This is an optimization exercise on Yosys and OpenROAD, whose aim is small area and a short achievable clock period, not a production implementation. At most, simulation tests tie the RTL to the original design; equivalence was not proved. Not every run is shown, and edits may drop behaviour that the tests do not exercise. The RTL of run 4 was laid out without a check of its function. Power is estimated from default activity; no workload was simulated.

## flow/design.v in outline (module list and top-level ports)
// module fa_cell: 4 lines
// module ha_cell: 4 lines
// module hai_cell: 4 lines
// module xnor_cell: 3 lines
// module or_cell: 3 lines
// module ALU_TOP: 2101 lines
module ALU_TOP #(parameter width_top = 16) (A, B, ALU_FUN,
    CLK,RST,
    ARITH_OUT,
    LOGIC_OUT,
    CMP_OUT,
    SHIFT_OUT,
    CARRY_OUT,
    ARITH_FLAG_OUT,
    LOGIC_FLAG_OUT,
    CMP_FLAG_OUT,
    SHIFT_FLAG_OUT
    );
  // ...
==> flow/flow/run.sh <==
#!/bin/bash
# Own layout flow: the standard flow (standard.sh) with two changes made
# through the environment the ORFS scripts read:
#  - the port buffers are sky130_fd_sc_hd__buf_1 instead of the flow's
#    default choice (every input and output port still gets its buffer);
#  - repair_timing aims for 89 ns of setup slack instead of 0, so that it
#    sizes up and buffers the longest paths (the SDC is unchanged).
# The make run's whole output goes to flow_make.log in this folder; ORFS keeps
# each step's full log under orfs/logs/.
set -euo pipefail
export BUFFER_PORTS_ARGS="-buffer_cell sky130_fd_sc_hd__buf_1"
export SETUP_SLACK_MARGIN=89
bash standard.sh > flow_make.log 2>&1
==> flow/standard.sh <==
#!/bin/bash
# synth_recipe.tcl (not shown) runs the flow's synth.tcl, then flattens the netlist and writes it again
# the make line also repeats each setting of config.mk as NAME=value (left out here)
make -C /OpenROAD-flow-scripts/flow DESIGN_CONFIG=/design/flow/config.mk WORK_HOME=/design/flow/orfs CLKGATE_MAP_FILE= SYNTH_SCRIPT=/design/flow/synth_recipe.tcl "${@:-finish}"
==> flow/config.mk <==
export PLATFORM = sky130hd
export DESIGN_NAME = ALU_TOP
export DESIGN_NICKNAME = ALU_TOP
export VERILOG_FILES = /design/flow/design.v
export SDC_FILE = /design/flow/constraint.sdc
export NUM_CORES = 4
export LEC_CHECK = 0
export ABC_AREA = 1
export CAP_MARGIN = 20
export CORE_MARGIN = 2
export CORE_UTILIZATION = 60
export PLACE_DENSITY = 0.72
export SLEW_MARGIN = 20
export SYNTH_HIERARCHICAL = 1
==> flow/constraint.sdc <==
create_clock -name core_clock -period 130.0 [get_ports {CLK}]
set_input_delay 26.0000 -clock core_clock [delete_from_list [all_inputs] [get_ports {CLK}]]
set_output_delay 26.0000 -clock core_clock [all_outputs]
set_load 0.01 [all_outputs]
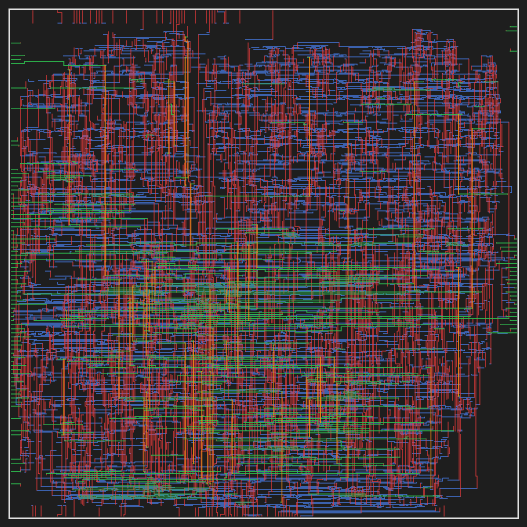
Run 1: signal wires by layer
Drawn at 3 px/micron.
Key: blue = M1 [wire length 18700 microns]; green = M3 [wire length 5800 microns]; red = M2 [wire length 21.3 mm]; orange = M4 [wire length 1470 microns]
GRT Util Overall: 34.2%
Vias: 14200
Total Wirelength: 47300 microns
routed len/inst: 18.8 microns

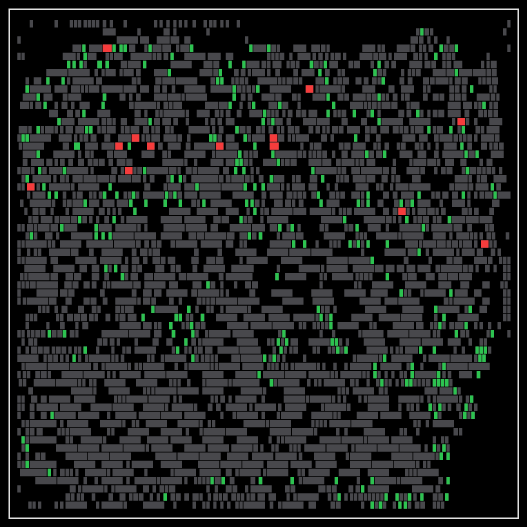
Run 1: gate-type map
Drawn at 3 px/micron.
Key: green = inv cells [cells 268, most used inv_1, where spread over the die]; red = non-inverting ao/oa cells [cells 13, most used a21o_1]
multi-input gate share of total cell area: 79.7%
fin cells: 2517
commonest non-fill, non-tap cell in the layout: nand2_1

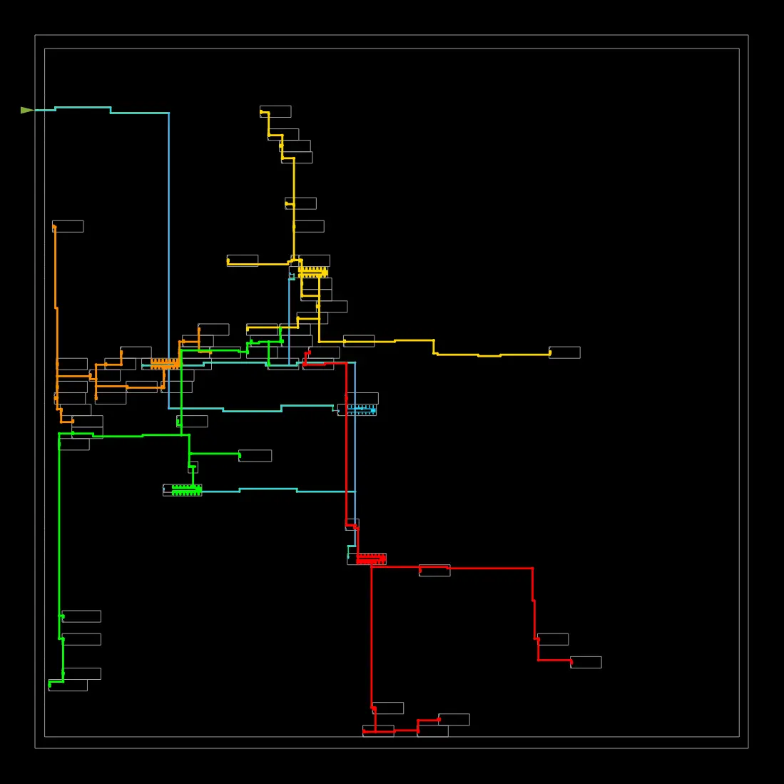
Run 1: clock tree after CTS
clk sink count: 56
num sequential: 56

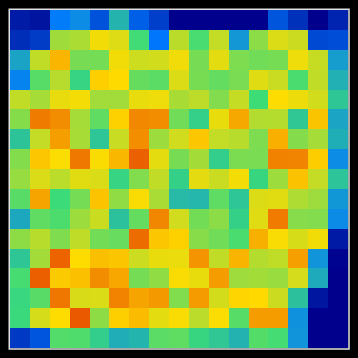
Run 1: local utilization
Drawn at 2 px/micron. 17 x 17 tiles, from dark blue (low) to red (high), 0 to 100% covered.
4.5% of the tiles are nearly empty. 19% of the tiles are over 75% full. The mean over all tiles is 58%. The fullest tile reaches 90%.
core area: 0.0269 sq mm
Core Util, Final: 63.0%
initial core utilization: 60.9%

==> summary.txt, run 1 <==
Dpl hpwl - 36800 microns
Area of the multi-input gates - 0.0135 sq mm
Initial antenna violation count - 0
F_max - 0.0249 GHz
CP max stage delay - 0.85 ns
# nets final - 2623
DRC errors left - 0
CP Launch Type - flop
Most used flip-flop cell after synthesis - dfxtp_1
EDFF count, synth - 0
GR peak layer - met2
Power Density - 11.9 mW/mm^2
Via/cell ratio - 5.66
Peak VDD IR - 0.0137 mV
Sequential-to-total area share from yosys stat - 6.97%
Post-synthesis cell count - 2125
Die width - 169 microns
Synth Area per Inst - 7.70 sq um
Synth warn - 7
Port Buf Inserts - 125
# rows - 60
Placed cells - 2509
First-pass GRT wire length - 75100 microns
GR Util met1 - 44.4%
Number of max-cap violations - 0
Most frequent CP cell - fa_1
Ant. Diodes - 0
Hold Vio Cnt, Final - 0
Met2 Use GR - 53.7%
Total grt overflow - 0
Number of global-route vias before repair - 14200
H-Tree Depth - 2
Synth unique cells - 57
Register area - 0.00114 sq mm
Leakage Power - 8.07 nW
CP Max Fanout - 21
Req. time, crit path - 104.00 ns
Status - no timing/DRC/antenna violations
Layout cells sized above 1 - 7.17%
GR Util met3 - 13.0%
Max Transition Viols Final - 0
Async SR Flop Fraction - 7.14%
Total I/O pin count - 171
CP Capture Type - output port
Most frequent cells in the layout - nand2_1 (617), fa_1 (286), inv_1 (253), nand3_1 (131), buf_1 (125)
Critical path's slowest cell - dfxtp_1
Iteration-0 DRC Markers - 1146
Flops & latches, synth - 56
CP Class - reg -> out
DR pass1 iterations - 5
Largest net degree at the start of global routing - 52
Final setup TNS - 0 ns
CTS Root Cell - clkbuf_16
Die height - 169 microns
Gpl congestion - 0.918
Synth Cell Area - 0.0164 sq mm
Total Die Area - 0.0286 sq mm
Area Growth Syn to Fin - 3.46%
Final setup viols - 0
Routed Antenna Nets - 0
Slew HR - 28.0%
Worst-path clk slew - 0.08 ns
Worst-Margin Slew - 1.08 ns
Num CTS Buffers - 5
CTS tree - built
Tcrit/Tclk final - 30.9%
RSZ-0062 raised after global routing - no
CP arrival - 14.22 ns
Tmin final - 40.22 ns
Fillers - 2450
HP Class - in -> async
Max Buffers Root-to-Sink - 2
[run 1: where the power goes]
part           internal, mW  total [mW]  leakage [nW]  switching, mW
logic                0.0718       0.167          7.51         0.0952
registers            0.0180      0.0193         0.487        0.00133
clock network       0.00724      0.0148        0.0745        0.00755
total                0.0970       0.201          8.07          0.104
[run 1: layout make-up]
class                   count  share of cell area, %
clock inverters             3                  0.118
well taps                 341                   2.52
multi-input cells        1687                   79.7
repair buffers            157                   4.19
clock buffers               5                  0.739
flip-flops and latches     56                   6.76
inverters                 268                   5.96
[run 1: stage by stage]
stage | hold WS [ns] | setup WS (ns) | power, mW | cell area [sq um] | utilization (%)
floorplan | 25.70 | 90.43 | 0.130 | 16500 | -
global placement | 25.83 | 90.25 | 0.176 | 16800 | 62.4
detailed placement | 25.84 | 89.97 | 0.180 | 16800 | 62.4
CTS | 25.50 | 89.72 | 0.196 | 16900 | 63.0
global route | 25.50 | 89.20 | 0.221 | 16900 | 63.0
finish | 25.50 | 89.78 | 0.201 | 16900 | 63.0
[run 1: routing by layer]
layer  part of all wire, %  vias up
met4                   3.1        0
met5                     0        -
met3                    12      104
met2                    45      693
li1                      -     6638
met1                    40     6811
[run 1: cells in the mapped netlist, drive strengths merged (6+ instances only)]
| library cell | count | area [sq um] |
|---|---|---|
| dfxtp | 52 | 1040 |
| ha | 124 | 1550 |
| a21oi | 89 | 449 |
| o22ai | 12 | 75.1 |
| nand3 | 141 | 763 |
| and2 | 24 | 150 |
| nor2 | 46 | 229 |
| fa | 286 | 5730 |
| buf | 97 | 659 |
| nand2 | 638 | 2450 |
| xnor2 | 18 | 158 |
| a21o | 8 | 60.1 |
| inv | 264 | 993 |
| a211oi | 13 | 103 |
| nand4 | 6 | 37.5 |
| o21ai | 97 | 538 |
| or2 | 54 | 338 |
| xor2 | 39 | 342 |
| clkbuf | 62 | 233 |
| nor3 | 9 | 56.3 |
[run 1: cell families (layout without fill, tap and decap cells)]
| logic type | count (synthesis) | count (layout) | share of synthesized area, % |
|---|---|---|---|
| adders and majority gates | 410 | 410 | 44.5 |
| DFF | 56 | 56 | 6.97 |
| AOI/OAI and AO/OA | 242 | 242 | 8.64 |
| and+or+nand+nor | 929 | 929 | 25.1 |
| muxes | 2 | 2 | 0.122 |
| other | 2 | 47 | 0.0459 |
| buffers and inverters | 427 | 433 | 11.6 |
| xor gates and xnor gates | 57 | 57 | 3.05 |
[run 1: repair_timing]
action / in CTS / in global routing
gates resized for setup: 0 / 3
hold endpoints to repair: 0 / 0
endpoints found under the setup margin: 0 / 1
buffers inserted: 0 / 0
hold buffers: 0 / 0
[run 1: critical path, delay by kind of cell (launching register included)]
family          cells  cell delay, ns
compound gates      1            0.12
simple gates        4            0.69
buf+inv             1            0.17
flops               1            0.85
fa+ha+maj          30           12.05
==> run 2: changes to the inputs <==
--- a/flow/config.mk
+++ b/flow/config.mk
@@ -5,7 +5,6 @@
 export SDC_FILE = /design/flow/constraint.sdc
 export NUM_CORES = 4
 export LEC_CHECK = 0
-export ABC_AREA = 1
 export CAP_MARGIN = 20
 export CORE_MARGIN = 2
 export CORE_UTILIZATION = 60
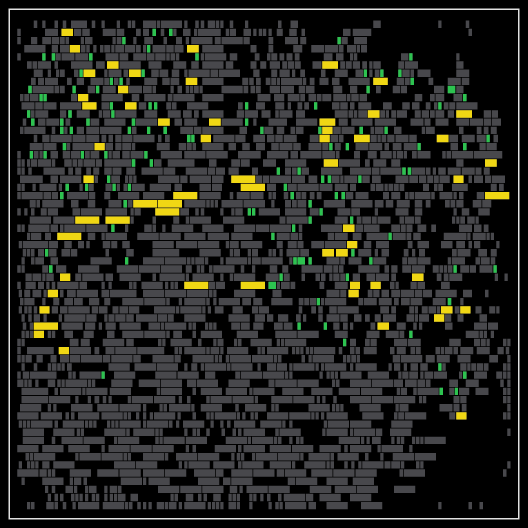
Run 2: gate-type map
Drawn at 3 px/micron.
Key: yellow = mux cells [cells 59, most used mux2i_1]; green = inv cells [cells 116, most used inv_1]
multi-input gate share of total cell area: 81.9%
fin cells: 2248

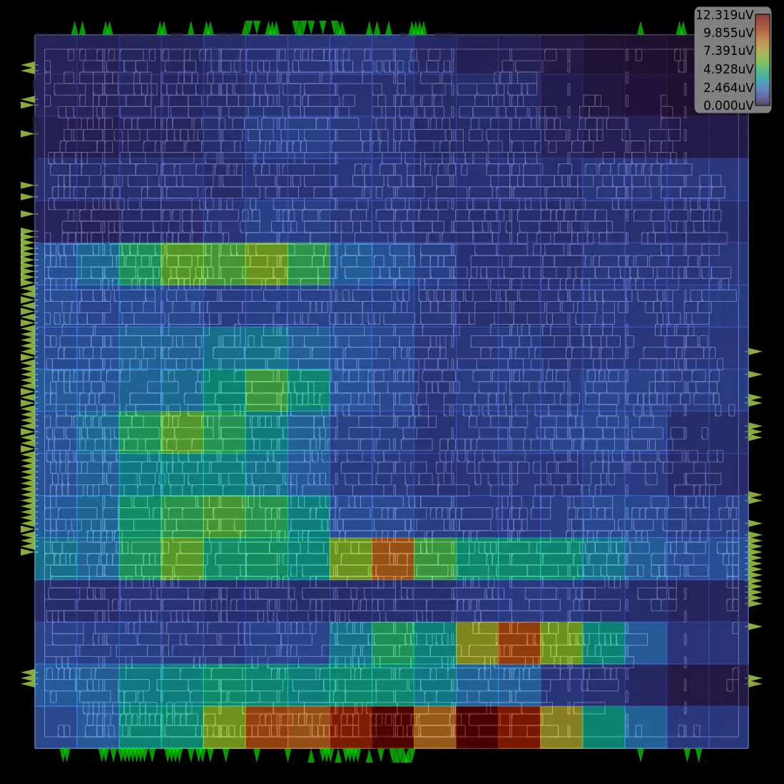
Run 2: IR drop map
P_sw: 0.107 mW
internal power: 0.104 mW

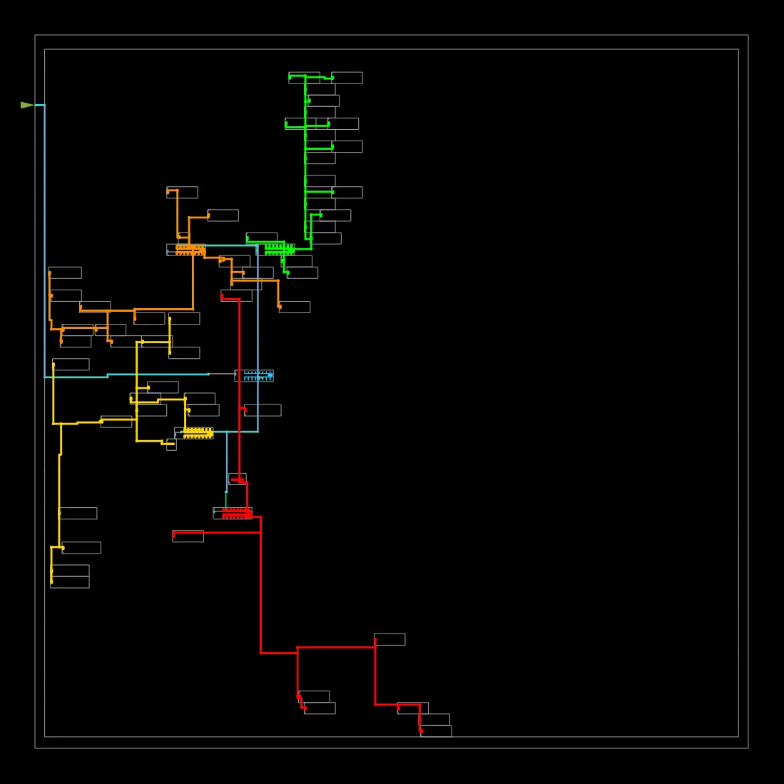
Run 2: clock tree after CTS
H-Tree Depth: 2
CTS Root Cell: clkbuf_16
Num CTS Buffers: 5

==> run 2 against run 1 <==
Compared with the run above:
- sequential power shrank 2%
- worst hold slack gained 0.010 ns
- final cell count shrank 11%
- flip-flop and latch count is the same
- first-iteration DRC count shrank 3.1%
- critical path depth grew 18
- routed wire length grew 0.20%
- area after synthesis grew 0.21%
- total power grew 4.9%
- largest power group unchanged
- highest routed layer unchanged
==> summary.txt, run 2 <==
Status - no timing/DRC/antenna violations
Critical path's slowest cell - nor4_4
Count leader, synth - nand2_1
Routed len/inst - 21.1 microns (+12%)
Core area - 0.0269 sq mm (unchanged)
Number of global-route vias before repair - 14100 (-0.93%)
Initial antenna violation count - 1 (+1)
Die height - 169 microns (+0.10%)
Yosys top cell by area - fa_1
Routed Antenna Nets - 0 (unchanged)
Port Buf Inserts - 125 (unchanged)
Synth unique cells - 85 (+49%)
Largest net degree at the start of global routing - 61 (+17%)
Sequential-to-total area share from yosys stat - 6.96% (-0.014 points)
Gpl congestion - 0.943 (+2.7%)
CP Max Fanout - 24 (+14%)
Hold slack - 25.51 ns (+0.0102 ns)
CTS tree - built
Most frequent cells in the layout - nand2_1 (308), fa_1 (286), buf_1 (125), ha_1 (124), inv_1 (111)
Leakage Power - 7.26 nW (-10%)
Max Buffers Root-to-Sink - 2 (unchanged)
CP Class - reg -> out
Hold buffer count at cts - 0 (unchanged)
Worst-path clk slew - 0.08 ns (about the same)
Commonest non-fill, non-tap cell in the layout - nand2_1
Hold Vio Cnt, Final - 0 (unchanged)
EDFF count, synth - 0 (unchanged)
GR peak layer - met2
Max Transition Viols Final - 0 (unchanged)
Peak VDD IR - 0.0134 mV (-2.2%)
# nets final - 2353 (-10%)
Total Wirelength - 47400 microns (+0.20%)
Number of max-cap violations - 0 (unchanged)
Total Die Area - 0.0287 sq mm (+0.20%)
# rows - 60 (unchanged)
Main area contributors after synthesis - fa_1 (35%), ha_1 (9.5%), nand2_1 (7.1%)
Vias - 13900 (-2.6%)
CP arrival - 14.20 ns (-0.02 ns)
DRC errors left - 0 (unchanged)
Iteration-0 DRC Markers - 1110 (-3.1%)
Most frequent CP cell - a21o_1
F_max - 0.0249 GHz (about the same)
Cell family with most CP delay - compound AO/OA/AOI/OAI gates
Die width - 169 microns (+0.10%)
Initial core utilization - 61.0% (+0.13 points)
Yosys top cell area share - 34.9% (-0.072 points)
GRT Util Overall - 33.7% (-0.54 points)
DR pass1 iterations - 5 (unchanged)
Tmin final - 40.20 ns (-0.0227 ns)
Final setup TNS - 0 ns (unchanged)
Flops & latches, synth - 56 (unchanged)
Worst-Margin Slew - 1.00 ns (-0.0775 ns)
Tcrit/Tclk final - 30.9% (about the same)
Total grt overflow - 0 (unchanged)
First-pass GRT wire length - 75300 microns (+0.22%)
-- run 2: area by class of cell --
class | count | area [sq um] | share of cell area [%]
multi-input cells | 1535 | 14300 | 81.9
flip-flops and latches | 56 | 1150 | 6.60
repair buffers | 191 | 976 | 5.60
inverters | 116 | 447 | 2.56
well taps | 341 | 427 | 2.45
clock buffers | 5 | 125 | 0.718
clock inverters | 3 | 25.0 | 0.144
diodes | 1 | 2.50 | 0.0144
-- run 2: metal layers --
layer | part of all wire, % | up-vias | routed length, microns
met5 | 0 | - | 0
met1 | 39 | 6818 | 18700
met3 | 10 | 117 | 4750
met2 | 47 | 796 | 22100
met4 | 4.0 | 0 | 1900
li1 | - | 6141 | -
-- run 2: cells by family after synthesis --
logic type,count (synthesis),share of synthesized area (%)
simple gates,605,17.0
fa+ha+maj,419,44.9
compound gates,305,12.9
buf+inv,282,8.03
xor+xnor,100,5.34
mux,59,4.88
flops,56,6.96
other cells,2,0.0458
-- run 2: timing repair --
action / CTS / global route
pin swaps: 0 / 6
setup endpoints to repair: 3 / 11
resized for setup: 11 / 44
buffers inserted: 0 / 27
-- run 2: stage by stage --
stage	cells	setup slack (ns)	instance area [sq um]	utilization [%]
detailed placement	2212	88.10	16900	62.8
global placement	2212	88.47	16900	62.8
CTS	2220	89.04	17100	63.5
floorplan	1873	89.93	16600	-
finish	2248	89.80	17400	64.9
global route	2247	89.02	17400	64.9
-- run 2: power breakdown --
part / internal, mW / switching [mW] / total (mW)
Clock: 0.00733 / 0.00723 / 0.0146
Sequential: 0.0179 / 0.000920 / 0.0189
Combinational: 0.0785 / 0.0990 / 0.178
Total: 0.104 / 0.107 / 0.211
Run 2, sequential cells coloured by netlist name:
Drawn at 3 px/micron. Other sequential cells in the stronger grey, the rest of the logic in the fainter grey.
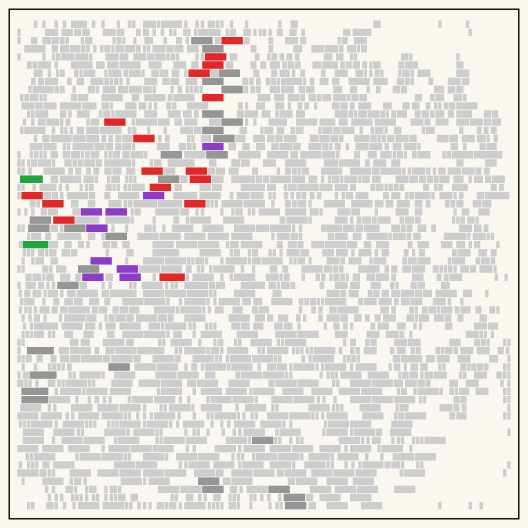

==> run 3: changes to the inputs <==
==> flow/flow/run.sh (replaced) <==
#!/bin/bash
# Own layout flow: the standard flow (standard.sh) with two changes made
# through the environment the ORFS scripts read:
#  - the port buffers are sky130_fd_sc_hd__buf_1 instead of the flow's
#    default choice (every input and output port still gets its buffer);
#  - repair_timing aims for 90 ns of setup slack instead of 0, so that it
#    sizes up and buffers the longest paths (the SDC is unchanged).
# The make run's whole output goes to flow_make.log in this folder; ORFS keeps
# each step's full log under orfs/logs/.
set -euo pipefail
export BUFFER_PORTS_ARGS="-buffer_cell sky130_fd_sc_hd__buf_1"
export SETUP_SLACK_MARGIN=90
bash standard.sh > flow_make.log 2>&1
--- a/flow/config.mk
+++ b/flow/config.mk
@@ -5,6 +5,7 @@
 export SDC_FILE = /design/flow/constraint.sdc
 export NUM_CORES = 4
 export LEC_CHECK = 0
+export ABC_AREA = 1
 export CAP_MARGIN = 20
 export CORE_MARGIN = 2
 export CORE_UTILIZATION = 60
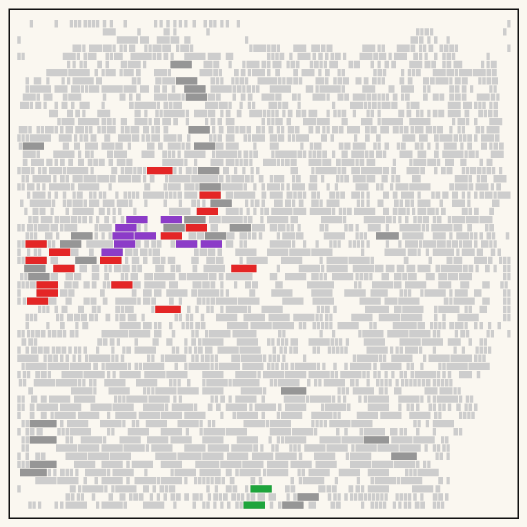
Run 3: sequential cells coloured by netlist name
Drawn at 3 px/micron. Other sequential cells in the stronger grey, the rest of the logic in the fainter grey.
Key: purple = dq_r [placed flops 9, where west]; green = op_r [placed flops 2]; red = b_r [placed flops 16, where west]
Another 29 sequential cells are not coloured.
P_seq: 0.0192 mW
register area: 0.00116 sq mm
register share of the cell area: 6.78%
Core Util, Final: 63.9%

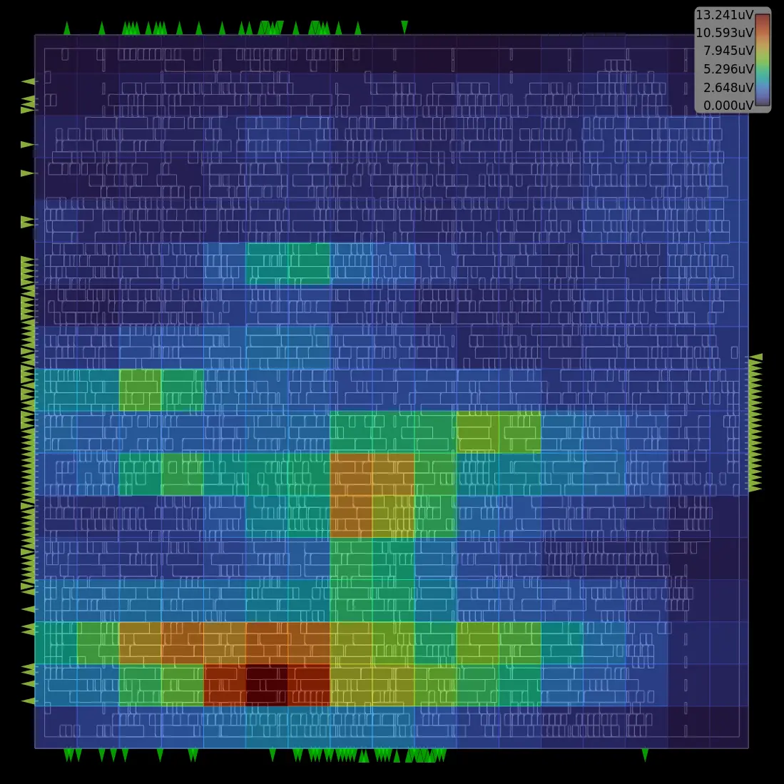
Run 3: IR drop map
total power: 0.204 mW
internal power: 0.0991 mW

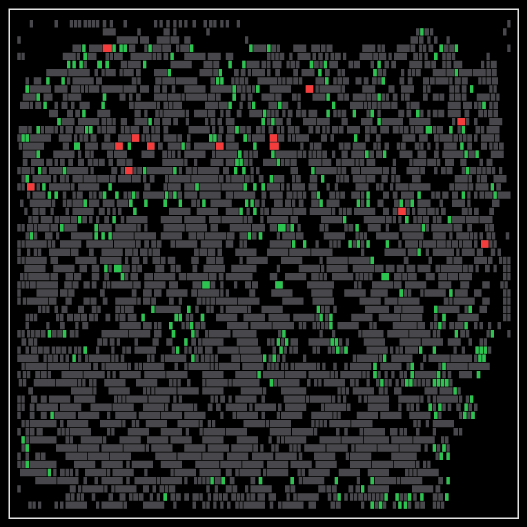
Run 3: gate-type map
Drawn at 3 px/micron.
Key: red = non-inverting ao/oa cells [cells 13, most used a21o_1]; green = inv cells [cells 268, most used inv_1, where spread over the die]
multi-input gate share of total cell area: 78.7%
fin cells: 2536

==> run 3 against run 2 <==
Compared with the run above:
- total power shrank 3.5%
- final cell count grew 13%
- first-iteration DRC count shrank 4.2%
==> summary.txt, run 3 <==
Status - no timing/DRC/antenna violations
Yosys top cell by area - fa_1
CP Class - reg -> out
Final setup viols - 0
Initial antenna violation count - 0 (-1)
Ant. Diodes - 0 (-1)
Power Density - 11.9 mW/mm^2
H-Tree Depth - 2 (unchanged)
F_max - 0.0253 GHz (+1.6%)
Top cells by count, synth - nand2_1 (618), fa_1 (286), inv_1 (253), nand3_1 (131), ha_1 (124)
CP arrival - 13.57 ns (-0.63 ns)
Total Wirelength - 47700 microns (+0.53%)
Vias - 14300 (+3.1%)
EDFF count, synth - 0 (unchanged)
Count leader, synth - nand2_1
GR Util met1 - 44.6%
Largest net degree at the start of global routing - 52 (-15%)
Commonest non-fill, non-tap cell in the layout - nand2_1
DR pass1 iterations - 5 (unchanged)
Area Growth Syn to Fin - 5.00%
Worst-path clk slew - 0.08 ns (about the same)
Via/cell ratio - 5.64
CP Max Fanout - 12 (-50%)
Total grt overflow - 0 (unchanged)
Sequential-to-total area share from yosys stat - 6.97% (+0.014 points)
Main area contributors after synthesis - fa_1 (35%), nand2_1 (14%), ha_1 (9.5%)
Hold slack - 25.50 ns (-0.0147 ns)
Number of global-route vias before repair - 14200 (+0.90%)
GR Util met3 - 12.7%
Most frequent cells in the layout - nand2_1 (616), fa_1 (281), inv_1 (248), nand3_1 (131)
Dpl hpwl - 36800 microns
Synth unique cells - 57 (-33%)
Leakage Power - 8.16 nW (+12%)
Post-synthesis cell count - 2125
CP Capture Type - output port
Async SR Flop Fraction - 7.14%
CP max stage delay - 0.56 ns
Worst-Margin Slew - 0.988 ns (-0.0137 ns)
Max Transition Viols Final - 0 (unchanged)
Routed Antenna Nets - 0 (unchanged)
Most used flip-flop cell after synthesis - dfxtp_1
Layout cells sized above 1 - 8.75%
CTS Root Cell - clkbuf_16
Flops & latches, synth - 56 (unchanged)
Tmin final - 39.57 ns (-0.635 ns)
Number of max-cap violations - 0 (unchanged)
CP Launch Type - flop
Final setup TNS - 0 ns (unchanged)
Synth Cell Area - 0.0164 sq mm
Peak VDD IR - 0.0144 mV (+7.9%)
Initial core utilization - 60.9% (-0.13 points)
First-pass GRT wire length - 75100 microns (-0.23%)
Total Die Area - 0.0286 sq mm (-0.20%)
Die height - 169 microns (-0.10%)
GR peak layer - met2
Clk sink count - 56
Synth Area per Inst - 7.70 sq um
RSZ-0062 raised after global routing - no
DRC errors left - 0 (unchanged)
Num CTS Buffers - 5 (unchanged)
Req. time, crit path - 104.00 ns
Max Buffers Root-to-Sink - 2 (unchanged)
Core area - 0.0269 sq mm (unchanged)
Fillers - 2417
Routed len/inst - 18.8 microns (-11%)
Gpl congestion - 0.918 (-2.6%)
HP Class - in -> async
Iteration-0 DRC Markers - 1063 (-4.2%)
Met2 Use GR - 53.8%
Yosys top cell area share - 35.0% (+0.072 points)
Tcrit/Tclk final - 30.4% (-0.49 points)
Die width - 169 microns (-0.10%)
Slew HR - 34.1%
Port Buf Inserts - 125 (unchanged)
Synth warn - 7
GRT Util Overall - 34.2% (+0.53 points)
CTS tree - built
# rows - 60 (unchanged)
Critical path's slowest cell - fa_1
# nets final - 2642 (+12%)
Most frequent CP cell - fa_1
Hold Vio Cnt, Final - 0 (unchanged)
Total I/O pin count - 171
## run 3: cell types whose count changed after synthesis, moves of 37 or more
cell | before | now
nor2_1 | 93 | 37
inv_1 | 114 | 253
nand2_1 | 312 | 618
xnor2_1 | 58 | 18
nand3_1 | 28 | 131
or2_2 | 4 | 41
## run 3: area by class of cell
cell class | instances | area (sq um) | area share, %
Tap cell | 341 | 427 | 2.48
Clock buffer | 5 | 125 | 0.728
Timing Repair Buffer | 176 | 900 | 5.24
Multi-Input combinational cell | 1687 | 13500 | 78.7
Clock inverter | 3 | 20.0 | 0.117
Inverter | 268 | 1030 | 6.00
Sequential cell | 56 | 1160 | 6.78
## run 3: worst max-delay path: cells and delay by family, from the launching register on
kind            cells  cell delay, ns
buf+inv             2            0.32
simple gates        4            0.54
compound gates      1            0.12
fa+ha+maj          30           11.86
flops               1            0.41
## run 3: report_power, final
part	leakage [nW]	switching, mW	internal, mW
clock	0.0745	0.00767	0.00725
combinational	7.60	0.0955	0.0740
sequential	0.489	0.00131	0.0179
## run 3: logic make-up after synthesis
kind of cell               count (synthesis)  synth area share [%]
AOI/OAI and AO/OA                        242                  8.64
xor gates and xnor gates                  57                  3.05
adders and majority gates                410                  44.5
buffers and inverters                    427                  11.6
DFF                                       56                  6.97
muxes                                      2                 0.122
other                                      2                0.0459
and+or+nand+nor                          929                  25.1
## run 3: layer usage
layer | routed length, microns | share of wire, %
met4 | 1540 | 3.2
met2 | 21400 | 45
met3 | 5950 | 12
met5 | 0 | 0
met1 | 18800 | 39
## run 3: repair_timing
item	4_1_cts	5_1_grt
resized for setup	6	29
hold buffers	0	0
buffers inserted	0	18
pin swaps	0	1
cloned	0	1
setup endpoints to repair	1	3
## run 3: stage by stage
stage | instance area, sq um | setup slack, ns | util (%) | instances
2_1_floorplan | 16500 | 90.43 | - | 2170
3_3_place_gp | 16800 | 90.25 | 62.4 | 2509
3_5_place_dp | 16800 | 89.97 | 62.4 | 2509
4_1_cts | 16900 | 90.02 | 63.0 | 2517
5_1_grt | 17200 | 90.00 | 63.9 | 2536
6_report | 17200 | 90.43 | 63.9 | 2536
==> run 4: changes to the inputs <==
--- a/flow/design.v
+++ b/flow/design.v
@@ -10,6 +10,9 @@
     assign s = ~(a ^ b);
     assign co = a | b;
 endmodule
+module xor_cell (input a, input b, output y);
+    assign y = a ^ b;
+endmodule
 module xnor_cell (input a, input b, output y);
     assign y = ~(a ^ b);
 endmodule
@@ -450,71 +453,71 @@
     wire        sub = op_r[0] | cmp_flag;
     wire [15:0] s;
     wire        c;
-    wire n2131 = b_r[0] ^ sub;
-    wire n2132 = b_r[1] ^ sub;
-    wire n2133 = b_r[2] ^ sub;
-    wire n2134 = b_r[3] ^ sub;
-    wire n2135 = b_r[4] ^ sub;
-    wire n2136 = b_r[5] ^ sub;
-    wire n2137 = b_r[6] ^ sub;
-    wire n2138 = b_r[7] ^ sub;
-    wire n2139 = b_r[8] ^ sub;
-    wire n2140 = b_r[9] ^ sub;
-    wire n2141 = b_r[10] ^ sub;
-    wire n2142 = b_r[11] ^ sub;
-    wire n2143 = b_r[12] ^ sub;
-    wire n2144 = b_r[13] ^ sub;
-    wire n2145 = b_r[14] ^ sub;
-    wire n2146 = b_r[15] ^ sub;
-    wire s2147, c2148;
-    fa_cell u_fa2149 (.a(a_r[0]), .b(n2131), .c(sub), .s(s2147), .co(c2148));
-    wire s2150, c2151;
-    fa_cell u_fa2152 (.a(a_r[1]), .b(n2132), .c(c2148), .s(s2150), .co(c2151));
-    wire s2153, c2154;
-    fa_cell u_fa2155 (.a(a_r[2]), .b(n2133), .c(c2151), .s(s2153), .co(c2154));
-    wire s2156, c2157;
-    fa_cell u_fa2158 (.a(a_r[3]), .b(n2134), .c(c2154), .s(s2156), .co(c2157));
-    wire s2159, c2160;
-    fa_cell u_fa2161 (.a(a_r[4]), .b(n2135), .c(c2157), .s(s2159), .co(c2160));
-    wire s2162, c2163;
-    fa_cell u_fa2164 (.a(a_r[5]), .b(n2136), .c(c2160), .s(s2162), .co(c2163));
-    wire s2165, c2166;
-    fa_cell u_fa2167 (.a(a_r[6]), .b(n2137), .c(c2163), .s(s2165), .co(c2166));
-    wire s2168, c2169;
-    fa_cell u_fa2170 (.a(a_r[7]), .b(n2138), .c(c2166), .s(s2168), .co(c2169));
-    wire s2171, c2172;
-    fa_cell u_fa2173 (.a(a_r[8]), .b(n2139), .c(c2169), .s(s2171), .co(c2172));
-    wire s2174, c2175;
-    fa_cell u_fa2176 (.a(a_r[9]), .b(n2140), .c(c2172), .s(s2174), .co(c2175));
-    wire s2177, c2178;
-    fa_cell u_fa2179 (.a(a_r[10]), .b(n2141), .c(c2175), .s(s2177), .co(c2178));
-    wire s2180, c2181;
-    fa_cell u_fa2182 (.a(a_r[11]), .b(n2142), .c(c2178), .s(s2180), .co(c2181));
-    wire s2183, c2184;
-    fa_cell u_fa2185 (.a(a_r[12]), .b(n2143), .c(c2181), .s(s2183), .co(c2184));
-    wire s2186, c2187;
-    fa_cell u_fa2188 (.a(a_r[13]), .b(n2144), .c(c2184), .s(s2186), .co(c2187));
-    wire s2189, c2190;
-    fa_cell u_fa2191 (.a(a_r[14]), .b(n2145), .c(c2187), .s(s2189), .co(c2190));
-    wire s2192, c2193;
-    fa_cell u_fa2194 (.a(a_r[15]), .b(n2146), .c(c2190), .s(s2192), .co(c2193));
-    assign s[0] = s2147;
-    assign s[1] = s2150;
-    assign s[2] = s2153;
-    assign s[3] = s2156;
-    assign s[4] = s2159;
-    assign s[5] = s2162;
-    assign s[6] = s2165;
-    assign s[7] = s2168;
-    assign s[8] = s2171;
-    assign s[9] = s2174;
-    assign s[10] = s2177;
-    assign s[11] = s2180;
-    assign s[12] = s2183;
-    assign s[13] = s2186;
-    assign s[14] = s2189;
-    assign s[15] = s2192;
-    assign c = c2193;
+    wire n2181 = b_r[0] ^ sub;
+    wire n2182 = b_r[1] ^ sub;
+    wire n2183 = b_r[2] ^ sub;
+    wire n2184 = b_r[3] ^ sub;
+    wire n2185 = b_r[4] ^ sub;
+    wire n2186 = b_r[5] ^ sub;
+    wire n2187 = b_r[6] ^ sub;
+    wire n2188 = b_r[7] ^ sub;
+    wire n2189 = b_r[8] ^ sub;
+    wire n2190 = b_r[9] ^ sub;
+    wire n2191 = b_r[10] ^ sub;
+    wire n2192 = b_r[11] ^ sub;
+    wire n2193 = b_r[12] ^ sub;
+    wire n2194 = b_r[13] ^ sub;
+    wire n2195 = b_r[14] ^ sub;
+    wire n2196 = b_r[15] ^ sub;
+    wire s2197, c2198;
+    fa_cell u_fa2199 (.a(a_r[0]), .b(n2181), .c(sub), .s(s2197), .co(c2198));
+    wire s2200, c2201;
+    fa_cell u_fa2202 (.a(a_r[1]), .b(n2182), .c(c2198), .s(s2200), .co(c2201));
+    wire s2203, c2204;
+    fa_cell u_fa2205 (.a(a_r[2]), .b(n2183), .c(c2201), .s(s2203), .co(c2204));
+    wire s2206, c2207;
+    fa_cell u_fa2208 (.a(a_r[3]), .b(n2184), .c(c2204), .s(s2206), .co(c2207));
+    wire s2209, c2210;
+    fa_cell u_fa2211 (.a(a_r[4]), .b(n2185), .c(c2207), .s(s2209), .co(c2210));
+    wire s2212, c2213;
+    fa_cell u_fa2214 (.a(a_r[5]), .b(n2186), .c(c2210), .s(s2212), .co(c2213));
+    wire s2215, c2216;
+    fa_cell u_fa2217 (.a(a_r[6]), .b(n2187), .c(c2213), .s(s2215), .co(c2216));
+    wire s2218, c2219;
+    fa_cell u_fa2220 (.a(a_r[7]), .b(n2188), .c(c2216), .s(s2218), .co(c2219));
+    wire s2221, c2222;
+    fa_cell u_fa2223 (.a(a_r[8]), .b(n2189), .c(c2219), .s(s2221), .co(c2222));
+    wire s2224, c2225;
+    fa_cell u_fa2226 (.a(a_r[9]), .b(n2190), .c(c2222), .s(s2224), .co(c2225));
+    wire s2227, c2228;
+    fa_cell u_fa2229 (.a(a_r[10]), .b(n2191), .c(c2225), .s(s2227), .co(c2228));
+    wire s2230, c2231;
+    fa_cell u_fa2232 (.a(a_r[11]), .b(n2192), .c(c2228), .s(s2230), .co(c2231));
+    wire s2233, c2234;
+    fa_cell u_fa2235 (.a(a_r[12]), .b(n2193), .c(c2231), .s(s2233), .co(c2234));
+    wire s2236, c2237;
+    fa_cell u_fa2238 (.a(a_r[13]), .b(n2194), .c(c2234), .s(s2236), .co(c2237));
+    wire s2239, c2240;
+    fa_cell u_fa2241 (.a(a_r[14]), .b(n2195), .c(c2237), .s(s2239), .co(c2240));
+    wire s2242, c2243;
+    fa_cell u_fa2244 (.a(a_r[15]), .b(n2196), .c(c2240), .s(s2242), .co(c2243));
+    assign s[0] = s2197;
+    assign s[1] = s2200;
+    assign s[2] = s2203;
+    assign s[3] = s2206;
+    assign s[4] = s2209;
+    assign s[5] = s2212;
+    assign s[6] = s2215;
+    assign s[7] = s2218;
+    assign s[8] = s2221;
+    assign s[9] = s2224;
+    assign s[10] = s2227;
+    assign s[11] = s2230;
+    assign s[12] = s2233;
+    assign s[13] = s2236;
+    assign s[14] = s2239;
+    assign s[15] = s2242;
+    assign c = c2243;
     wire [31:0] prod;
     wire pp1136 = ~(a_r[0] & b_r[0]);
     wire pp1137 = ~(a_r[0] & b_r[1]);
@@ -1248,7 +1251,7 @@
     wire s2092, c2093;
     fa_cell u_fa2094 (.a(c2002), .b(s2004), .c(c2090), .s(s2092), .co(c2093));
     wire s2095, c2096;
-    fa_cell u_fa2097 (.a(c2005), .b(s2007), .c(c2093), .s(s2095), .co(c2096));
+    ha_cell u_ha2097 (.a(c2005), .b(s2007), .s(s2095), .co(c2096));
     wire s2098, c2099;
     fa_cell u_fa2100 (.a(c2008), .b(s2010), .c(c2096), .s(s2098), .co(c2099));
     wire s2101, c2102;
@@ -1271,6 +1274,44 @@
     fa_cell u_fa2127 (.a(c2035), .b(pp1391), .c(c2123), .s(s2125), .co(c2126));
     wire s2128, c2129;
     fa_cell u_fa2130 (.a(1'b1), .b(1'b1), .c(c2126), .s(s2128), .co(c2129));
+    wire s2131, c2132;
+    xnor_cell u_xn2133 (.a(c2005), .b(s2007), .y(s2131));
+    or_cell u_or2134 (.a(c2005), .b(s2007), .y(c2132));
+    wire s2135, c2136;
+    fa_cell u_fa2137 (.a(c2008), .b(s2010), .c(c2132), .s(s2135), .co(c2136));
+    wire s2138, c2139;
+    fa_cell u_fa2140 (.a(c2011), .b(s2013), .c(c2136), .s(s2138), .co(c2139));
+    wire s2141, c2142;
+    fa_cell u_fa2143 (.a(c2014), .b(s2016), .c(c2139), .s(s2141), .co(c2142));
+    wire s2144, c2145;
+    fa_cell u_fa2146 (.a(c2017), .b(s2019), .c(c2142), .s(s2144), .co(c2145));
+    wire s2147, c2148;
+    fa_cell u_fa2149 (.a(c2020), .b(s2022), .c(c2145), .s(s2147), .co(c2148));
+    wire s2150, c2151;
+    fa_cell u_fa2152 (.a(c2023), .b(s2025), .c(c2148), .s(s2150), .co(c2151));
+    wire s2153, c2154;
+    fa_cell u_fa2155 (.a(c2026), .b(s2028), .c(c2151), .s(s2153), .co(c2154));
+    wire s2156, c2157;
+    fa_cell u_fa2158 (.a(c2029), .b(s2031), .c(c2154), .s(s2156), .co(c2157));
+    wire s2159, c2160;
+    fa_cell u_fa2161 (.a(c2032), .b(s2034), .c(c2157), .s(s2159), .co(c2160));
+    wire s2162, c2163;
+    fa_cell u_fa2164 (.a(c2035), .b(pp1391), .c(c2160), .s(s2162), .co(c2163));
+    wire s2165, c2166;
+    fa_cell u_fa2167 (.a(1'b1), .b(1'b1), .c(c2163), .s(s2165), .co(c2166));
+    wire n2168 = c2093 ? s2131 : s2095;
+    wire n2169 = c2093 ? s2135 : s2098;
+    wire n2170 = c2093 ? s2138 : s2101;
+    wire n2171 = c2093 ? s2141 : s2104;
+    wire n2172 = c2093 ? s2144 : s2107;
+    wire n2173 = c2093 ? s2147 : s2110;
+    wire n2174 = c2093 ? s2150 : s2113;
+    wire n2175 = c2093 ? s2153 : s2116;
+    wire n2176 = c2093 ? s2156 : s2119;
+    wire n2177 = c2093 ? s2159 : s2122;
+    wire n2178 = c2093 ? s2162 : s2125;
+    wire n2179 = c2093 ? s2165 : s2128;
+    wire n2180 = c2093 ? c2166 : c2129;
     assign prod[1] = ~s2037;
     assign prod[2] = ~s2041;
     assign prod[3] = ~s2044;
@@ -1290,18 +1331,18 @@
     assign prod[17] = ~s2086;
     assign prod[18] = ~s2089;
     assign prod[19] = ~s2092;
-    assign prod[20] = ~s2095;
-    assign prod[21] = ~s2098;
-    assign prod[22] = ~s2101;
-    assign prod[23] = ~s2104;
-    assign prod[24] = ~s2107;
-    assign prod[25] = ~s2110;
-    assign prod[26] = ~s2113;
-    assign prod[27] = ~s2116;
-    assign prod[28] = ~s2119;
-    assign prod[29] = ~s2122;
-    assign prod[30] = ~s2125;
-    assign prod[31] = ~s2128;
+    assign prod[20] = ~n2168;
+    assign prod[21] = ~n2169;
+    assign prod[22] = ~n2170;
+    assign prod[23] = ~n2171;
+    assign prod[24] = ~n2172;
+    assign prod[25] = ~n2173;
+    assign prod[26] = ~n2174;
+    assign prod[27] = ~n2175;
+    assign prod[28] = ~n2176;
+    assign prod[29] = ~n2177;
+    assign prod[30] = ~n2178;
+    assign prod[31] = ~n2179;
     wire [6:0] dq_lo_w;
     wire n359 = ~b_r[0];
     wire n360 = ~b_r[1];
==> flow/flow/run.sh (replaced) <==
#!/bin/bash
# Own layout flow: the standard flow (standard.sh) with two changes made
# through the environment the ORFS scripts read:
#  - the port buffers are sky130_fd_sc_hd__buf_1 instead of the flow's
#    default choice (every input and output port still gets its buffer);
#  - repair_timing aims for 89 ns of setup slack instead of 0, so that it
#    sizes up and buffers the longest paths (the SDC is unchanged).
# The make run's whole output goes to flow_make.log in this folder; ORFS keeps
# each step's full log under orfs/logs/.
set -euo pipefail
export BUFFER_PORTS_ARGS="-buffer_cell sky130_fd_sc_hd__buf_1"
export SETUP_SLACK_MARGIN=89
bash standard.sh > flow_make.log 2>&1
--- a/flow/config.mk
+++ b/flow/config.mk
@@ -5,7 +5,6 @@
 export SDC_FILE = /design/flow/constraint.sdc
 export NUM_CORES = 4
 export LEC_CHECK = 0
-export ABC_AREA = 1
 export CAP_MARGIN = 20
 export CORE_MARGIN = 2
 export CORE_UTILIZATION = 60
==> run 4 against run 3 <==
Compared with the run above:
- still clean on timing, DRC and antenna
- count of clock-buffer cells in the layout rose by 1
- first-iteration DRC count fell by 6.3%
- maximum frequency shrank 1.9%
- final cell count is 10% lower
- routed wire length increased by 1.2%
- clock power fell by 5%
- area after synthesis rose by 1.5%
- sequential share of layout area decreased by 0.34 points
- die area increased by 1.5%
==> summary.txt, run 4 <==
Post-synthesis cell count - 1814 (-15%)
Yosys top cell by area - fa_1
Number of global-route vias before repair - 14500 (+2.0%)
Synth warn - 7 (unchanged)
Dpl hpwl - 35400 microns (-4.0%)
Synth Cell Area - 0.0166 sq mm (+1.5%)
F_max - 0.0248 GHz (-1.9%)
Core Util, Final - 65.7% (+1.8 points)
CTS tree - built
DRC errors left - 0 (unchanged)
Num CTS Buffers - 5 (unchanged)
Hold slack - 25.49 ns (-0.00870 ns)
Max Transition Viols Final - 0 (unchanged)
HP Class - in -> async
Pre-CTS WS - 87.99 ns (-1.98 ns)
CP arrival - 14.32 ns (+0.75 ns)
CTS Root Cell - clkbuf_16
Max Buffers Root-to-Sink - 2 (unchanged)
Die width - 170 microns (+0.73%)
Met1 wire length - 18500 microns (-1.5%)
CP Launch Type - flop
Main area contributors after synthesis - fa_1 (36%), ha_1 (9.4%), nand2_1 (7.1%)
Worst-path clk slew - 0.08 ns (about the same)
Final setup viols - 0 (unchanged)
Leakage Power - 7.23 nW (-11%)
Flops & latches, synth - 56 (unchanged)
Total Die Area - 0.0290 sq mm (+1.5%)
Ant. Diodes - 0 (unchanged)
Status - no timing/DRC/antenna violations
Met2 Wirelength - 23100 microns (+8.1%)
Area Growth Syn to Fin - 7.19%
DP Area - 0.0172 sq mm (+2.2%)
CP Class - reg -> out
DR pass1 iterations - 6 (+1)
Layout cells sized above 1 - 9.25% (+0.50 points)
Worst-Margin Slew - 1.03 ns (+0.0381 ns)
Most frequent CP cell - ha_1
Hold Vio Cnt, Final - 0 (unchanged)
Tmin final - 40.32 ns (+0.752 ns)
Peak VDD IR - 0.0212 mV (+47%)
Routed len/inst - 21.2 microns (+13%)
H-Tree Depth - 2 (unchanged)
Iteration-0 DRC Markers - 996 (-6.3%)
Total I/O pin count - 171 (unchanged)
Initial antenna violation count - 0 (unchanged)
CP Capture Type - output port
Hold buffer count at cts - 0 (unchanged)
PnR worst setup slack - 89.68 ns (-0.752 ns)
Fin cells - 2275 (-10%)
Largest net degree at the start of global routing - 75 (+44%)
Synth Area per Inst - 9.16 sq um (+19%)
Total Wirelength - 48300 microns (+1.2%)
Sequential-to-total area share from yosys stat - 6.87% (-0.10 points)
Vias - 14000 (-2.0%)
First-pass GRT wire length - 76600 microns (+2.0%)
Routed Antenna Nets - 0 (unchanged)
Top cells by count, synth - nand2_1 (312), fa_1 (296), ha_1 (125), inv_1 (111), clkbuf_1 (69)
Via/cell ratio - 6.16 (+9.3%)
CP max stage delay - 0.52 ns (-0.04 ns)
Synth unique cells - 85 (+49%)
Core area - 0.0271 sq mm (+0.84%)
Most frequent cells in the layout - nand2_1 (312), fa_1 (296), ha_1 (125), buf_1 (125), inv_1 (107)
Gpl congestion - 0.903 (-1.7%)
Req. time, crit path - 104.00 ns (about the same)
Critical path's slowest cell - fa_1
RSZ-0062 raised after global routing - yes
Most used flip-flop cell after synthesis - dfxtp_1
Die height - 170 microns (+0.73%)
Tcrit/Tclk final - 31.0% (+0.58 points)
EDFF count, synth - 0 (unchanged)
Slew HR - 31.6% (-2.5 points)
Yosys top cell area share - 35.7% (+0.69 points)
Final setup TNS - 0 ns (unchanged)
Async SR Flop Fraction - 7.14% (unchanged)
Initial core utilization - 61.3% (+0.40 points)
Clk sink count - 56 (unchanged)
Number of max-cap violations - 0 (unchanged)
# nets final - 2361 (-11%)
Port Buf Inserts - 125 (unchanged)
Fillers - 2236 (-7.5%)
Count leader, synth - nand2_1
GRT Util Overall - 34.3% (+0.071 points)
Total grt overflow - 0 (unchanged)
Max layer used - met4
CP Max Fanout - 27 (+15)
Commonest non-fill, non-tap cell in the layout - nand2_1
Met3 WL - 4530 microns (-24%)
# rows - 60 (unchanged)
Placed cells - 2233 (-11%)
Final instance area - 0.0178 sq mm (+3.6%)
[run 4: layout make-up]
| type | instances | area (sq um) | area share, % |
|---|---|---|---|
| Multi-Input combinational cell | 1536 | 14600 | 82.1 |
| Tap cell | 372 | 465 | 2.61 |
| Clock buffer | 6 | 129 | 0.724 |
| Clock inverter | 2 | 13.8 | 0.0773 |
| Inverter | 111 | 432 | 2.42 |
| Timing Repair Buffer | 192 | 996 | 5.60 |
| Sequential cell | 56 | 1150 | 6.44 |
[run 4: metal layers]
layer	up-vias	GRT usage, %
li1	6159	-
met1	6983	43.7
met2	720	57.4
met3	157	6.72
met4	0	14.4
met5	-	0
[run 4: critical path: cells and delay by family (launching register included)]
family	cells	cell delay (ns)
adder cells (fa/ha/maj)	7	2.17
multiplexers	1	0.38
flip-flops	1	0.37
AND/OR/NAND/NOR	11	2.96
AO/OA/AOI/OAI	32	7.32
buffers and inverters	6	0.77
[run 4: kinds of logic (layout without fill, tap and decap cells)]
logic type	count (synthesis)	in the layout	synth area share [%]
buf+inv	271	311	7.53
other cells	2	49	0.0452
fa+ha+maj	437	437	46.1
simple gates	591	592	16.7
mux	74	74	5.58
flops	56	56	6.87
xor+xnor	96	96	5.06
compound gates	287	288	12.2
[run 4: repair_timing]
| item | CTS | global route |
|---|---|---|
| pin swaps | 2 | 8 |
| cloned | 0 | 2 |
| buffers inserted | 10 | 22 |
| resized for setup | 19 | 35 |
| hold endpoints to repair | 0 | 0 |
| setup endpoints to repair | 1 | 11 |
[run 4: report_power, final]
group | leakage, nW | total, mW | internal (mW) | switching [mW]
logic | 6.68 | 0.198 | 0.0910 | 0.107
clock network | 0.0712 | 0.0142 | 0.00723 | 0.00698
registers | 0.487 | 0.0189 | 0.0179 | 0.000971
total | 7.23 | 0.231 | 0.116 | 0.115
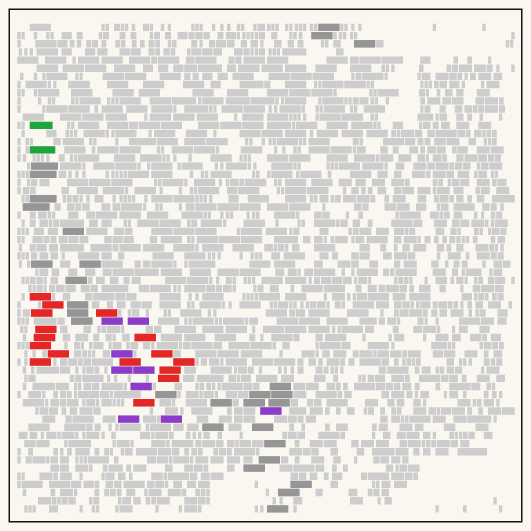
Run 4: sequential cells coloured by netlist name
Drawn at 3 px/micron. Other sequential cells in the stronger grey, the rest of the logic in the fainter grey.
Key: red = b_r [placed flops 16]; green = op_r [placed flops 2]; purple = dq_r [placed flops 9]
Another 29 sequential cells are not coloured.

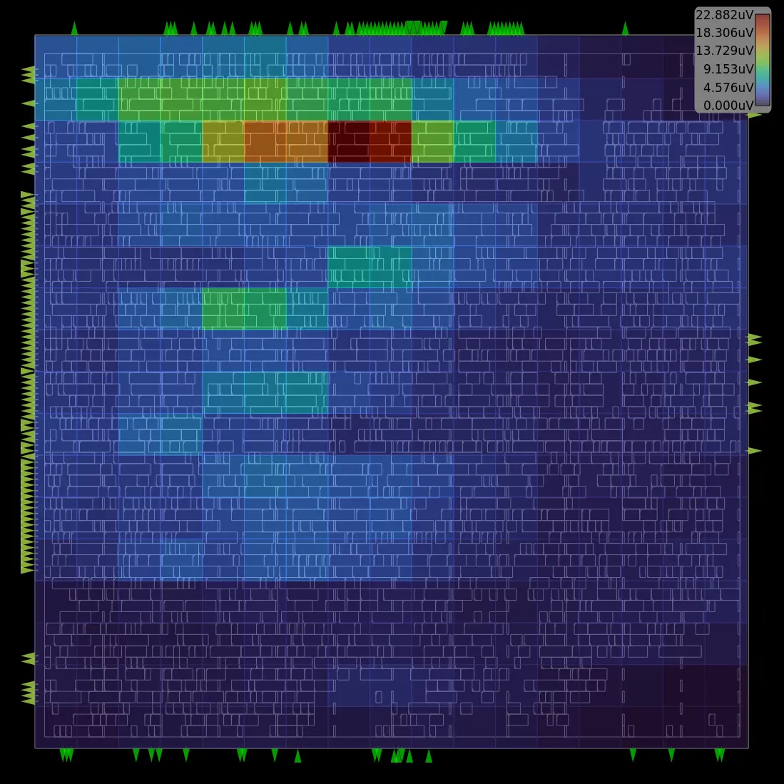
Run 4: IR drop map
Power Density: 13.0 mW/mm^2
internal power: 0.116 mW
P_sw: 0.115 mW
total power: 0.231 mW

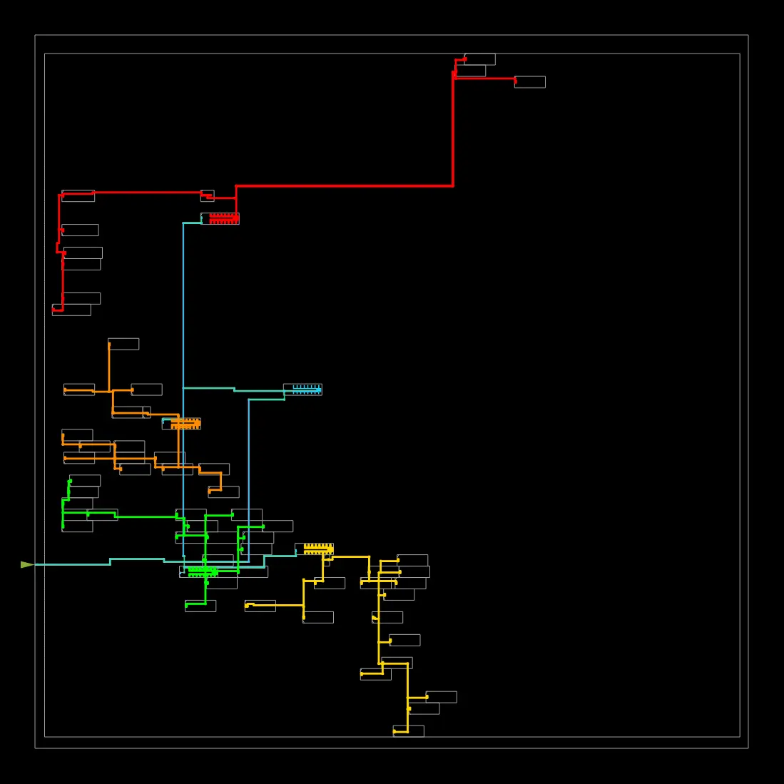
Run 4: clock tree after CTS

Run 4, signal wires by layer:
Drawn at 3 px/micron.
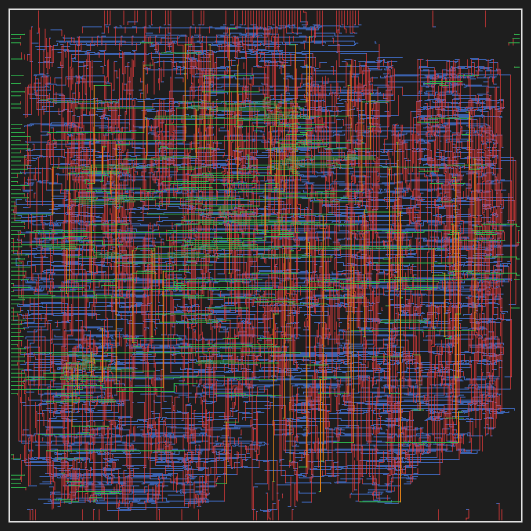

==> run 5: changes to the inputs <==
--- a/flow/design.v
+++ b/flow/design.v
@@ -453,71 +453,71 @@
     wire        sub = op_r[0] | cmp_flag;
     wire [15:0] s;
     wire        c;
-    wire n2181 = b_r[0] ^ sub;
-    wire n2182 = b_r[1] ^ sub;
-    wire n2183 = b_r[2] ^ sub;
-    wire n2184 = b_r[3] ^ sub;
-    wire n2185 = b_r[4] ^ sub;
-    wire n2186 = b_r[5] ^ sub;
-    wire n2187 = b_r[6] ^ sub;
-    wire n2188 = b_r[7] ^ sub;
-    wire n2189 = b_r[8] ^ sub;
-    wire n2190 = b_r[9] ^ sub;
-    wire n2191 = b_r[10] ^ sub;
-    wire n2192 = b_r[11] ^ sub;
-    wire n2193 = b_r[12] ^ sub;
-    wire n2194 = b_r[13] ^ sub;
-    wire n2195 = b_r[14] ^ sub;
-    wire n2196 = b_r[15] ^ sub;
+    wire n2157 = b_r[0] ^ sub;
+    wire n2158 = b_r[1] ^ sub;
+    wire n2159 = b_r[2] ^ sub;
+    wire n2160 = b_r[3] ^ sub;
+    wire n2161 = b_r[4] ^ sub;
+    wire n2162 = b_r[5] ^ sub;
+    wire n2163 = b_r[6] ^ sub;
+    wire n2164 = b_r[7] ^ sub;
+    wire n2165 = b_r[8] ^ sub;
+    wire n2166 = b_r[9] ^ sub;
+    wire n2167 = b_r[10] ^ sub;
+    wire n2168 = b_r[11] ^ sub;
+    wire n2169 = b_r[12] ^ sub;
+    wire n2170 = b_r[13] ^ sub;
+    wire n2171 = b_r[14] ^ sub;
+    wire n2172 = b_r[15] ^ sub;
+    wire s2173, c2174;
+    fa_cell u_fa2175 (.a(a_r[0]), .b(n2157), .c(sub), .s(s2173), .co(c2174));
+    wire s2176, c2177;
+    fa_cell u_fa2178 (.a(a_r[1]), .b(n2158), .c(c2174), .s(s2176), .co(c2177));
+    wire s2179, c2180;
+    fa_cell u_fa2181 (.a(a_r[2]), .b(n2159), .c(c2177), .s(s2179), .co(c2180));
+    wire s2182, c2183;
+    fa_cell u_fa2184 (.a(a_r[3]), .b(n2160), .c(c2180), .s(s2182), .co(c2183));
+    wire s2185, c2186;
+    fa_cell u_fa2187 (.a(a_r[4]), .b(n2161), .c(c2183), .s(s2185), .co(c2186));
+    wire s2188, c2189;
+    fa_cell u_fa2190 (.a(a_r[5]), .b(n2162), .c(c2186), .s(s2188), .co(c2189));
+    wire s2191, c2192;
+    fa_cell u_fa2193 (.a(a_r[6]), .b(n2163), .c(c2189), .s(s2191), .co(c2192));
+    wire s2194, c2195;
+    fa_cell u_fa2196 (.a(a_r[7]), .b(n2164), .c(c2192), .s(s2194), .co(c2195));
     wire s2197, c2198;
-    fa_cell u_fa2199 (.a(a_r[0]), .b(n2181), .c(sub), .s(s2197), .co(c2198));
+    fa_cell u_fa2199 (.a(a_r[8]), .b(n2165), .c(c2195), .s(s2197), .co(c2198));
     wire s2200, c2201;
-    fa_cell u_fa2202 (.a(a_r[1]), .b(n2182), .c(c2198), .s(s2200), .co(c2201));
+    fa_cell u_fa2202 (.a(a_r[9]), .b(n2166), .c(c2198), .s(s2200), .co(c2201));
     wire s2203, c2204;
-    fa_cell u_fa2205 (.a(a_r[2]), .b(n2183), .c(c2201), .s(s2203), .co(c2204));
+    fa_cell u_fa2205 (.a(a_r[10]), .b(n2167), .c(c2201), .s(s2203), .co(c2204));
     wire s2206, c2207;
-    fa_cell u_fa2208 (.a(a_r[3]), .b(n2184), .c(c2204), .s(s2206), .co(c2207));
+    fa_cell u_fa2208 (.a(a_r[11]), .b(n2168), .c(c2204), .s(s2206), .co(c2207));
     wire s2209, c2210;
-    fa_cell u_fa2211 (.a(a_r[4]), .b(n2185), .c(c2207), .s(s2209), .co(c2210));
+    fa_cell u_fa2211 (.a(a_r[12]), .b(n2169), .c(c2207), .s(s2209), .co(c2210));
     wire s2212, c2213;
-    fa_cell u_fa2214 (.a(a_r[5]), .b(n2186), .c(c2210), .s(s2212), .co(c2213));
+    fa_cell u_fa2214 (.a(a_r[13]), .b(n2170), .c(c2210), .s(s2212), .co(c2213));
     wire s2215, c2216;
-    fa_cell u_fa2217 (.a(a_r[6]), .b(n2187), .c(c2213), .s(s2215), .co(c2216));
+    fa_cell u_fa2217 (.a(a_r[14]), .b(n2171), .c(c2213), .s(s2215), .co(c2216));
     wire s2218, c2219;
-    fa_cell u_fa2220 (.a(a_r[7]), .b(n2188), .c(c2216), .s(s2218), .co(c2219));
-    wire s2221, c2222;
-    fa_cell u_fa2223 (.a(a_r[8]), .b(n2189), .c(c2219), .s(s2221), .co(c2222));
-    wire s2224, c2225;
-    fa_cell u_fa2226 (.a(a_r[9]), .b(n2190), .c(c2222), .s(s2224), .co(c2225));
-    wire s2227, c2228;
-    fa_cell u_fa2229 (.a(a_r[10]), .b(n2191), .c(c2225), .s(s2227), .co(c2228));
-    wire s2230, c2231;
-    fa_cell u_fa2232 (.a(a_r[11]), .b(n2192), .c(c2228), .s(s2230), .co(c2231));
-    wire s2233, c2234;
-    fa_cell u_fa2235 (.a(a_r[12]), .b(n2193), .c(c2231), .s(s2233), .co(c2234));
-    wire s2236, c2237;
-    fa_cell u_fa2238 (.a(a_r[13]), .b(n2194), .c(c2234), .s(s2236), .co(c2237));
-    wire s2239, c2240;
-    fa_cell u_fa2241 (.a(a_r[14]), .b(n2195), .c(c2237), .s(s2239), .co(c2240));
-    wire s2242, c2243;
-    fa_cell u_fa2244 (.a(a_r[15]), .b(n2196), .c(c2240), .s(s2242), .co(c2243));
-    assign s[0] = s2197;
-    assign s[1] = s2200;
-    assign s[2] = s2203;
-    assign s[3] = s2206;
-    assign s[4] = s2209;
-    assign s[5] = s2212;
-    assign s[6] = s2215;
-    assign s[7] = s2218;
-    assign s[8] = s2221;
-    assign s[9] = s2224;
-    assign s[10] = s2227;
-    assign s[11] = s2230;
-    assign s[12] = s2233;
-    assign s[13] = s2236;
-    assign s[14] = s2239;
-    assign s[15] = s2242;
-    assign c = c2243;
+    fa_cell u_fa2220 (.a(a_r[15]), .b(n2172), .c(c2216), .s(s2218), .co(c2219));
+    assign s[0] = s2173;
+    assign s[1] = s2176;
+    assign s[2] = s2179;
+    assign s[3] = s2182;
+    assign s[4] = s2185;
+    assign s[5] = s2188;
+    assign s[6] = s2191;
+    assign s[7] = s2194;
+    assign s[8] = s2197;
+    assign s[9] = s2200;
+    assign s[10] = s2203;
+    assign s[11] = s2206;
+    assign s[12] = s2209;
+    assign s[13] = s2212;
+    assign s[14] = s2215;
+    assign s[15] = s2218;
+    assign c = c2219;
     wire [31:0] prod;
     wire pp1136 = ~(a_r[0] & b_r[0]);
     wire pp1137 = ~(a_r[0] & b_r[1]);
@@ -1251,7 +1251,7 @@
     wire s2092, c2093;
     fa_cell u_fa2094 (.a(c2002), .b(s2004), .c(c2090), .s(s2092), .co(c2093));
     wire s2095, c2096;
-    ha_cell u_ha2097 (.a(c2005), .b(s2007), .s(s2095), .co(c2096));
+    fa_cell u_fa2097 (.a(c2005), .b(s2007), .c(c2093), .s(s2095), .co(c2096));
     wire s2098, c2099;
     fa_cell u_fa2100 (.a(c2008), .b(s2010), .c(c2096), .s(s2098), .co(c2099));
     wire s2101, c2102;
@@ -1263,7 +1263,7 @@
     wire s2110, c2111;
     fa_cell u_fa2112 (.a(c2020), .b(s2022), .c(c2108), .s(s2110), .co(c2111));
     wire s2113, c2114;
-    fa_cell u_fa2115 (.a(c2023), .b(s2025), .c(c2111), .s(s2113), .co(c2114));
+    ha_cell u_ha2115 (.a(c2023), .b(s2025), .s(s2113), .co(c2114));
     wire s2116, c2117;
     fa_cell u_fa2118 (.a(c2026), .b(s2028), .c(c2114), .s(s2116), .co(c2117));
     wire s2119, c2120;
@@ -1275,43 +1275,25 @@
     wire s2128, c2129;
     fa_cell u_fa2130 (.a(1'b1), .b(1'b1), .c(c2126), .s(s2128), .co(c2129));
     wire s2131, c2132;
-    xnor_cell u_xn2133 (.a(c2005), .b(s2007), .y(s2131));
-    or_cell u_or2134 (.a(c2005), .b(s2007), .y(c2132));
+    xnor_cell u_xn2133 (.a(c2023), .b(s2025), .y(s2131));
+    or_cell u_or2134 (.a(c2023), .b(s2025), .y(c2132));
     wire s2135, c2136;
-    fa_cell u_fa2137 (.a(c2008), .b(s2010), .c(c2132), .s(s2135), .co(c2136));
+    fa_cell u_fa2137 (.a(c2026), .b(s2028), .c(c2132), .s(s2135), .co(c2136));
     wire s2138, c2139;
-    fa_cell u_fa2140 (.a(c2011), .b(s2013), .c(c2136), .s(s2138), .co(c2139));
+    fa_cell u_fa2140 (.a(c2029), .b(s2031), .c(c2136), .s(s2138), .co(c2139));
     wire s2141, c2142;
-    fa_cell u_fa2143 (.a(c2014), .b(s2016), .c(c2139), .s(s2141), .co(c2142));
+    fa_cell u_fa2143 (.a(c2032), .b(s2034), .c(c2139), .s(s2141), .co(c2142));
     wire s2144, c2145;
-    fa_cell u_fa2146 (.a(c2017), .b(s2019), .c(c2142), .s(s2144), .co(c2145));
+    fa_cell u_fa2146 (.a(c2035), .b(pp1391), .c(c2142), .s(s2144), .co(c2145));
     wire s2147, c2148;
-    fa_cell u_fa2149 (.a(c2020), .b(s2022), .c(c2145), .s(s2147), .co(c2148));
-    wire s2150, c2151;
-    fa_cell u_fa2152 (.a(c2023), .b(s2025), .c(c2148), .s(s2150), .co(c2151));
-    wire s2153, c2154;
-    fa_cell u_fa2155 (.a(c2026), .b(s2028), .c(c2151), .s(s2153), .co(c2154));
-    wire s2156, c2157;
-    fa_cell u_fa2158 (.a(c2029), .b(s2031), .c(c2154), .s(s2156), .co(c2157));
-    wire s2159, c2160;
-    fa_cell u_fa2161 (.a(c2032), .b(s2034), .c(c2157), .s(s2159), .co(c2160));
-    wire s2162, c2163;
-    fa_cell u_fa2164 (.a(c2035), .b(pp1391), .c(c2160), .s(s2162), .co(c2163));
-    wire s2165, c2166;
-    fa_cell u_fa2167 (.a(1'b1), .b(1'b1), .c(c2163), .s(s2165), .co(c2166));
-    wire n2168 = c2093 ? s2131 : s2095;
-    wire n2169 = c2093 ? s2135 : s2098;
-    wire n2170 = c2093 ? s2138 : s2101;
-    wire n2171 = c2093 ? s2141 : s2104;
-    wire n2172 = c2093 ? s2144 : s2107;
-    wire n2173 = c2093 ? s2147 : s2110;
-    wire n2174 = c2093 ? s2150 : s2113;
-    wire n2175 = c2093 ? s2153 : s2116;
-    wire n2176 = c2093 ? s2156 : s2119;
-    wire n2177 = c2093 ? s2159 : s2122;
-    wire n2178 = c2093 ? s2162 : s2125;
-    wire n2179 = c2093 ? s2165 : s2128;
-    wire n2180 = c2093 ? c2166 : c2129;
+    fa_cell u_fa2149 (.a(1'b1), .b(1'b1), .c(c2145), .s(s2147), .co(c2148));
+    wire n2150 = c2111 ? s2131 : s2113;
+    wire n2151 = c2111 ? s2135 : s2116;
+    wire n2152 = c2111 ? s2138 : s2119;
+    wire n2153 = c2111 ? s2141 : s2122;
+    wire n2154 = c2111 ? s2144 : s2125;
+    wire n2155 = c2111 ? s2147 : s2128;
+    wire n2156 = c2111 ? c2148 : c2129;
     assign prod[1] = ~s2037;
     assign prod[2] = ~s2041;
     assign prod[3] = ~s2044;
@@ -1331,18 +1313,18 @@
     assign prod[17] = ~s2086;
     assign prod[18] = ~s2089;
     assign prod[19] = ~s2092;
-    assign prod[20] = ~n2168;
-    assign prod[21] = ~n2169;
-    assign prod[22] = ~n2170;
-    assign prod[23] = ~n2171;
-    assign prod[24] = ~n2172;
-    assign prod[25] = ~n2173;
-    assign prod[26] = ~n2174;
-    assign prod[27] = ~n2175;
-    assign prod[28] = ~n2176;
-    assign prod[29] = ~n2177;
-    assign prod[30] = ~n2178;
-    assign prod[31] = ~n2179;
+    assign prod[20] = ~s2095;
+    assign prod[21] = ~s2098;
+    assign prod[22] = ~s2101;
+    assign prod[23] = ~s2104;
+    assign prod[24] = ~s2107;
+    assign prod[25] = ~s2110;
+    assign prod[26] = ~n2150;
+    assign prod[27] = ~n2151;
+    assign prod[28] = ~n2152;
+    assign prod[29] = ~n2153;
+    assign prod[30] = ~n2154;
+    assign prod[31] = ~n2155;
     wire [6:0] dq_lo_w;
     wire n359 = ~b_r[0];
     wire n360 = ~b_r[1];
--- a/flow/config.mk
+++ b/flow/config.mk
@@ -5,6 +5,7 @@
 export SDC_FILE = /design/flow/constraint.sdc
 export NUM_CORES = 4
 export LEC_CHECK = 0
+export ABC_AREA = 1
 export CAP_MARGIN = 20
 export CORE_MARGIN = 2
 export CORE_UTILIZATION = 60
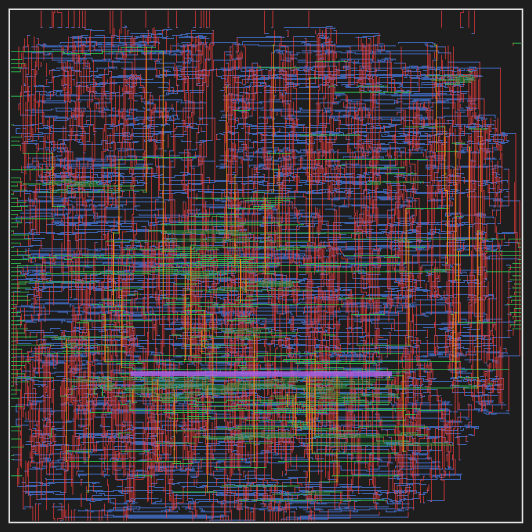
Run 5: signal wires by layer
Drawn at 3 px/micron.
Key: red = M2 [wire length 22.5 mm]; green = M3 [wire length 5120 microns]; purple = M5 [wire length 85.6 microns]; orange = M4 [wire length 1430 microns]; blue = M1 [wire length 19600 microns]
GRT Util Overall: 34.9%
routed len/inst: 18.9 microns
Vias: 14500
Total Wirelength: 48800 microns

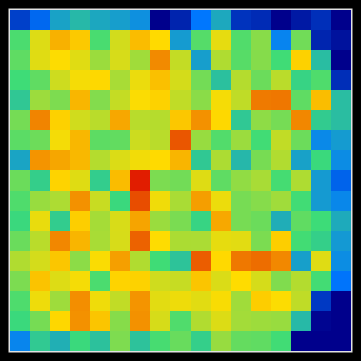
Run 5: local utilization
Drawn at 2 px/micron. 17 x 17 tiles, from dark blue (low) to red (high), 0 to 100% covered.
The mean over all tiles is 58%. 3.5% of the tiles are nearly empty. The fullest tile reaches 97%. 20% of the tiles are over 75% full.
initial core utilization: 61.4%
core area: 0.0271 sq mm

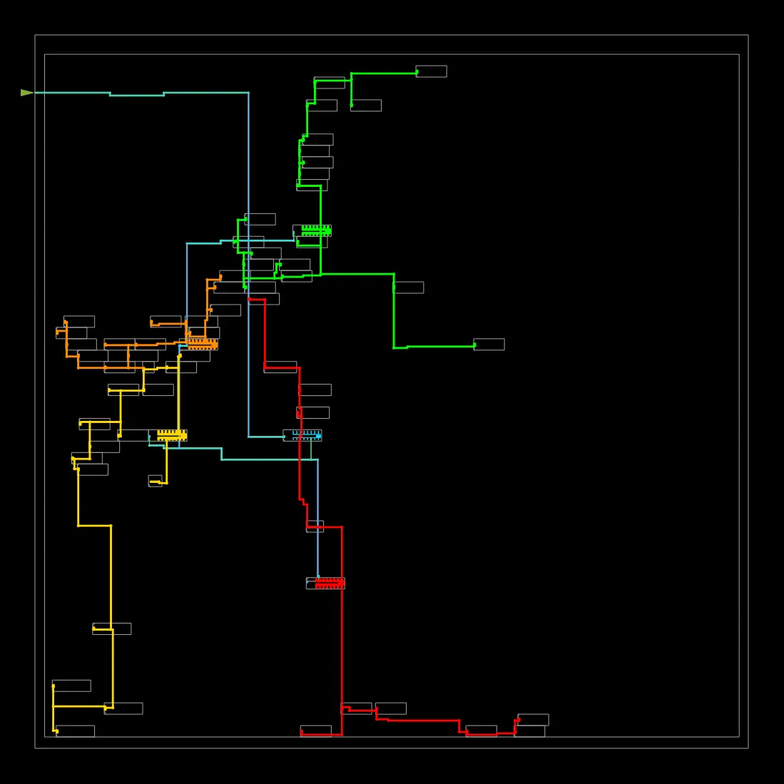
Run 5: clock tree after CTS

==> run 5 against run 4 <==
Compared with the run above:
- synthesized cell count rose by 19%
- count of clock-buffer cells in the layout fell by 1
- still clean
- critical path type unchanged
- maximum frequency increased by 2.1%
- total power is 13% lower
- final cell count rose by 14%
- sequential share of layout area is 0.18 points higher
- die area increased by 0.21%
- combinational power shrank 16%
- largest power group unchanged
- critical path depth rose by 24
==> summary.txt, run 5 <==
CP Max Fanout - 24 (-11%)
DRC errors left - 0 (unchanged)
Ant. Diodes - 0 (unchanged)
Worst-Margin Slew - 1.12 ns (+0.0898 ns)
Commonest non-fill, non-tap cell in the layout - nand2_1
CTS tree - built
Final setup viols - 0 (unchanged)
Fillers - 2459 (+10%)
Most frequent cells in the layout - nand2_1 (634), fa_1 (290), inv_1 (260), ha_1 (125), buf_1 (125)
Tcrit/Tclk final - 30.4% (-0.62 points)
CP Class - reg -> out
Worst-path clk slew - 0.08 ns (about the same)
Synth warn - 7 (unchanged)
CP Capture Type - output port
Sequential-to-total area share from yosys stat - 6.86% (-0.014 points)
Top cells by count, synth - nand2_1 (637), fa_1 (290), inv_1 (263), ha_1 (125), nand3_1 (121)
Status - no timing/DRC/antenna violations
Total I/O pin count - 171 (unchanged)
Total Die Area - 0.0291 sq mm (+0.21%)
Via/cell ratio - 5.60 (-9.1%)
Yosys top cell area share - 34.9% (-0.80 points)
Dpl hpwl - 38500 microns (+9.0%)
H-Tree Depth - 2 (unchanged)
Hold buffer count at cts - 0 (unchanged)
Count leader, synth - nand2_1
Final setup TNS - 0 ns (unchanged)
Yosys top cell by area - fa_1
Leakage Power - 8.27 nW (+14%)
Max Transition Viols Final - 0 (unchanged)
EDFF count, synth - 0 (unchanged)
Peak VDD IR - 0.0153 mV (-28%)
HP Class - in -> async
DR pass1 iterations - 5 (-1)
Gpl congestion - 0.974 (+7.8%)
Port Buf Inserts - 125 (unchanged)
Slew HR - 25.5% (-6.1 points)
Routed Antenna Nets - 0 (unchanged)
Core Util, Final - 63.9% (-1.8 points)
Max Buffers Root-to-Sink - 2 (unchanged)
Most used flip-flop cell after synthesis - dfxtp_1
Synth Area per Inst - 7.72 sq um (-16%)
Die height - 171 microns (+0.10%)
First-pass GRT wire length - 77100 microns (+0.62%)
Largest net degree at the start of global routing - 52 (-31%)
Clk sink count - 56 (unchanged)
Async SR Flop Fraction - 7.14% (unchanged)
Post-synthesis cell count - 2155 (+19%)
Num CTS Buffers - 5 (unchanged)
Initial antenna violation count - 0 (unchanged)
Number of max-cap violations - 0 (unchanged)
RSZ-0062 raised after global routing - no
Hold Vio Cnt, Final - 0 (unchanged)
## run 5: cell types whose count changed after synthesis, sizes merged, moves of 25 or more
cell | before | now
inv | 111 | 273
nor2b | 25 | 0
o21ai | 46 | 98
mux2i | 42 | 2
xnor2 | 58 | 18
a21oi | 61 | 90
nand2 | 313 | 656
nor3 | 37 | 12
nand3 | 25 | 146
## run 5: report_power, final
group,leakage [nW],switching [mW],internal [mW]
sequential,0.487,0.00128,0.0180
clock,0.0719,0.00763,0.00736
combinational,7.71,0.0946,0.0712
## run 5: per-layer routing
layer	track usage, %	part of all wire [%]
met2	56.2	46
met1	46.6	40
met3	9.00	10
met4	9.88	2.9
met5	2.26	0.17
## run 5: per-stage QoR
stage	instances	instance area [sq um]	power, mW	setup WS (ns)
5_1_grt	2583	17300	0.223	89.01
3_5_place_dp	2570	17100	0.180	89.75
3_3_place_gp	2570	17100	0.178	90.33
2_1_floorplan	2202	16800	0.135	92.71
6_report	2583	17300	0.200	90.49
4_1_cts	2578	17200	0.198	89.40
## run 5: worst max-delay path, delay by kind of cell (launching register included)
kind,cells,cell delay [ns]
flip-flops,1,0.31
AND/OR/NAND/NOR,49,5.72
buffers and inverters,10,2.24
AO/OA/AOI/OAI,15,2.45
adder cells (fa/ha/maj),7,2.37
## run 5: kinds of logic (layout without fill, tap and decap cells)
logic type / count (synthesis) / count (layout) / share of synthesized area [%]
compound gates: 242 / 242 / 8.46
other cells: 2 / 49 / 0.0451
simple gates: 946 / 946 / 25.6
mux: 2 / 2 / 0.120
flops: 56 / 56 / 6.86
fa+ha+maj: 415 / 415 / 44.3
xor+xnor: 57 / 57 / 3.00
buf+inv: 435 / 444 / 11.6
## run 5: what timing repair did
action,4_1_cts,5_1_grt
buffers inserted,0,5
resized for setup,0,10
setup endpoints to repair,0,2
## run 5: final cells by class
cell class / count / area, sq um / share of cell area [%]
clock buffers: 5 / 125 / 0.723
clock inverters: 3 / 27.5 / 0.159
inverters: 274 / 1040 / 6.02
multi-input cells: 1711 / 13800 / 79.5
flip-flops and latches: 56 / 1150 / 6.62
well taps: 372 / 465 / 2.69
repair buffers: 162 / 747 / 4.32
==> run 6: changes to the inputs <==
==> flow/flow/run.sh (replaced) <==
#!/bin/bash
# Own layout flow: the standard flow (standard.sh) with two changes made
# through the environment the ORFS scripts read:
#  - the port buffers are sky130_fd_sc_hd__buf_1 instead of the flow's
#    default choice (every input and output port still gets its buffer);
#  - repair_timing aims for 92 ns of setup slack instead of 0, so that it
#    sizes up and buffers the longest paths (the SDC is unchanged).
# The make run's whole output goes to flow_make.log in this folder; ORFS keeps
# each step's full log under orfs/logs/.
set -euo pipefail
export BUFFER_PORTS_ARGS="-buffer_cell sky130_fd_sc_hd__buf_1"
export SETUP_SLACK_MARGIN=92
bash standard.sh > flow_make.log 2>&1
==> run 6 against run 5 <==
Compared with the run above:
- critical path type unchanged
- largest cell class unchanged
- die area unchanged
- non-clock buffer count up 74
- global-route usage up 0.83 points
- via count grew 4.1%
- maximum frequency rose by 4.8%
- final cell count up 3.1%
- sequential power about the same
- worst hold slack gained 0.0024 ns
- still clean on timing, DRC and antenna
==> summary.txt, run 6 <==
Die height - 171 microns (unchanged)
Final setup viols - 0 (unchanged)
Count leader, synth - nand2_1
Yosys top cell area share - 34.9% (unchanged)
Synth Area in XOR/XNOR - 3.00% (unchanged)
CP Class - reg -> out
Num CTS Buffers - 5 (unchanged)
GRT Util Overall - 35.7% (+0.83 points)
EDFF count, synth - 0 (unchanged)
Mux share of post-synthesis cell area - 0.120% (unchanged)
Post-synthesis cell count - 2155 (unchanged)
Status - no timing/DRC/antenna violations
Synth Area per Inst - 7.72 sq um (unchanged)
Synth Area in Compound Gates - 8.46% (unchanged)
Yosys top cell by area - fa_1
H-Tree Depth - 2 (unchanged)
Sequential-to-total area share from yosys stat - 6.86% (unchanged)
Final setup TNS - 0 ns (unchanged)
Most frequent cells in the layout - nand2_1 (618), fa_1 (278), inv_1 (244), buf_1 (122)
Slew HR - 24.0% (-1.6 points)
Fillers - 2270 (-7.7%)
Via/cell ratio - 5.66 (+1.0%)
Vias - 15100 (+4.1%)
First-pass GRT wire length - 79000 microns (+2.4%)
Total I/O pin count - 171 (unchanged)
Area of the multi-input gates - 0.0142 sq mm (+3.5%)
Tcrit/Tclk final - 29.0% (-1.4 points)
Leakage Power - 8.74 nW (+5.7%)
DRC errors left - 0 (unchanged)
Routed len/inst - 19.6 microns (+3.7%)
Ant. Diodes - 0 (unchanged)
Hold Vio Cnt, Final - 0 (unchanged)
RSZ-0062 raised after global routing - yes
Worst-path clk slew - 0.08 ns (about the same)
Core area - 0.0271 sq mm (unchanged)
CP Capture Type - output port
Routed Antenna Nets - 0 (unchanged)
Initial core utilization - 61.4% (unchanged)
Number of max-cap violations - 0 (unchanged)
Port Buf Inserts - 125 (unchanged)
HP Class - in -> async
Peak VDD IR - 0.0155 mV (+1.1%)
Core Util, Final - 68.6% (+4.8 points)
Synth Area in Simple Gates - 25.6% (unchanged)
Max Buffers Root-to-Sink - 2 (unchanged)
CP Max Fanout - 18 (-25%)
Top cells by count, synth - nand2_1 (637), fa_1 (290), inv_1 (263), ha_1 (125), nand3_1 (121)
Clk sink count - 56 (unchanged)
Total Die Area - 0.0291 sq mm (unchanged)
Gpl congestion - 0.974 (unchanged)
-- run 6: cell types whose count changed in the layout (fill, tap and decap cells not counted), sizes merged --
cell      delta
inv         -10
buf         +69
clkinvlp    +11
clkbuf       +4
nand2        +4
bufbuf       +1
-- run 6: per-stage QoR --
stage	total power, mW	cell area [sq um]	hold slack [ns]	std cells	setup slack (ns)
2_1_floorplan	0.135	16800	25.70	2202	92.71
3_3_place_gp	0.178	17100	25.83	2570	90.33
3_5_place_dp	0.180	17100	25.86	2570	89.75
4_1_cts	0.200	17700	25.52	2607	91.97
5_1_grt	0.231	18600	25.52	2662	91.79
6_report	0.210	18600	25.50	2662	92.28
-- run 6: routing by layer --
metal | up-vias | GRT usage, % | wire length [microns]
li1 | 6892 | - | -
met1 | 7221 | 46.7 | 20200
met2 | 804 | 57.6 | 24100
met3 | 139 | 10.1 | 5800
met4 | 0 | 11.4 | 2030
met5 | - | 0 | 0
-- run 6: cells by family after synthesis --
| group | Yosys count |
|---|---|
| AO/OA/AOI/OAI | 242 |
| adder cells (fa/ha/maj) | 415 |
| multiplexers | 2 |
| XOR/XNOR | 57 |
| other | 2 |
| AND/OR/NAND/NOR | 946 |
| flip-flops | 56 |
| buffers and inverters | 435 |
-- run 6: cell type report --
class / count / share of cell area [%]
Multi-Input combinational cell: 1715 / 76.5
Inverter: 274 / 5.86
Timing Repair inverter: 1 / 0.0404
Clock buffer: 5 / 0.673
Sequential cell: 56 / 6.32
Tap cell: 372 / 2.50
Clock inverter: 3 / 0.148
Timing Repair Buffer: 236 / 7.95
-- run 6: report_power, final --
group | switching (mW) | internal, mW
combinational | 0.0995 | 0.0761
clock | 0.00766 | 0.00736
sequential | 0.00110 | 0.0179
-- run 6: worst max-delay path: cells and delay by family (launching register included) --
family | cells | cell delay (ns)
AO/OA/AOI/OAI | 1 | 0.14
adder cells (fa/ha/maj) | 24 | 9.90
AND/OR/NAND/NOR | 4 | 0.59
buffers and inverters | 2 | 0.39
flip-flops | 1 | 0.39
-- run 6: timing repair --
item	CTS	global route
resized for setup	50	109
setup endpoints to repair	16	19
cloned	4	5
pin swaps	2	36
hold endpoints to repair	0	0
hold buffers	0	0
setup buffers	25	50
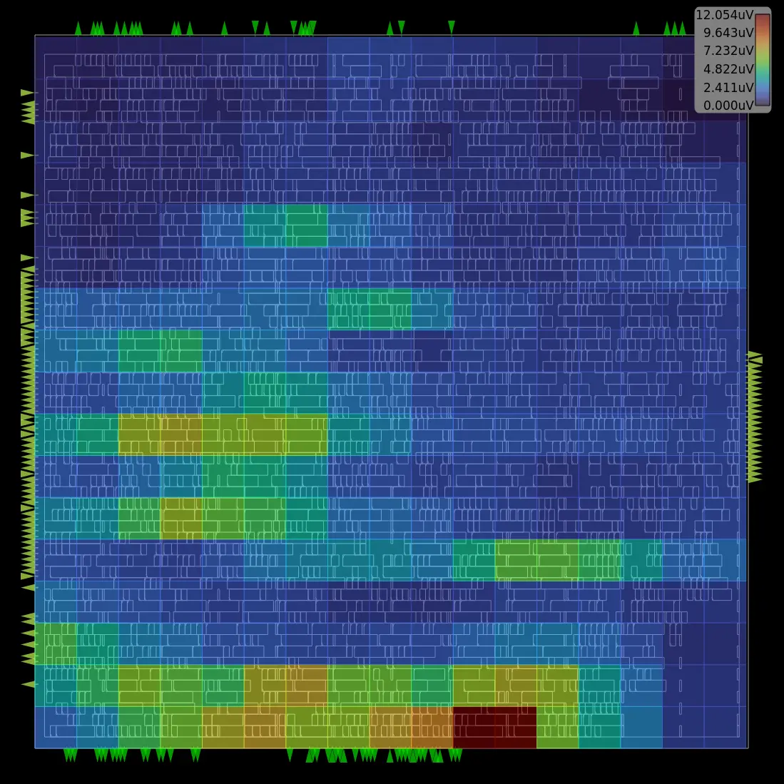
Run 6: IR drop map
P_sw: 0.108 mW
total power: 0.210 mW
Power Density: 11.3 mW/mm^2
internal power: 0.101 mW

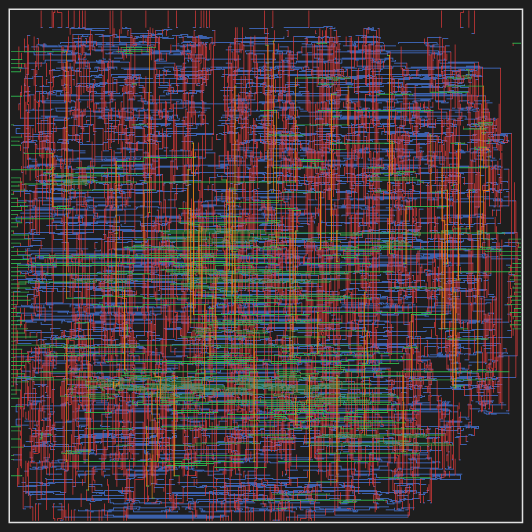
Run 6: signal wires by layer
Drawn at 3 px/micron.
Key: blue = M1 [wire length 20.2 mm]; orange = M4 [wire length 2030 microns]; green = M3 [wire length 5800 microns]; red = M2 [wire length 24.1 mm]

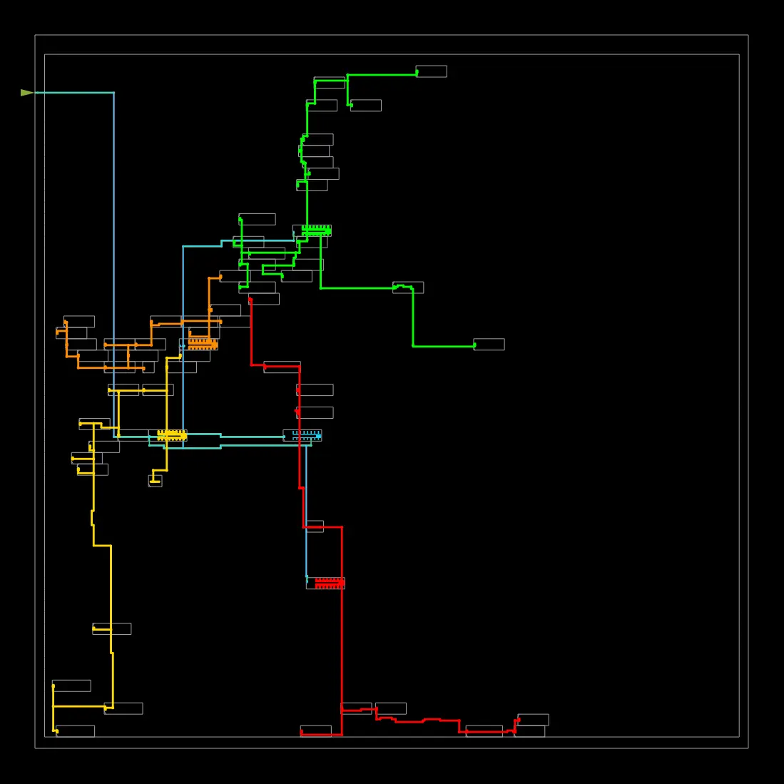
Run 6: clock tree after CTS

==> run 7: changes to the inputs <==
==> flow/flow/run.sh (replaced) <==
#!/bin/bash
# Own layout flow: the standard flow (standard.sh) with two changes made
# through the environment the ORFS scripts read:
#  - the port buffers are sky130_fd_sc_hd__buf_1 instead of the flow's
#    default choice (every input and output port still gets its buffer);
#  - repair_timing aims for 93 ns of setup slack instead of 0, so that it
#    sizes up and buffers the longest paths (the SDC is unchanged).
# The make run's whole output goes to flow_make.log in this folder; ORFS keeps
# each step's full log under orfs/logs/.
set -euo pipefail
export BUFFER_PORTS_ARGS="-buffer_cell sky130_fd_sc_hd__buf_1"
export SETUP_SLACK_MARGIN=93
bash standard.sh > flow_make.log 2>&1
==> run 7 against run 6 <==
Compared with the run above:
- total power rose by 5.4%
- design area increased by 7.8%
- final cell count rose by 2.0%
- maximum frequency increased by 0.58%
- count of clock-buffer cells in the layout is 1 higher
- routed wire length rose by 10%
- global-route usage grew 2.9 points
- worst hold slack got worse by 0.00070 ns
- critical path depth up 46
- sequential share of layout area down 0.45 points
==> summary.txt, run 7 <==
Sequential-to-total area share from yosys stat - 6.86% (unchanged)
Total grt overflow - 0
Commonest non-fill, non-tap cell in the layout - nand2_1
Total I/O pin count - 171 (unchanged)
CP Capture Type - output port
PnR worst setup slack - 92.50 ns (+0.217 ns)
Tcrit/Tclk final - 28.8% (-0.17 points)
Met2 Wirelength - 26700 microns (+11%)
Synth Cell Area - 0.0166 sq mm
CP Class - reg -> out
Initial core utilization - 61.4% (unchanged)
Max Buffers Root-to-Sink - 2 (unchanged)
Synth warn - 7
Synth Area per Inst - 7.72 sq um (unchanged)
Dpl hpwl - 38300 microns
Gpl congestion - 0.941 (-3.3%)
Max Transition Viols Final - 0
Top cells by count, synth - nand2_1 (637), fa_1 (290), inv_1 (263), ha_1 (125), nand3_1 (121)
CP max stage delay - 0.43 ns
Met1 wire length - 21100 microns (+4.4%)
Max layer used - met5
Layout cells sized above 1 - 24.5%
Status - no timing/DRC/antenna violations
Die height - 171 microns (unchanged)
Area of the multi-input gates - 0.0151 sq mm (+6.4%)
Req. time, crit path - 104.00 ns
Leakage Power - 9.20 nW (+5.2%)
Register area - 0.00118 sq mm
Critical path's slowest cell - fa_2
Hold Vio Cnt, Final - 0 (unchanged)
Met3 WL - 6400 microns (+10%)
First-pass GRT wire length - 85000 microns (+7.7%)
Main area contributors after synthesis - fa_1 (35%), nand2_1 (14%), ha_1 (9.4%)
CP Launch Type - flop
Number of max-cap violations - 0 (unchanged)
Pre-CTS WS - 89.58 ns (-0.165 ns)
Flops & latches, synth - 56
CTS Root Cell - clkbuf_16
Synth unique cells - 56
Ant. Diodes - 0 (unchanged)
RSZ-0062 raised after global routing - yes
CP Max Fanout - 7 (-11)
Total Die Area - 0.0291 sq mm (unchanged)
Number of global-route vias before repair - 16000
Worst-Margin Slew - 0.910 ns
Post-synthesis cell count - 2155 (unchanged)
Core area - 0.0271 sq mm (unchanged)
Routed Antenna Nets - 0 (unchanged)
Worst-path clk slew - 0.08 ns (about the same)
Yosys top cell area share - 34.9% (unchanged)
Yosys top cell by area - fa_1
Hold buffer count at cts - 0 (unchanged)
Via/cell ratio - 5.91 (+4.4%)
Peak VDD IR - 0.0139 mV (-11%)
# rows - 60
Final setup viols - 0 (unchanged)
Most frequent CP cell - nand2_2
EDFF count, synth - 0 (unchanged)
Port Buf Inserts - 125 (unchanged)
Num CTS Buffers - 5 (unchanged)
Routed len/inst - 21.2 microns (+8.3%)
Die width - 171 microns
HP Class - in -> async
DRC errors left - 0 (unchanged)
Fillers - 2006 (-12%)
Area Growth Syn to Fin - 20.4%
Slew HR - 39.3% (+15 points)
CP arrival - 11.50 ns
H-Tree Depth - 2 (unchanged)
Largest net degree at the start of global routing - 52
Iteration-0 DRC Markers - 1616
Count leader, synth - nand2_1
Clk sink count - 56 (unchanged)
Final setup TNS - 0 ns (unchanged)
Most frequent cells in the layout - nand2_1 (571), fa_1 (248), inv_1 (231), buf_4 (133), buf_1 (119)
Most used flip-flop cell after synthesis - dfxtp_1
[run 7: cell counts after synthesis]
Identical to the previous run, type by type.
[run 7: where the power goes]
group	total, mW	internal [mW]	leakage (nW)	switching [mW]
clock	0.0159	0.00920	0.0815	0.00672
combinational	0.186	0.0833	8.63	0.103
sequential	0.0188	0.0179	0.490	0.000918
[run 7: per-layer routing]
layer	up-vias	GRT usage (%)
met1	7796	48.4
met2	967	61.0
li1	6999	-
met4	2	19.7
met3	272	11.2
met5	-	0
[run 7: repair_timing]
| action | CTS | global route |
|---|---|---|
| buffers inserted | 70 | 53 |
| endpoints found under the setup margin | 22 | 19 |
| pin swaps | 44 | 126 |
| gates resized for setup | 174 | 218 |
| cloned | 8 | 2 |
[run 7: critical path, delay by kind of cell (launching register included)]
| kind | cells | cell delay (ns) |
|---|---|---|
| simple gates | 40 | 4.41 |
| compound gates | 17 | 2.60 |
| fa+ha+maj | 8 | 2.59 |
| buf+inv | 12 | 1.21 |
| flops | 1 | 0.36 |
[run 7: final cells by class]
type	instances	share of cell area, %
Tap cell	372	2.32
Inverter	274	5.47
Timing Repair Buffer	289	10.0
Sequential cell	56	5.87
Clock buffer	6	0.643
Clock inverter	2	0.194
Multi-Input combinational cell	1716	75.5
[run 7: cells by family after synthesis]
logic type / share of synthesized area (%)
buffers and inverters: 11.6
AND/OR/NAND/NOR: 25.6
flip-flops: 6.86
XOR/XNOR: 3.00
multiplexers: 0.120
adder cells (fa/ha/maj): 44.3
AO/OA/AOI/OAI: 8.46
other: 0.0451
[run 7: metrics by stage]
stage               util [%]  power [mW]  area [sq um]  hold WS, ns  cells
floorplan                  -       0.135         16800        25.70   2202
global placement        63.2       0.174         17100        25.83   2574
detailed placement      63.2       0.175         17100        25.83   2574
CTS                     68.7       0.204         18600        25.51   2660
global route            74.0       0.242         20000        25.52   2715
finish                  74.0       0.221         20000        25.50   2715
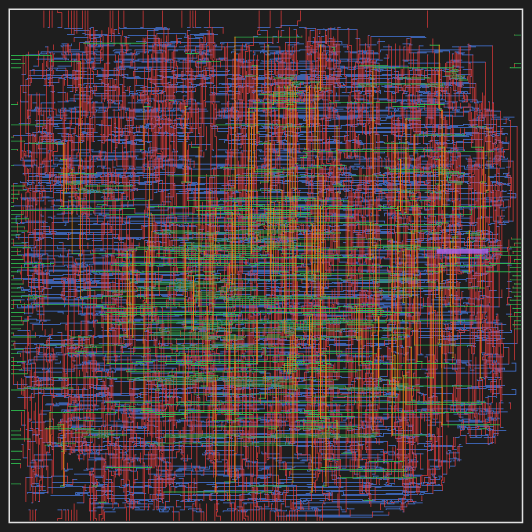
Run 7: signal wires by layer
Drawn at 3 px/micron.
Key: blue = M1 [wire length 21.1 mm]; purple = M5 [wire length 15.6 microns]; red = M2 [wire length 26.7 mm]; green = M3 [wire length 6400 microns]; orange = M4 [wire length 3350 microns]
Vias: 16000
GRT Util Overall: 38.6%
Total Wirelength: 57600 microns

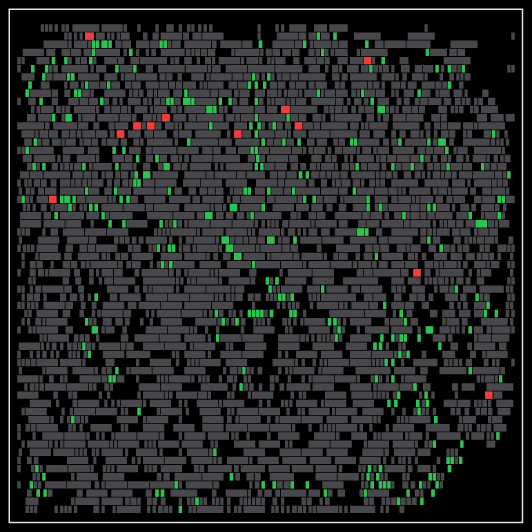
Run 7: gate-type map
Drawn at 3 px/micron.
Key: green = inv cells [cells 274, most used inv_1, where spread over the die]; red = non-inverting ao/oa cells [cells 12, most used a21o_1]

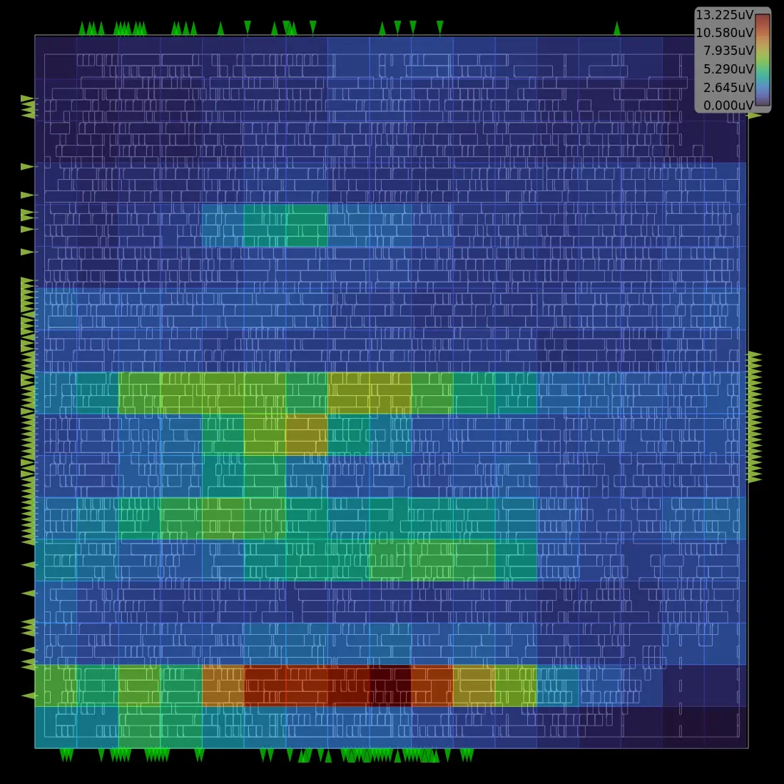
Run 7: IR drop map
Power Density: 11.0 mW/mm^2
internal power: 0.110 mW
total power: 0.221 mW
P_sw: 0.111 mW

==> run 8: changes to the inputs <==
==> flow/flow/run.sh (replaced) <==
#!/bin/bash
# Own layout flow: the standard flow (standard.sh) with two changes made
# through the environment the ORFS scripts read:
#  - the port buffers are sky130_fd_sc_hd__buf_1 instead of the flow's
#    default choice (every input and output port still gets its buffer);
#  - repair_timing aims for 91 ns of setup slack instead of 0, so that it
#    sizes up and buffers the longest paths (the SDC is unchanged).
# The make run's whole output goes to flow_make.log in this folder; ORFS keeps
# each step's full log under orfs/logs/.
set -euo pipefail
export BUFFER_PORTS_ARGS="-buffer_cell sky130_fd_sc_hd__buf_1"
export SETUP_SLACK_MARGIN=91
export SKIP_GATE_CLONING=1
bash standard.sh > flow_make.log 2>&1
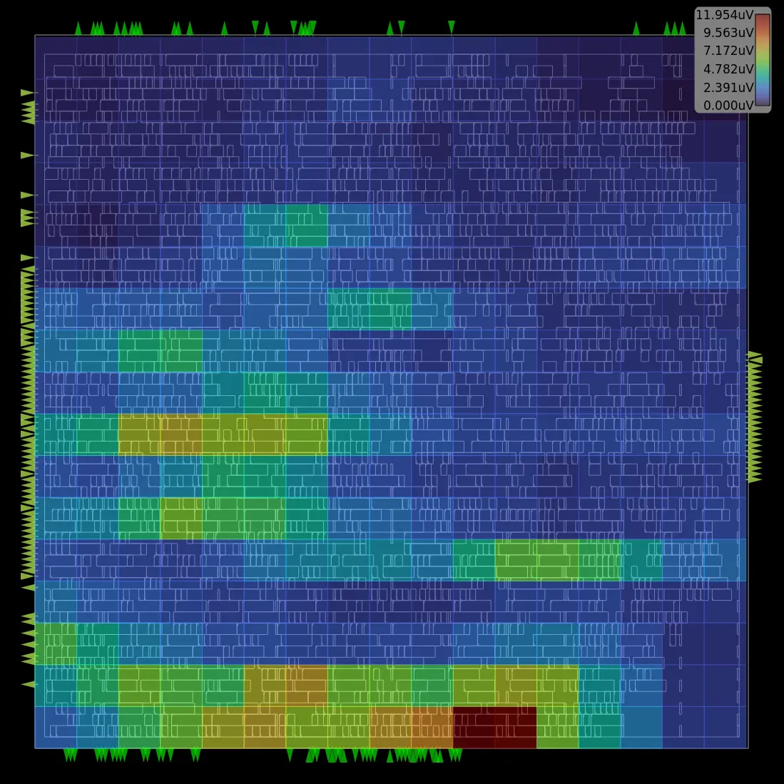
Run 8: IR drop map
P_sw: 0.104 mW
Power Density: 11.4 mW/mm^2

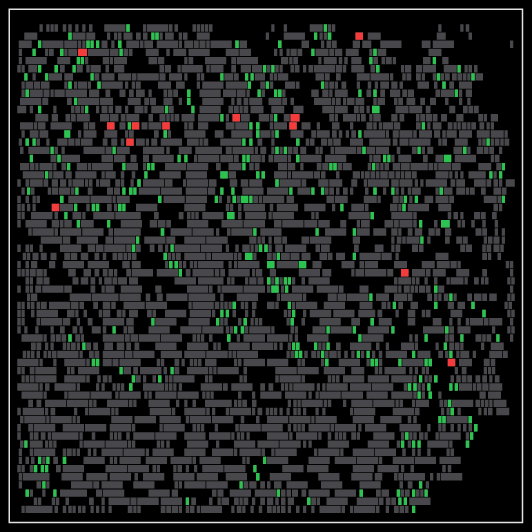
Run 8: gate-type map
Drawn at 3 px/micron.
Key: green = inv cells [cells 274, most used inv_1, where spread over the die]; red = non-inverting ao/oa cells [cells 12, most used a21o_1]
fin cells: 2604
multi-input gate share of total cell area: 78.5%

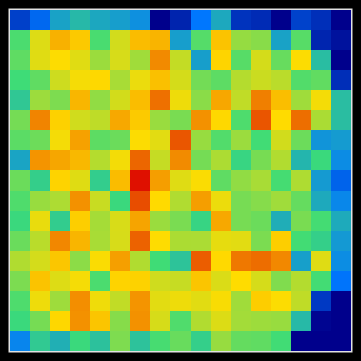
Run 8: local utilization
Drawn at 2 px/micron. 17 x 17 tiles, from dark blue (low) to red (high), 0 to 100% covered.
23% of the tiles are over 75% full. The mean over all tiles is 59%. 3.5% of the tiles are nearly empty.
Core Util, Final: 65.0%

==> run 8 against run 7 <==
Compared with the run above:
- synthesized cell count unchanged
- maximum frequency down 2.3%
- clock power down 6%
- routed wire length down 14%
- total power down 8.8%
- worst hold slack better by 0.0051 ns
- global-route usage down 3.5 points
- critical path depth down 45
- design area down 12%
- largest cell class unchanged
- non-clock buffer count down 106
- count of clock-buffer cells in the layout down 1
- setup slack worse by 0.88 ns
==> summary.txt, run 8 <==
# nets final - 2684
Final instance area - 0.0176 sq mm (-12%)
Clk sink count - 56 (unchanged)
Max Transition Viols Final - 0 (unchanged)
Ant. Diodes - 0 (unchanged)
Port Buf Inserts - 125 (unchanged)
DR pass1 iterations - 5
RSZ-0062 raised after global routing - yes
Gpl congestion - 0.974 (+3.4%)
Sequential-to-total area share from yosys stat - 6.86% (unchanged)
Synth Cell Area - 0.0166 sq mm (unchanged)
Initial core utilization - 61.4% (unchanged)
Vias - 14600 (-9.2%)
CP arrival - 12.38 ns (+0.88 ns)
CTS tree - built
Slew HR - 23.6% (-16 points)
Routed Antenna Nets - 0 (unchanged)
Final setup TNS - 0 ns (unchanged)
Via/cell ratio - 5.59 (-5.3%)
Synth unique cells - 56 (unchanged)
Num CTS Buffers - 5 (unchanged)
CP Capture Type - output port
Peak VDD IR - 0.0152 mV (+9.5%)
Fillers - 2417 (+20%)
# rows - 60 (unchanged)
Total Wirelength - 49400 microns (-14%)
Status - no timing/DRC/antenna violations
Layout cells sized above 1 - 9.32% (-15 points)
CP max stage delay - 0.97 ns (+0.54 ns)
HP Class - in -> async
First-pass GRT wire length - 77500 microns (-8.9%)
Yosys top cell area share - 34.9% (unchanged)
GRT Util Overall - 35.1% (-3.5 points)
Hold Vio Cnt, Final - 0 (unchanged)
CP Launch Type - flop
Initial antenna violation count - 0
Largest net degree at the start of global routing - 52 (unchanged)
Total Die Area - 0.0291 sq mm (unchanged)
Most frequent cells in the layout - nand2_1 (632), fa_1 (290), inv_1 (253), ha_1 (125), buf_1 (125)
Area Growth Syn to Fin - 5.80%
CP Max Fanout - 21 (+14)
Die width - 171 microns (unchanged)
Count leader, synth - nand2_1
Tmin final - 38.38 ns
CTS Root Cell - clkbuf_16
CP Class - reg -> out
Async SR Flop Fraction - 7.14%
Yosys top cell by area - fa_1
Critical path's slowest cell - dfxtp_1
Iteration-0 DRC Markers - 1128 (-30%)
Total grt overflow - 0 (unchanged)
Req. time, crit path - 104.00 ns (about the same)
Worst-Margin Slew - 1.14 ns (+0.235 ns)
Leakage Power - 8.39 nW (-8.8%)
Worst-path clk slew - 0.09 ns (about the same)
Flops & latches, synth - 56 (unchanged)
Number of max-cap violations - 0 (unchanged)
DRC errors left - 0 (unchanged)
Synth Area per Inst - 7.72 sq um (unchanged)
Most used flip-flop cell after synthesis - dfxtp_1
Core area - 0.0271 sq mm (unchanged)
Commonest non-fill, non-tap cell in the layout - nand2_1
Number of global-route vias before repair - 14600 (-8.6%)
Dpl hpwl - 38500 microns (+0.57%)
Main area contributors after synthesis - fa_1 (35%), nand2_1 (14%), ha_1 (9.4%)
Pre-CTS WS - 89.75 ns (+0.165 ns)
Hold slack - 25.51 ns (+0.00510 ns)
Post-synthesis cell count - 2155 (unchanged)
EDFF count, synth - 0 (unchanged)
PnR worst setup slack - 91.62 ns (-0.879 ns)
Final setup viols - 0 (unchanged)
Routed len/inst - 19.0 microns (-11%)
Max Buffers Root-to-Sink - 2 (unchanged)
Top cells by count, synth - nand2_1 (637), fa_1 (290), inv_1 (263), ha_1 (125), nand3_1 (121)
F_max - 0.0261 GHz
Most frequent CP cell - fa_1
Total I/O pin count - 171 (unchanged)
DP Area - 0.0171 sq mm (-0.18%)
Synth warn - 7 (unchanged)
Die height - 171 microns (unchanged)
H-Tree Depth - 2 (unchanged)
Tcrit/Tclk final - 29.5% (+0.68 points)
run 8: changes by cell type in the layout (fill, tap and decap cells not counted), sizes merged:
cell | previous run | this run
buf | 282 | 182
nand2 | 661 | 656
bufbuf | 4 | 0
clkinv | 1 | 2
clkinvlp | 12 | 10
bufinv | 1 | 0
inv | 262 | 265
clkbuf | 9 | 6
run 8: area by class of cell:
type	count	area (sq um)	area share [%]
clock buffers	5	125	0.711
clock inverters	3	27.5	0.156
inverters	274	1070	6.08
multi-input cells	1711	13800	78.5
flip-flops and latches	56	1160	6.57
well taps	372	465	2.64
repair buffers	183	946	5.37
run 8: routing by layer:
layer / vias to the layer above / global-route usage [%] / share of wire [%]
met3: 113 / 9.25 / 11
met5: - / 2.26 / 0.17
li1: 6758 / - / -
met4: 2 / 11.0 / 3.2
met1: 6970 / 46.5 / 40
met2: 723 / 56.3 / 46
run 8: timing repair:
| item | CTS | global route |
|---|---|---|
| buffers inserted | 6 | 20 |
| hold buffers | 0 | 0 |
| setup endpoints to repair | 2 | 9 |
| pin swaps | 0 | 3 |
| gates resized for setup | 18 | 30 |
run 8: metrics by stage:
step | power [mW] | util, % | std cells
floorplan | 0.135 | - | 2202
global placement | 0.178 | 63.1 | 2570
detailed placement | 0.180 | 63.1 | 2570
CTS | 0.198 | 64.0 | 2584
global route | 0.224 | 65.0 | 2604
finish | 0.201 | 65.0 | 2604
run 8: where the power goes:
group | leakage, nW | switching, mW | internal (mW)
clock | 0.0719 | 0.00765 | 0.00736
sequential | 0.488 | 0.00125 | 0.0179
combinational | 7.83 | 0.0953 | 0.0719
run 8: kinds of logic after synthesis:
logic type,count (synthesis),synth area share [%]
xor gates and xnor gates,57,3.00
other,2,0.0451
AOI/OAI and AO/OA,242,8.46
buffers and inverters,435,11.6
adders and majority gates,415,44.3
muxes,2,0.120
DFF,56,6.86
and+or+nand+nor,946,25.6
run 8: critical path: cells and delay by family, from the launching register on:
kind            cells  cell delay (ns)
compound gates      1             0.08
flops               1             0.97
simple gates        5             0.56
buf+inv             2             0.37
fa+ha+maj          24            10.05
Run 8, sequential cells coloured by netlist name:
Drawn at 3 px/micron. Other sequential cells in the stronger grey, the rest of the logic in the fainter grey.
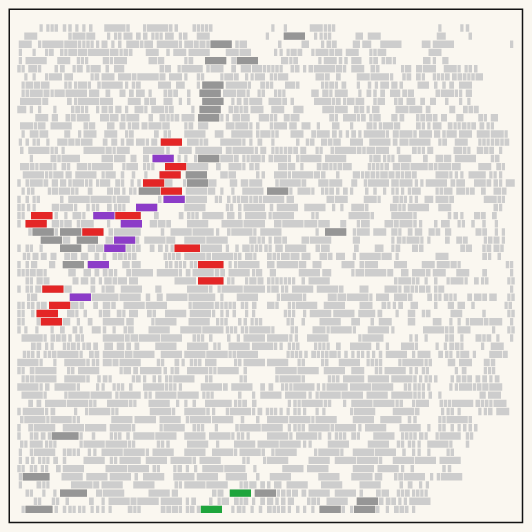

==> run 9: changes to the inputs <==
--- a/flow/flow/run.sh
+++ b/flow/flow/run.sh
@@ -10,5 +10,4 @@
 set -euo pipefail
 export BUFFER_PORTS_ARGS="-buffer_cell sky130_fd_sc_hd__buf_1"
 export SETUP_SLACK_MARGIN=91
-export SKIP_GATE_CLONING=1
 bash standard.sh > flow_make.log 2>&1
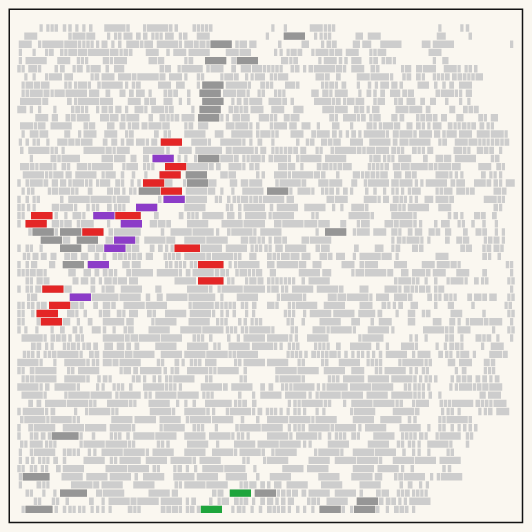
Run 9: sequential cells coloured by netlist name
Drawn at 3 px/micron. Other sequential cells in the stronger grey, the rest of the logic in the fainter grey.
Key: red = b_r [placed flops 16]; purple = dq_r [placed flops 9, where west]; green = op_r [placed flops 2]

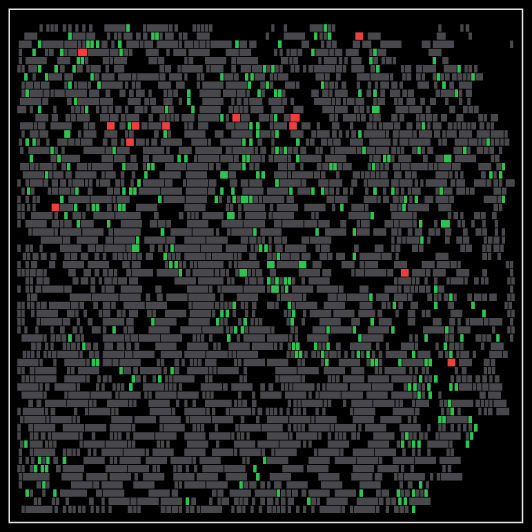
Run 9: gate-type map
Drawn at 3 px/micron.
Key: red = non-inverting ao/oa cells [cells 12, most used a21o_1]; green = inv cells [cells 274, most used inv_1, where spread over the die]
fin cells: 2607
multi-input gate share of total cell area: 78.4%

==> run 9 against run 8 <==
Compared with the run above:
- count of clock-buffer cells in the layout did not move
- still clean on timing, DRC and antenna
- final cell count rose by 0.12%
- largest power group unchanged
- critical path depth did not move
- global-route usage did not move
- maximum frequency barely moved
- first-iteration DRC count fell by 5.1%
- highest routed layer unchanged
- design area rose by 0.13%
- flip-flop and latch count did not move
- sequential power barely moved
- non-clock buffer count rose by 1
- core utilization rose by 0.083 points
==> summary.txt, run 9 <==
Synth warn - 7 (unchanged)
Worst-Margin Slew - 1.14 ns (-0.00348 ns)
CP Capture Type - output port
RSZ-0062 raised after global routing - yes
Power Density - 11.5 mW/mm^2 (+0.30%)
Hold Vio Cnt, Final - 0 (unchanged)
Port Buf Inserts - 125 (unchanged)
Final setup TNS - 0 ns (unchanged)
Slew HR - 23.9% (+0.23 points)
Stages on the worst setup path - 32 (unchanged)
Max Buffers Root-to-Sink - 2 (unchanged)
CP Launch Type - flop
Final instance area - 0.0176 sq mm (+0.13%)
Sequential-to-total area share from yosys stat - 6.86% (unchanged)
Via/cell ratio - 5.59 (about the same)
Yosys top cell by area - fa_1
Core area - 0.0271 sq mm (unchanged)
CTS tree - built
Num CTS Buffers - 5 (unchanged)
Clk sink count - 56 (unchanged)
Tcrit/Tclk final - 29.5% (about the same)
Clk pwr share - 7.5% (about the same)
Req. time, crit path - 104.00 ns (about the same)
# rows - 60 (unchanged)
Die height - 171 microns (unchanged)
DRC errors left - 0 (unchanged)
Dpl hpwl - 38500 microns (unchanged)
CTS Root Cell - clkbuf_16
CP max stage delay - 0.99 ns (+0.02 ns)
First-pass GRT wire length - 77500 microns (unchanged)
Most frequent cells in the layout - nand2_1 (631), fa_1 (290), inv_1 (252), ha_1 (125), buf_1 (125)
Comb pwr share - 83.1% (about the same)
CP Class - reg -> out
Top cells by count, synth - nand2_1 (637), fa_1 (290), inv_1 (263), ha_1 (125), nand3_1 (121)
Sequential power share - 9.5% (about the same)
Status - no timing/DRC/antenna violations
DR pass1 iterations - 5 (unchanged)
Die width - 171 microns (unchanged)
Leakage Power - 8.39 nW (about the same)
HP Class - in -> async
DP Area - 0.0171 sq mm (unchanged)
Total I/O pin count - 171 (unchanged)
Total Wirelength - 49600 microns (+0.40%)
Final setup viols - 0 (unchanged)
Synth Cell Area - 0.0166 sq mm (unchanged)
Tmin final - 38.40 ns (+0.0243 ns)
Count leader, synth - nand2_1
Total power - 0.202 mW (+0.42%)
Most used flip-flop cell after synthesis - dfxtp_1
Commonest non-fill, non-tap cell in the layout - nand2_1
Flops & latches, synth - 56 (unchanged)
Total grt overflow - 0 (unchanged)
CP Max Fanout - 21 (unchanged)
Yosys top cell area share - 34.9% (unchanged)
Max Transition Viols Final - 0 (unchanged)
Cell family with most CP delay - adder cells
Post-synthesis cell count - 2155 (unchanged)
Worst-path clk slew - 0.09 ns (about the same)
# nets final - 2687 (+0.11%)
GRT Util Overall - 35.1% (unchanged)
Initial core utilization - 61.4% (unchanged)
PnR worst setup slack - 91.60 ns (-0.0243 ns)
Main area contributors after synthesis - fa_1 (35%), nand2_1 (14%), ha_1 (9.4%)
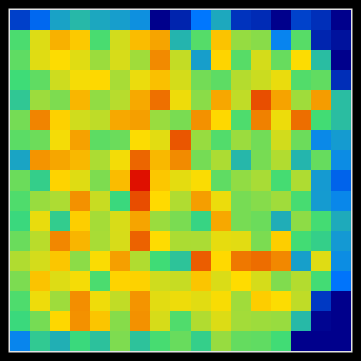
Run 9: local utilization
Drawn at 2 px/micron. 17 x 17 tiles, from dark blue (low) to red (high), 0 to 100% covered.
3.5% of the tiles are nearly empty. 23% of the tiles are over 75% full. The mean over all tiles is 59%.
Core Util, Final: 65.1%

-- run 9: cell counts after synthesis --
Identical to the previous run, type by type.
-- run 9: metal layers --
metal  global-route usage, %  up-vias  part of all wire, %
li1                        -     6771                    -
met1                    46.5     6959                   40
met2                    56.3      737                   46
met3                    9.25      110                   11
met4                    11.0        2                  3.3
met5                    2.26        -                 0.17
-- run 9: area by class of cell --
type                            instances  area (sq um)
Multi-Input combinational cell       1713         13800
Inverter                              274          1070
Fill cell                            2410          9470
Sequential cell                        56          1160
Tap cell                              372           465
Clock buffer                            5           125
Clock inverter                          3          27.5
Timing Repair Buffer                  184           957
-- run 9: kinds of logic after synthesis --
logic type | count (synthesis) | synth area share [%]
and+or+nand+nor | 946 | 25.6
other | 2 | 0.0451
DFF | 56 | 6.86
AOI/OAI and AO/OA | 242 | 8.46
muxes | 2 | 0.120
buffers and inverters | 435 | 11.6
xor gates and xnor gates | 57 | 3.00
adders and majority gates | 415 | 44.3
-- run 9: metrics by stage --
step	hold WS (ns)	utilization (%)
finish	25.50	65.1
CTS	25.52	64.0
detailed placement	25.86	63.1
global route	25.52	65.1
floorplan	25.70	-
global placement	25.83	63.1
-- run 9: repair_timing --
action                                  4_1_cts  5_1_grt
pin swaps                                     0        2
buffers inserted                              6       21
resized for setup                            18       33
cloned                                        0        2
endpoints found under the setup margin        2        9
-- run 9: power by group through the flow --
| stage | clock (mW) | combinational (mW) | sequential, mW |
|---|---|---|---|
| 3_5_place_dp | 0 | 0.160 | 0.0196 |
| 5_1_grt | 0.0158 | 0.189 | 0.0193 |
| 3_3_place_gp | 0 | 0.159 | 0.0195 |
| 6_report | 0.0151 | 0.168 | 0.0192 |
| 4_1_cts | 0.0152 | 0.164 | 0.0192 |
| 2_1_floorplan | 0 | 0.115 | 0.0191 |
==> run 10: changes to the inputs <==
--- a/flow/config.mk
+++ b/flow/config.mk
@@ -8,7 +8,8 @@
 export ABC_AREA = 1
 export CAP_MARGIN = 20
 export CORE_MARGIN = 2
-export CORE_UTILIZATION = 60
-export PLACE_DENSITY = 0.72
+export CORE_UTILIZATION = 70
+export GPL_ROUTABILITY_DRIVEN = 0
+export PLACE_DENSITY = 0.8
 export SLEW_MARGIN = 20
 export SYNTH_HIERARCHICAL = 1
==> run 10 against run 9 <==
Compared with the run above:
- still clean on timing, DRC and antenna
- combinational power about the same
- sequential share of layout area about the same
- die area down 14%
- area after synthesis unchanged
==> summary.txt, run 10 <==
Status - no timing/DRC/antenna violations
Tmin final - 38.55 ns (+0.148 ns)
Routed Antenna Nets - 0
Dpl hpwl - 37600 microns (-2.5%)
# nets final - 2682 (-0.19%)
Hold buffer count at cts - 0
Leakage Power - 8.37 nW (-0.31%)
Number of global-route vias before repair - 15000
Num CTS Buffers - 5 (unchanged)
Req. time, crit path - 104.00 ns (about the same)
Async SR Flop Fraction - 7.14%
Most frequent cells in the layout - nand2_1 (630), fa_1 (290), inv_1 (250), ha_1 (125), buf_1 (125)
Post-synthesis cell count - 2155 (unchanged)
Max Buffers Root-to-Sink - 2 (unchanged)
Iteration-0 DRC Markers - 1599
Via/cell ratio - 6.01 (+7.5%)
Synth Area per Inst - 7.72 sq um
Final setup viols - 0 (unchanged)
Most used flip-flop cell after synthesis - dfxtp_1
DRC errors left - 0 (unchanged)
Final setup TNS - 0 ns (unchanged)
Port Buf Inserts - 125 (unchanged)
Flops & latches, synth - 56 (unchanged)
Worst-Margin Slew - 1.01 ns (-0.128 ns)
Peak VDD IR - 0.0144 mV
CP max stage delay - 0.99 ns (about the same)
Yosys top cell by area - fa_1
CP arrival - 12.55 ns
Slew HR - 32.4% (+8.5 points)
First-pass GRT wire length - 78400 microns (+1.1%)
CTS tree - built
Tcrit/Tclk final - 29.7% (+0.11 points)
GRT Util Overall - 41.6% (+6.5 points)
Hold Vio Cnt, Final - 0 (unchanged)
Area Growth Syn to Fin - 5.45%
Number of max-cap violations - 0
Total power - 0.203 mW (+0.61%)
Initial core utilization - 71.1% (+9.7 points)
Critical path's slowest cell - dfxtp_1
CP Class - reg -> out
Power Density - 11.6 mW/mm^2 (+1.1%)
CP Max Fanout - 21 (unchanged)
Die height - 158 microns (-7.2%)
CTS Root Cell - clkbuf_16
HP Class - in -> async
Core area - 0.0234 sq mm (-14%)
Count leader, synth - nand2_1
Clk sink count - 56 (unchanged)
Commonest non-fill, non-tap cell in the layout - nand2_1
EDFF count, synth - 0
Core Util, Final - 75.0% (+9.9 points)
Worst-path clk slew - 0.10 ns (about the same)
Ant. Diodes - 0
Top cells by count, synth - nand2_1 (637), fa_1 (290), inv_1 (263), ha_1 (125), nand3_1 (121)
Synth unique cells - 56
Total I/O pin count - 171 (unchanged)
Most frequent CP cell - fa_1
Routed len/inst - 19.7 microns
CP Capture Type - output port
DR pass1 iterations - 8 (+3)
Synth warn - 7 (unchanged)
H-Tree Depth - 2
Total Wirelength - 50200 microns (+1.1%)
Total Die Area - 0.0250 sq mm
Max Transition Viols Final - 0 (unchanged)
CP Launch Type - flop
# rows - 56 (-6.7%)
Die width - 158 microns (-7.2%)
Main area contributors after synthesis - fa_1 (35%), nand2_1 (14%), ha_1 (9.4%)
Largest net degree at the start of global routing - 52
F_max - 0.0259 GHz
Synth Cell Area - 0.0166 sq mm (unchanged)
RSZ-0062 raised after global routing - no
Vias - 15300
Total grt overflow - 0 (unchanged)
Layout cells sized above 1 - 9.51%
Sequential-to-total area share from yosys stat - 6.86% (unchanged)
Yosys top cell area share - 34.9% (unchanged)
Initial antenna violation count - 0
-- run 10: worst max-delay path, delay by kind of cell, from the launching register on --
family	cells	cell delay (ns)
fa+ha+maj	24	10.13
compound gates	1	0.09
flops	1	0.99
buf+inv	2	0.39
simple gates	5	0.59
-- run 10: final cells by class --
class	instances	area [sq um]
clock buffers	5	125
inverters	274	1080
fillers	1848	5850
repair buffers	178	925
repair inverters	1	5.00
clock inverters	3	25.0
well taps	319	399
flip-flops and latches	56	1160
multi-input cells	1713	13800
-- run 10: power by group --
| part | switching [mW] | internal (mW) |
|---|---|---|
| sequential | 0.00159 | 0.0179 |
| combinational | 0.0963 | 0.0722 |
| clock | 0.00812 | 0.00736 |
-- run 10: repair_timing --
action                                 4_1_cts  5_1_grt
setup buffers                                9       14
setup endpoints to repair                    2       12
gates resized for setup                     20       35
cloned                                       0        4
pin swaps                                    0        1
endpoints found under the hold margin        0        0
-- run 10: logic make-up (layout without fill, tap and decap cells) --
logic type	after synthesis	in the layout	synth area share, %
simple gates	946	948	25.6
compound gates	242	242	8.46
mux	2	2	0.120
other cells	2	49	0.0451
fa+ha+maj	415	415	44.3
buf+inv	435	461	11.6
xor+xnor	57	57	3.00
flops	56	56	6.86
-- run 10: per-layer routing --
metal  vias to the layer above  wire, microns  track usage [%]
li1                       6765              -                -
met4                         0           2660             18.9
met2                      1041          22600             64.6
met5                         -              0                0
met1                      7275          18400             53.9
met3                       236           6490             12.5
-- run 10: metrics by stage --
stage / setup WS, ns / instance area, sq um / std cells / hold WS [ns]
after global placement: 90.47 / 17000 / 2514 / 25.83
after floorplan: 92.71 / 16800 / 2202 / 25.70
after detailed placement: 89.80 / 17000 / 2514 / 25.84
after CTS: 91.11 / 17300 / 2531 / 25.49
final: 91.45 / 17500 / 2549 / 25.48
after global routing: 90.91 / 17500 / 2549 / 25.51
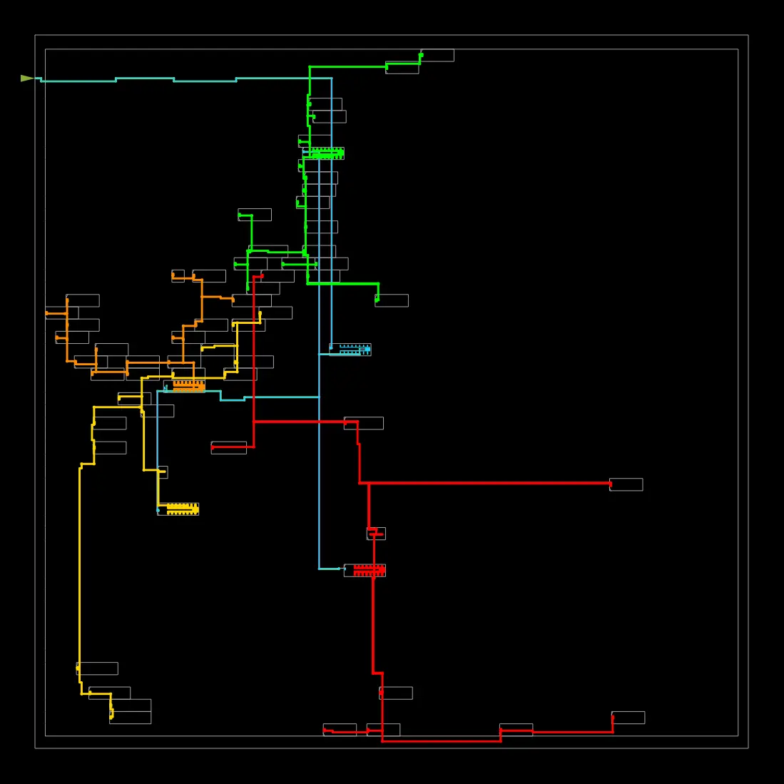
Run 10: clock tree after CTS

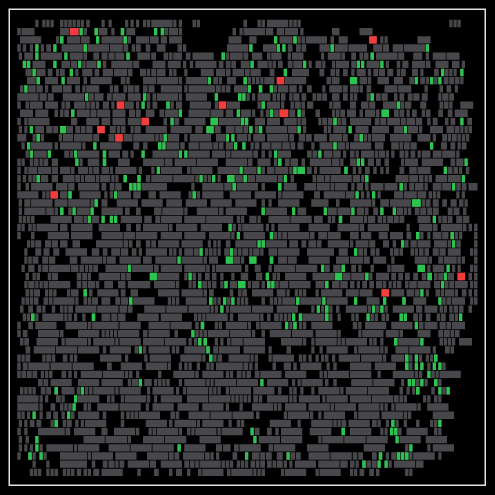
Run 10: gate-type map
Drawn at 3 px/micron.
Key: green = inv cells [cells 275, most used inv_1, where spread over the die]; red = non-inverting ao/oa cells [cells 12, most used a21o_1]
multi-input gate share of total cell area: 78.8%
fin cells: 2549

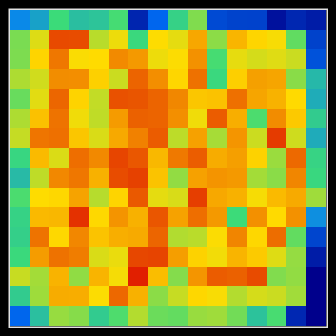
Run 10: local utilization
Drawn at 2 px/micron. 16 x 16 tiles, from dark blue (low) to red (high), 0 to 100% covered.
50% of the tiles are over 75% full. The mean over all tiles is 69%. 1.2% of the tiles are nearly empty. The densest ninth of the die: centre. The fullest tile reaches 97%.


==> gallery <==
Local utilization.
Drawn at 2 px/micron. 17 x 17 tiles, from dark blue (low) to red (high), 0 to 100% covered.
(a)
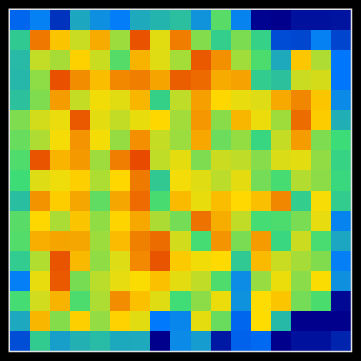
(b)
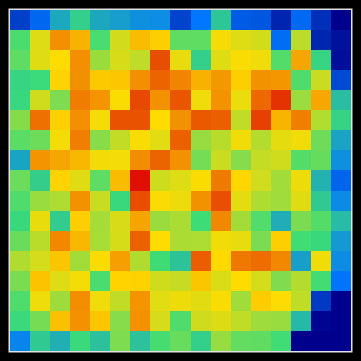
(c)
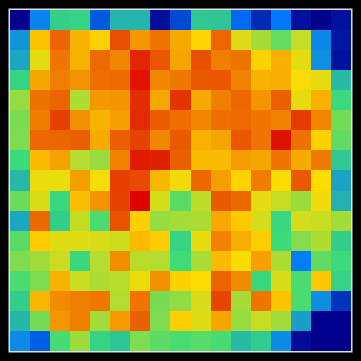
(d)
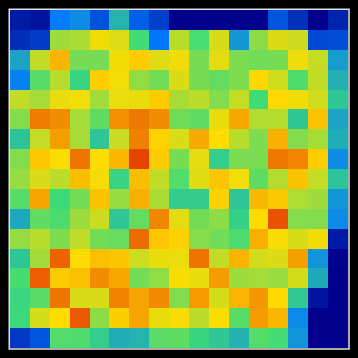
(d): run 3
(a): run 4
(c): run 7
(b): run 6

## port drivers added, routing unchanged
In the flow no input, the clock included, has a driving cell. The finished layouts below were timed again as built, in two steps.
Step 1 assumes that a clkbuf_16 drives the clock port and a buf_2 every other input.
Step 2 times the ports against the registers' clock, not the clock port: input delays grow and output delays shrink by t, the midpoint of the rising clock arrivals with the driver on.
a / b / c = ideal / step 1 / step 2; a / b = the first two.
run | t, ns | slack for setup (ns) | worst setup path after step 2
run 1 | 0.365 | 89.777 / 89.725 / 90.090 | register to output
run 2 | 0.343 | 89.799 / 89.758 / 89.803 | input to register
run 3 | 0.366 | 90.434 / 90.383 / 90.750 | register to output
run 4 | 0.350 | 89.682 / 89.641 / 89.465 | input to register
run 5 | 0.361 | 90.493 / 90.444 / 90.805 | register to output
run 6 | 0.361 | 92.285 / 92.235 / 92.368 | input to register
run 7 | 0.351 | 92.501 / 92.452 / 92.803 | register to output
run 8 | 0.363 | 91.623 / 91.572 / 91.639 | input to register
run 9 | 0.362 | 91.599 / 91.548 / 91.643 | input to register
run 10 | 0.367 | 91.450 / 91.406 / 91.773 | register to output
After both steps setup and hold are still met in every run listed. For run 4, which loses most, drivers alone change the setup slack by -0.041 ns; drivers and shift together by -0.217 ns.
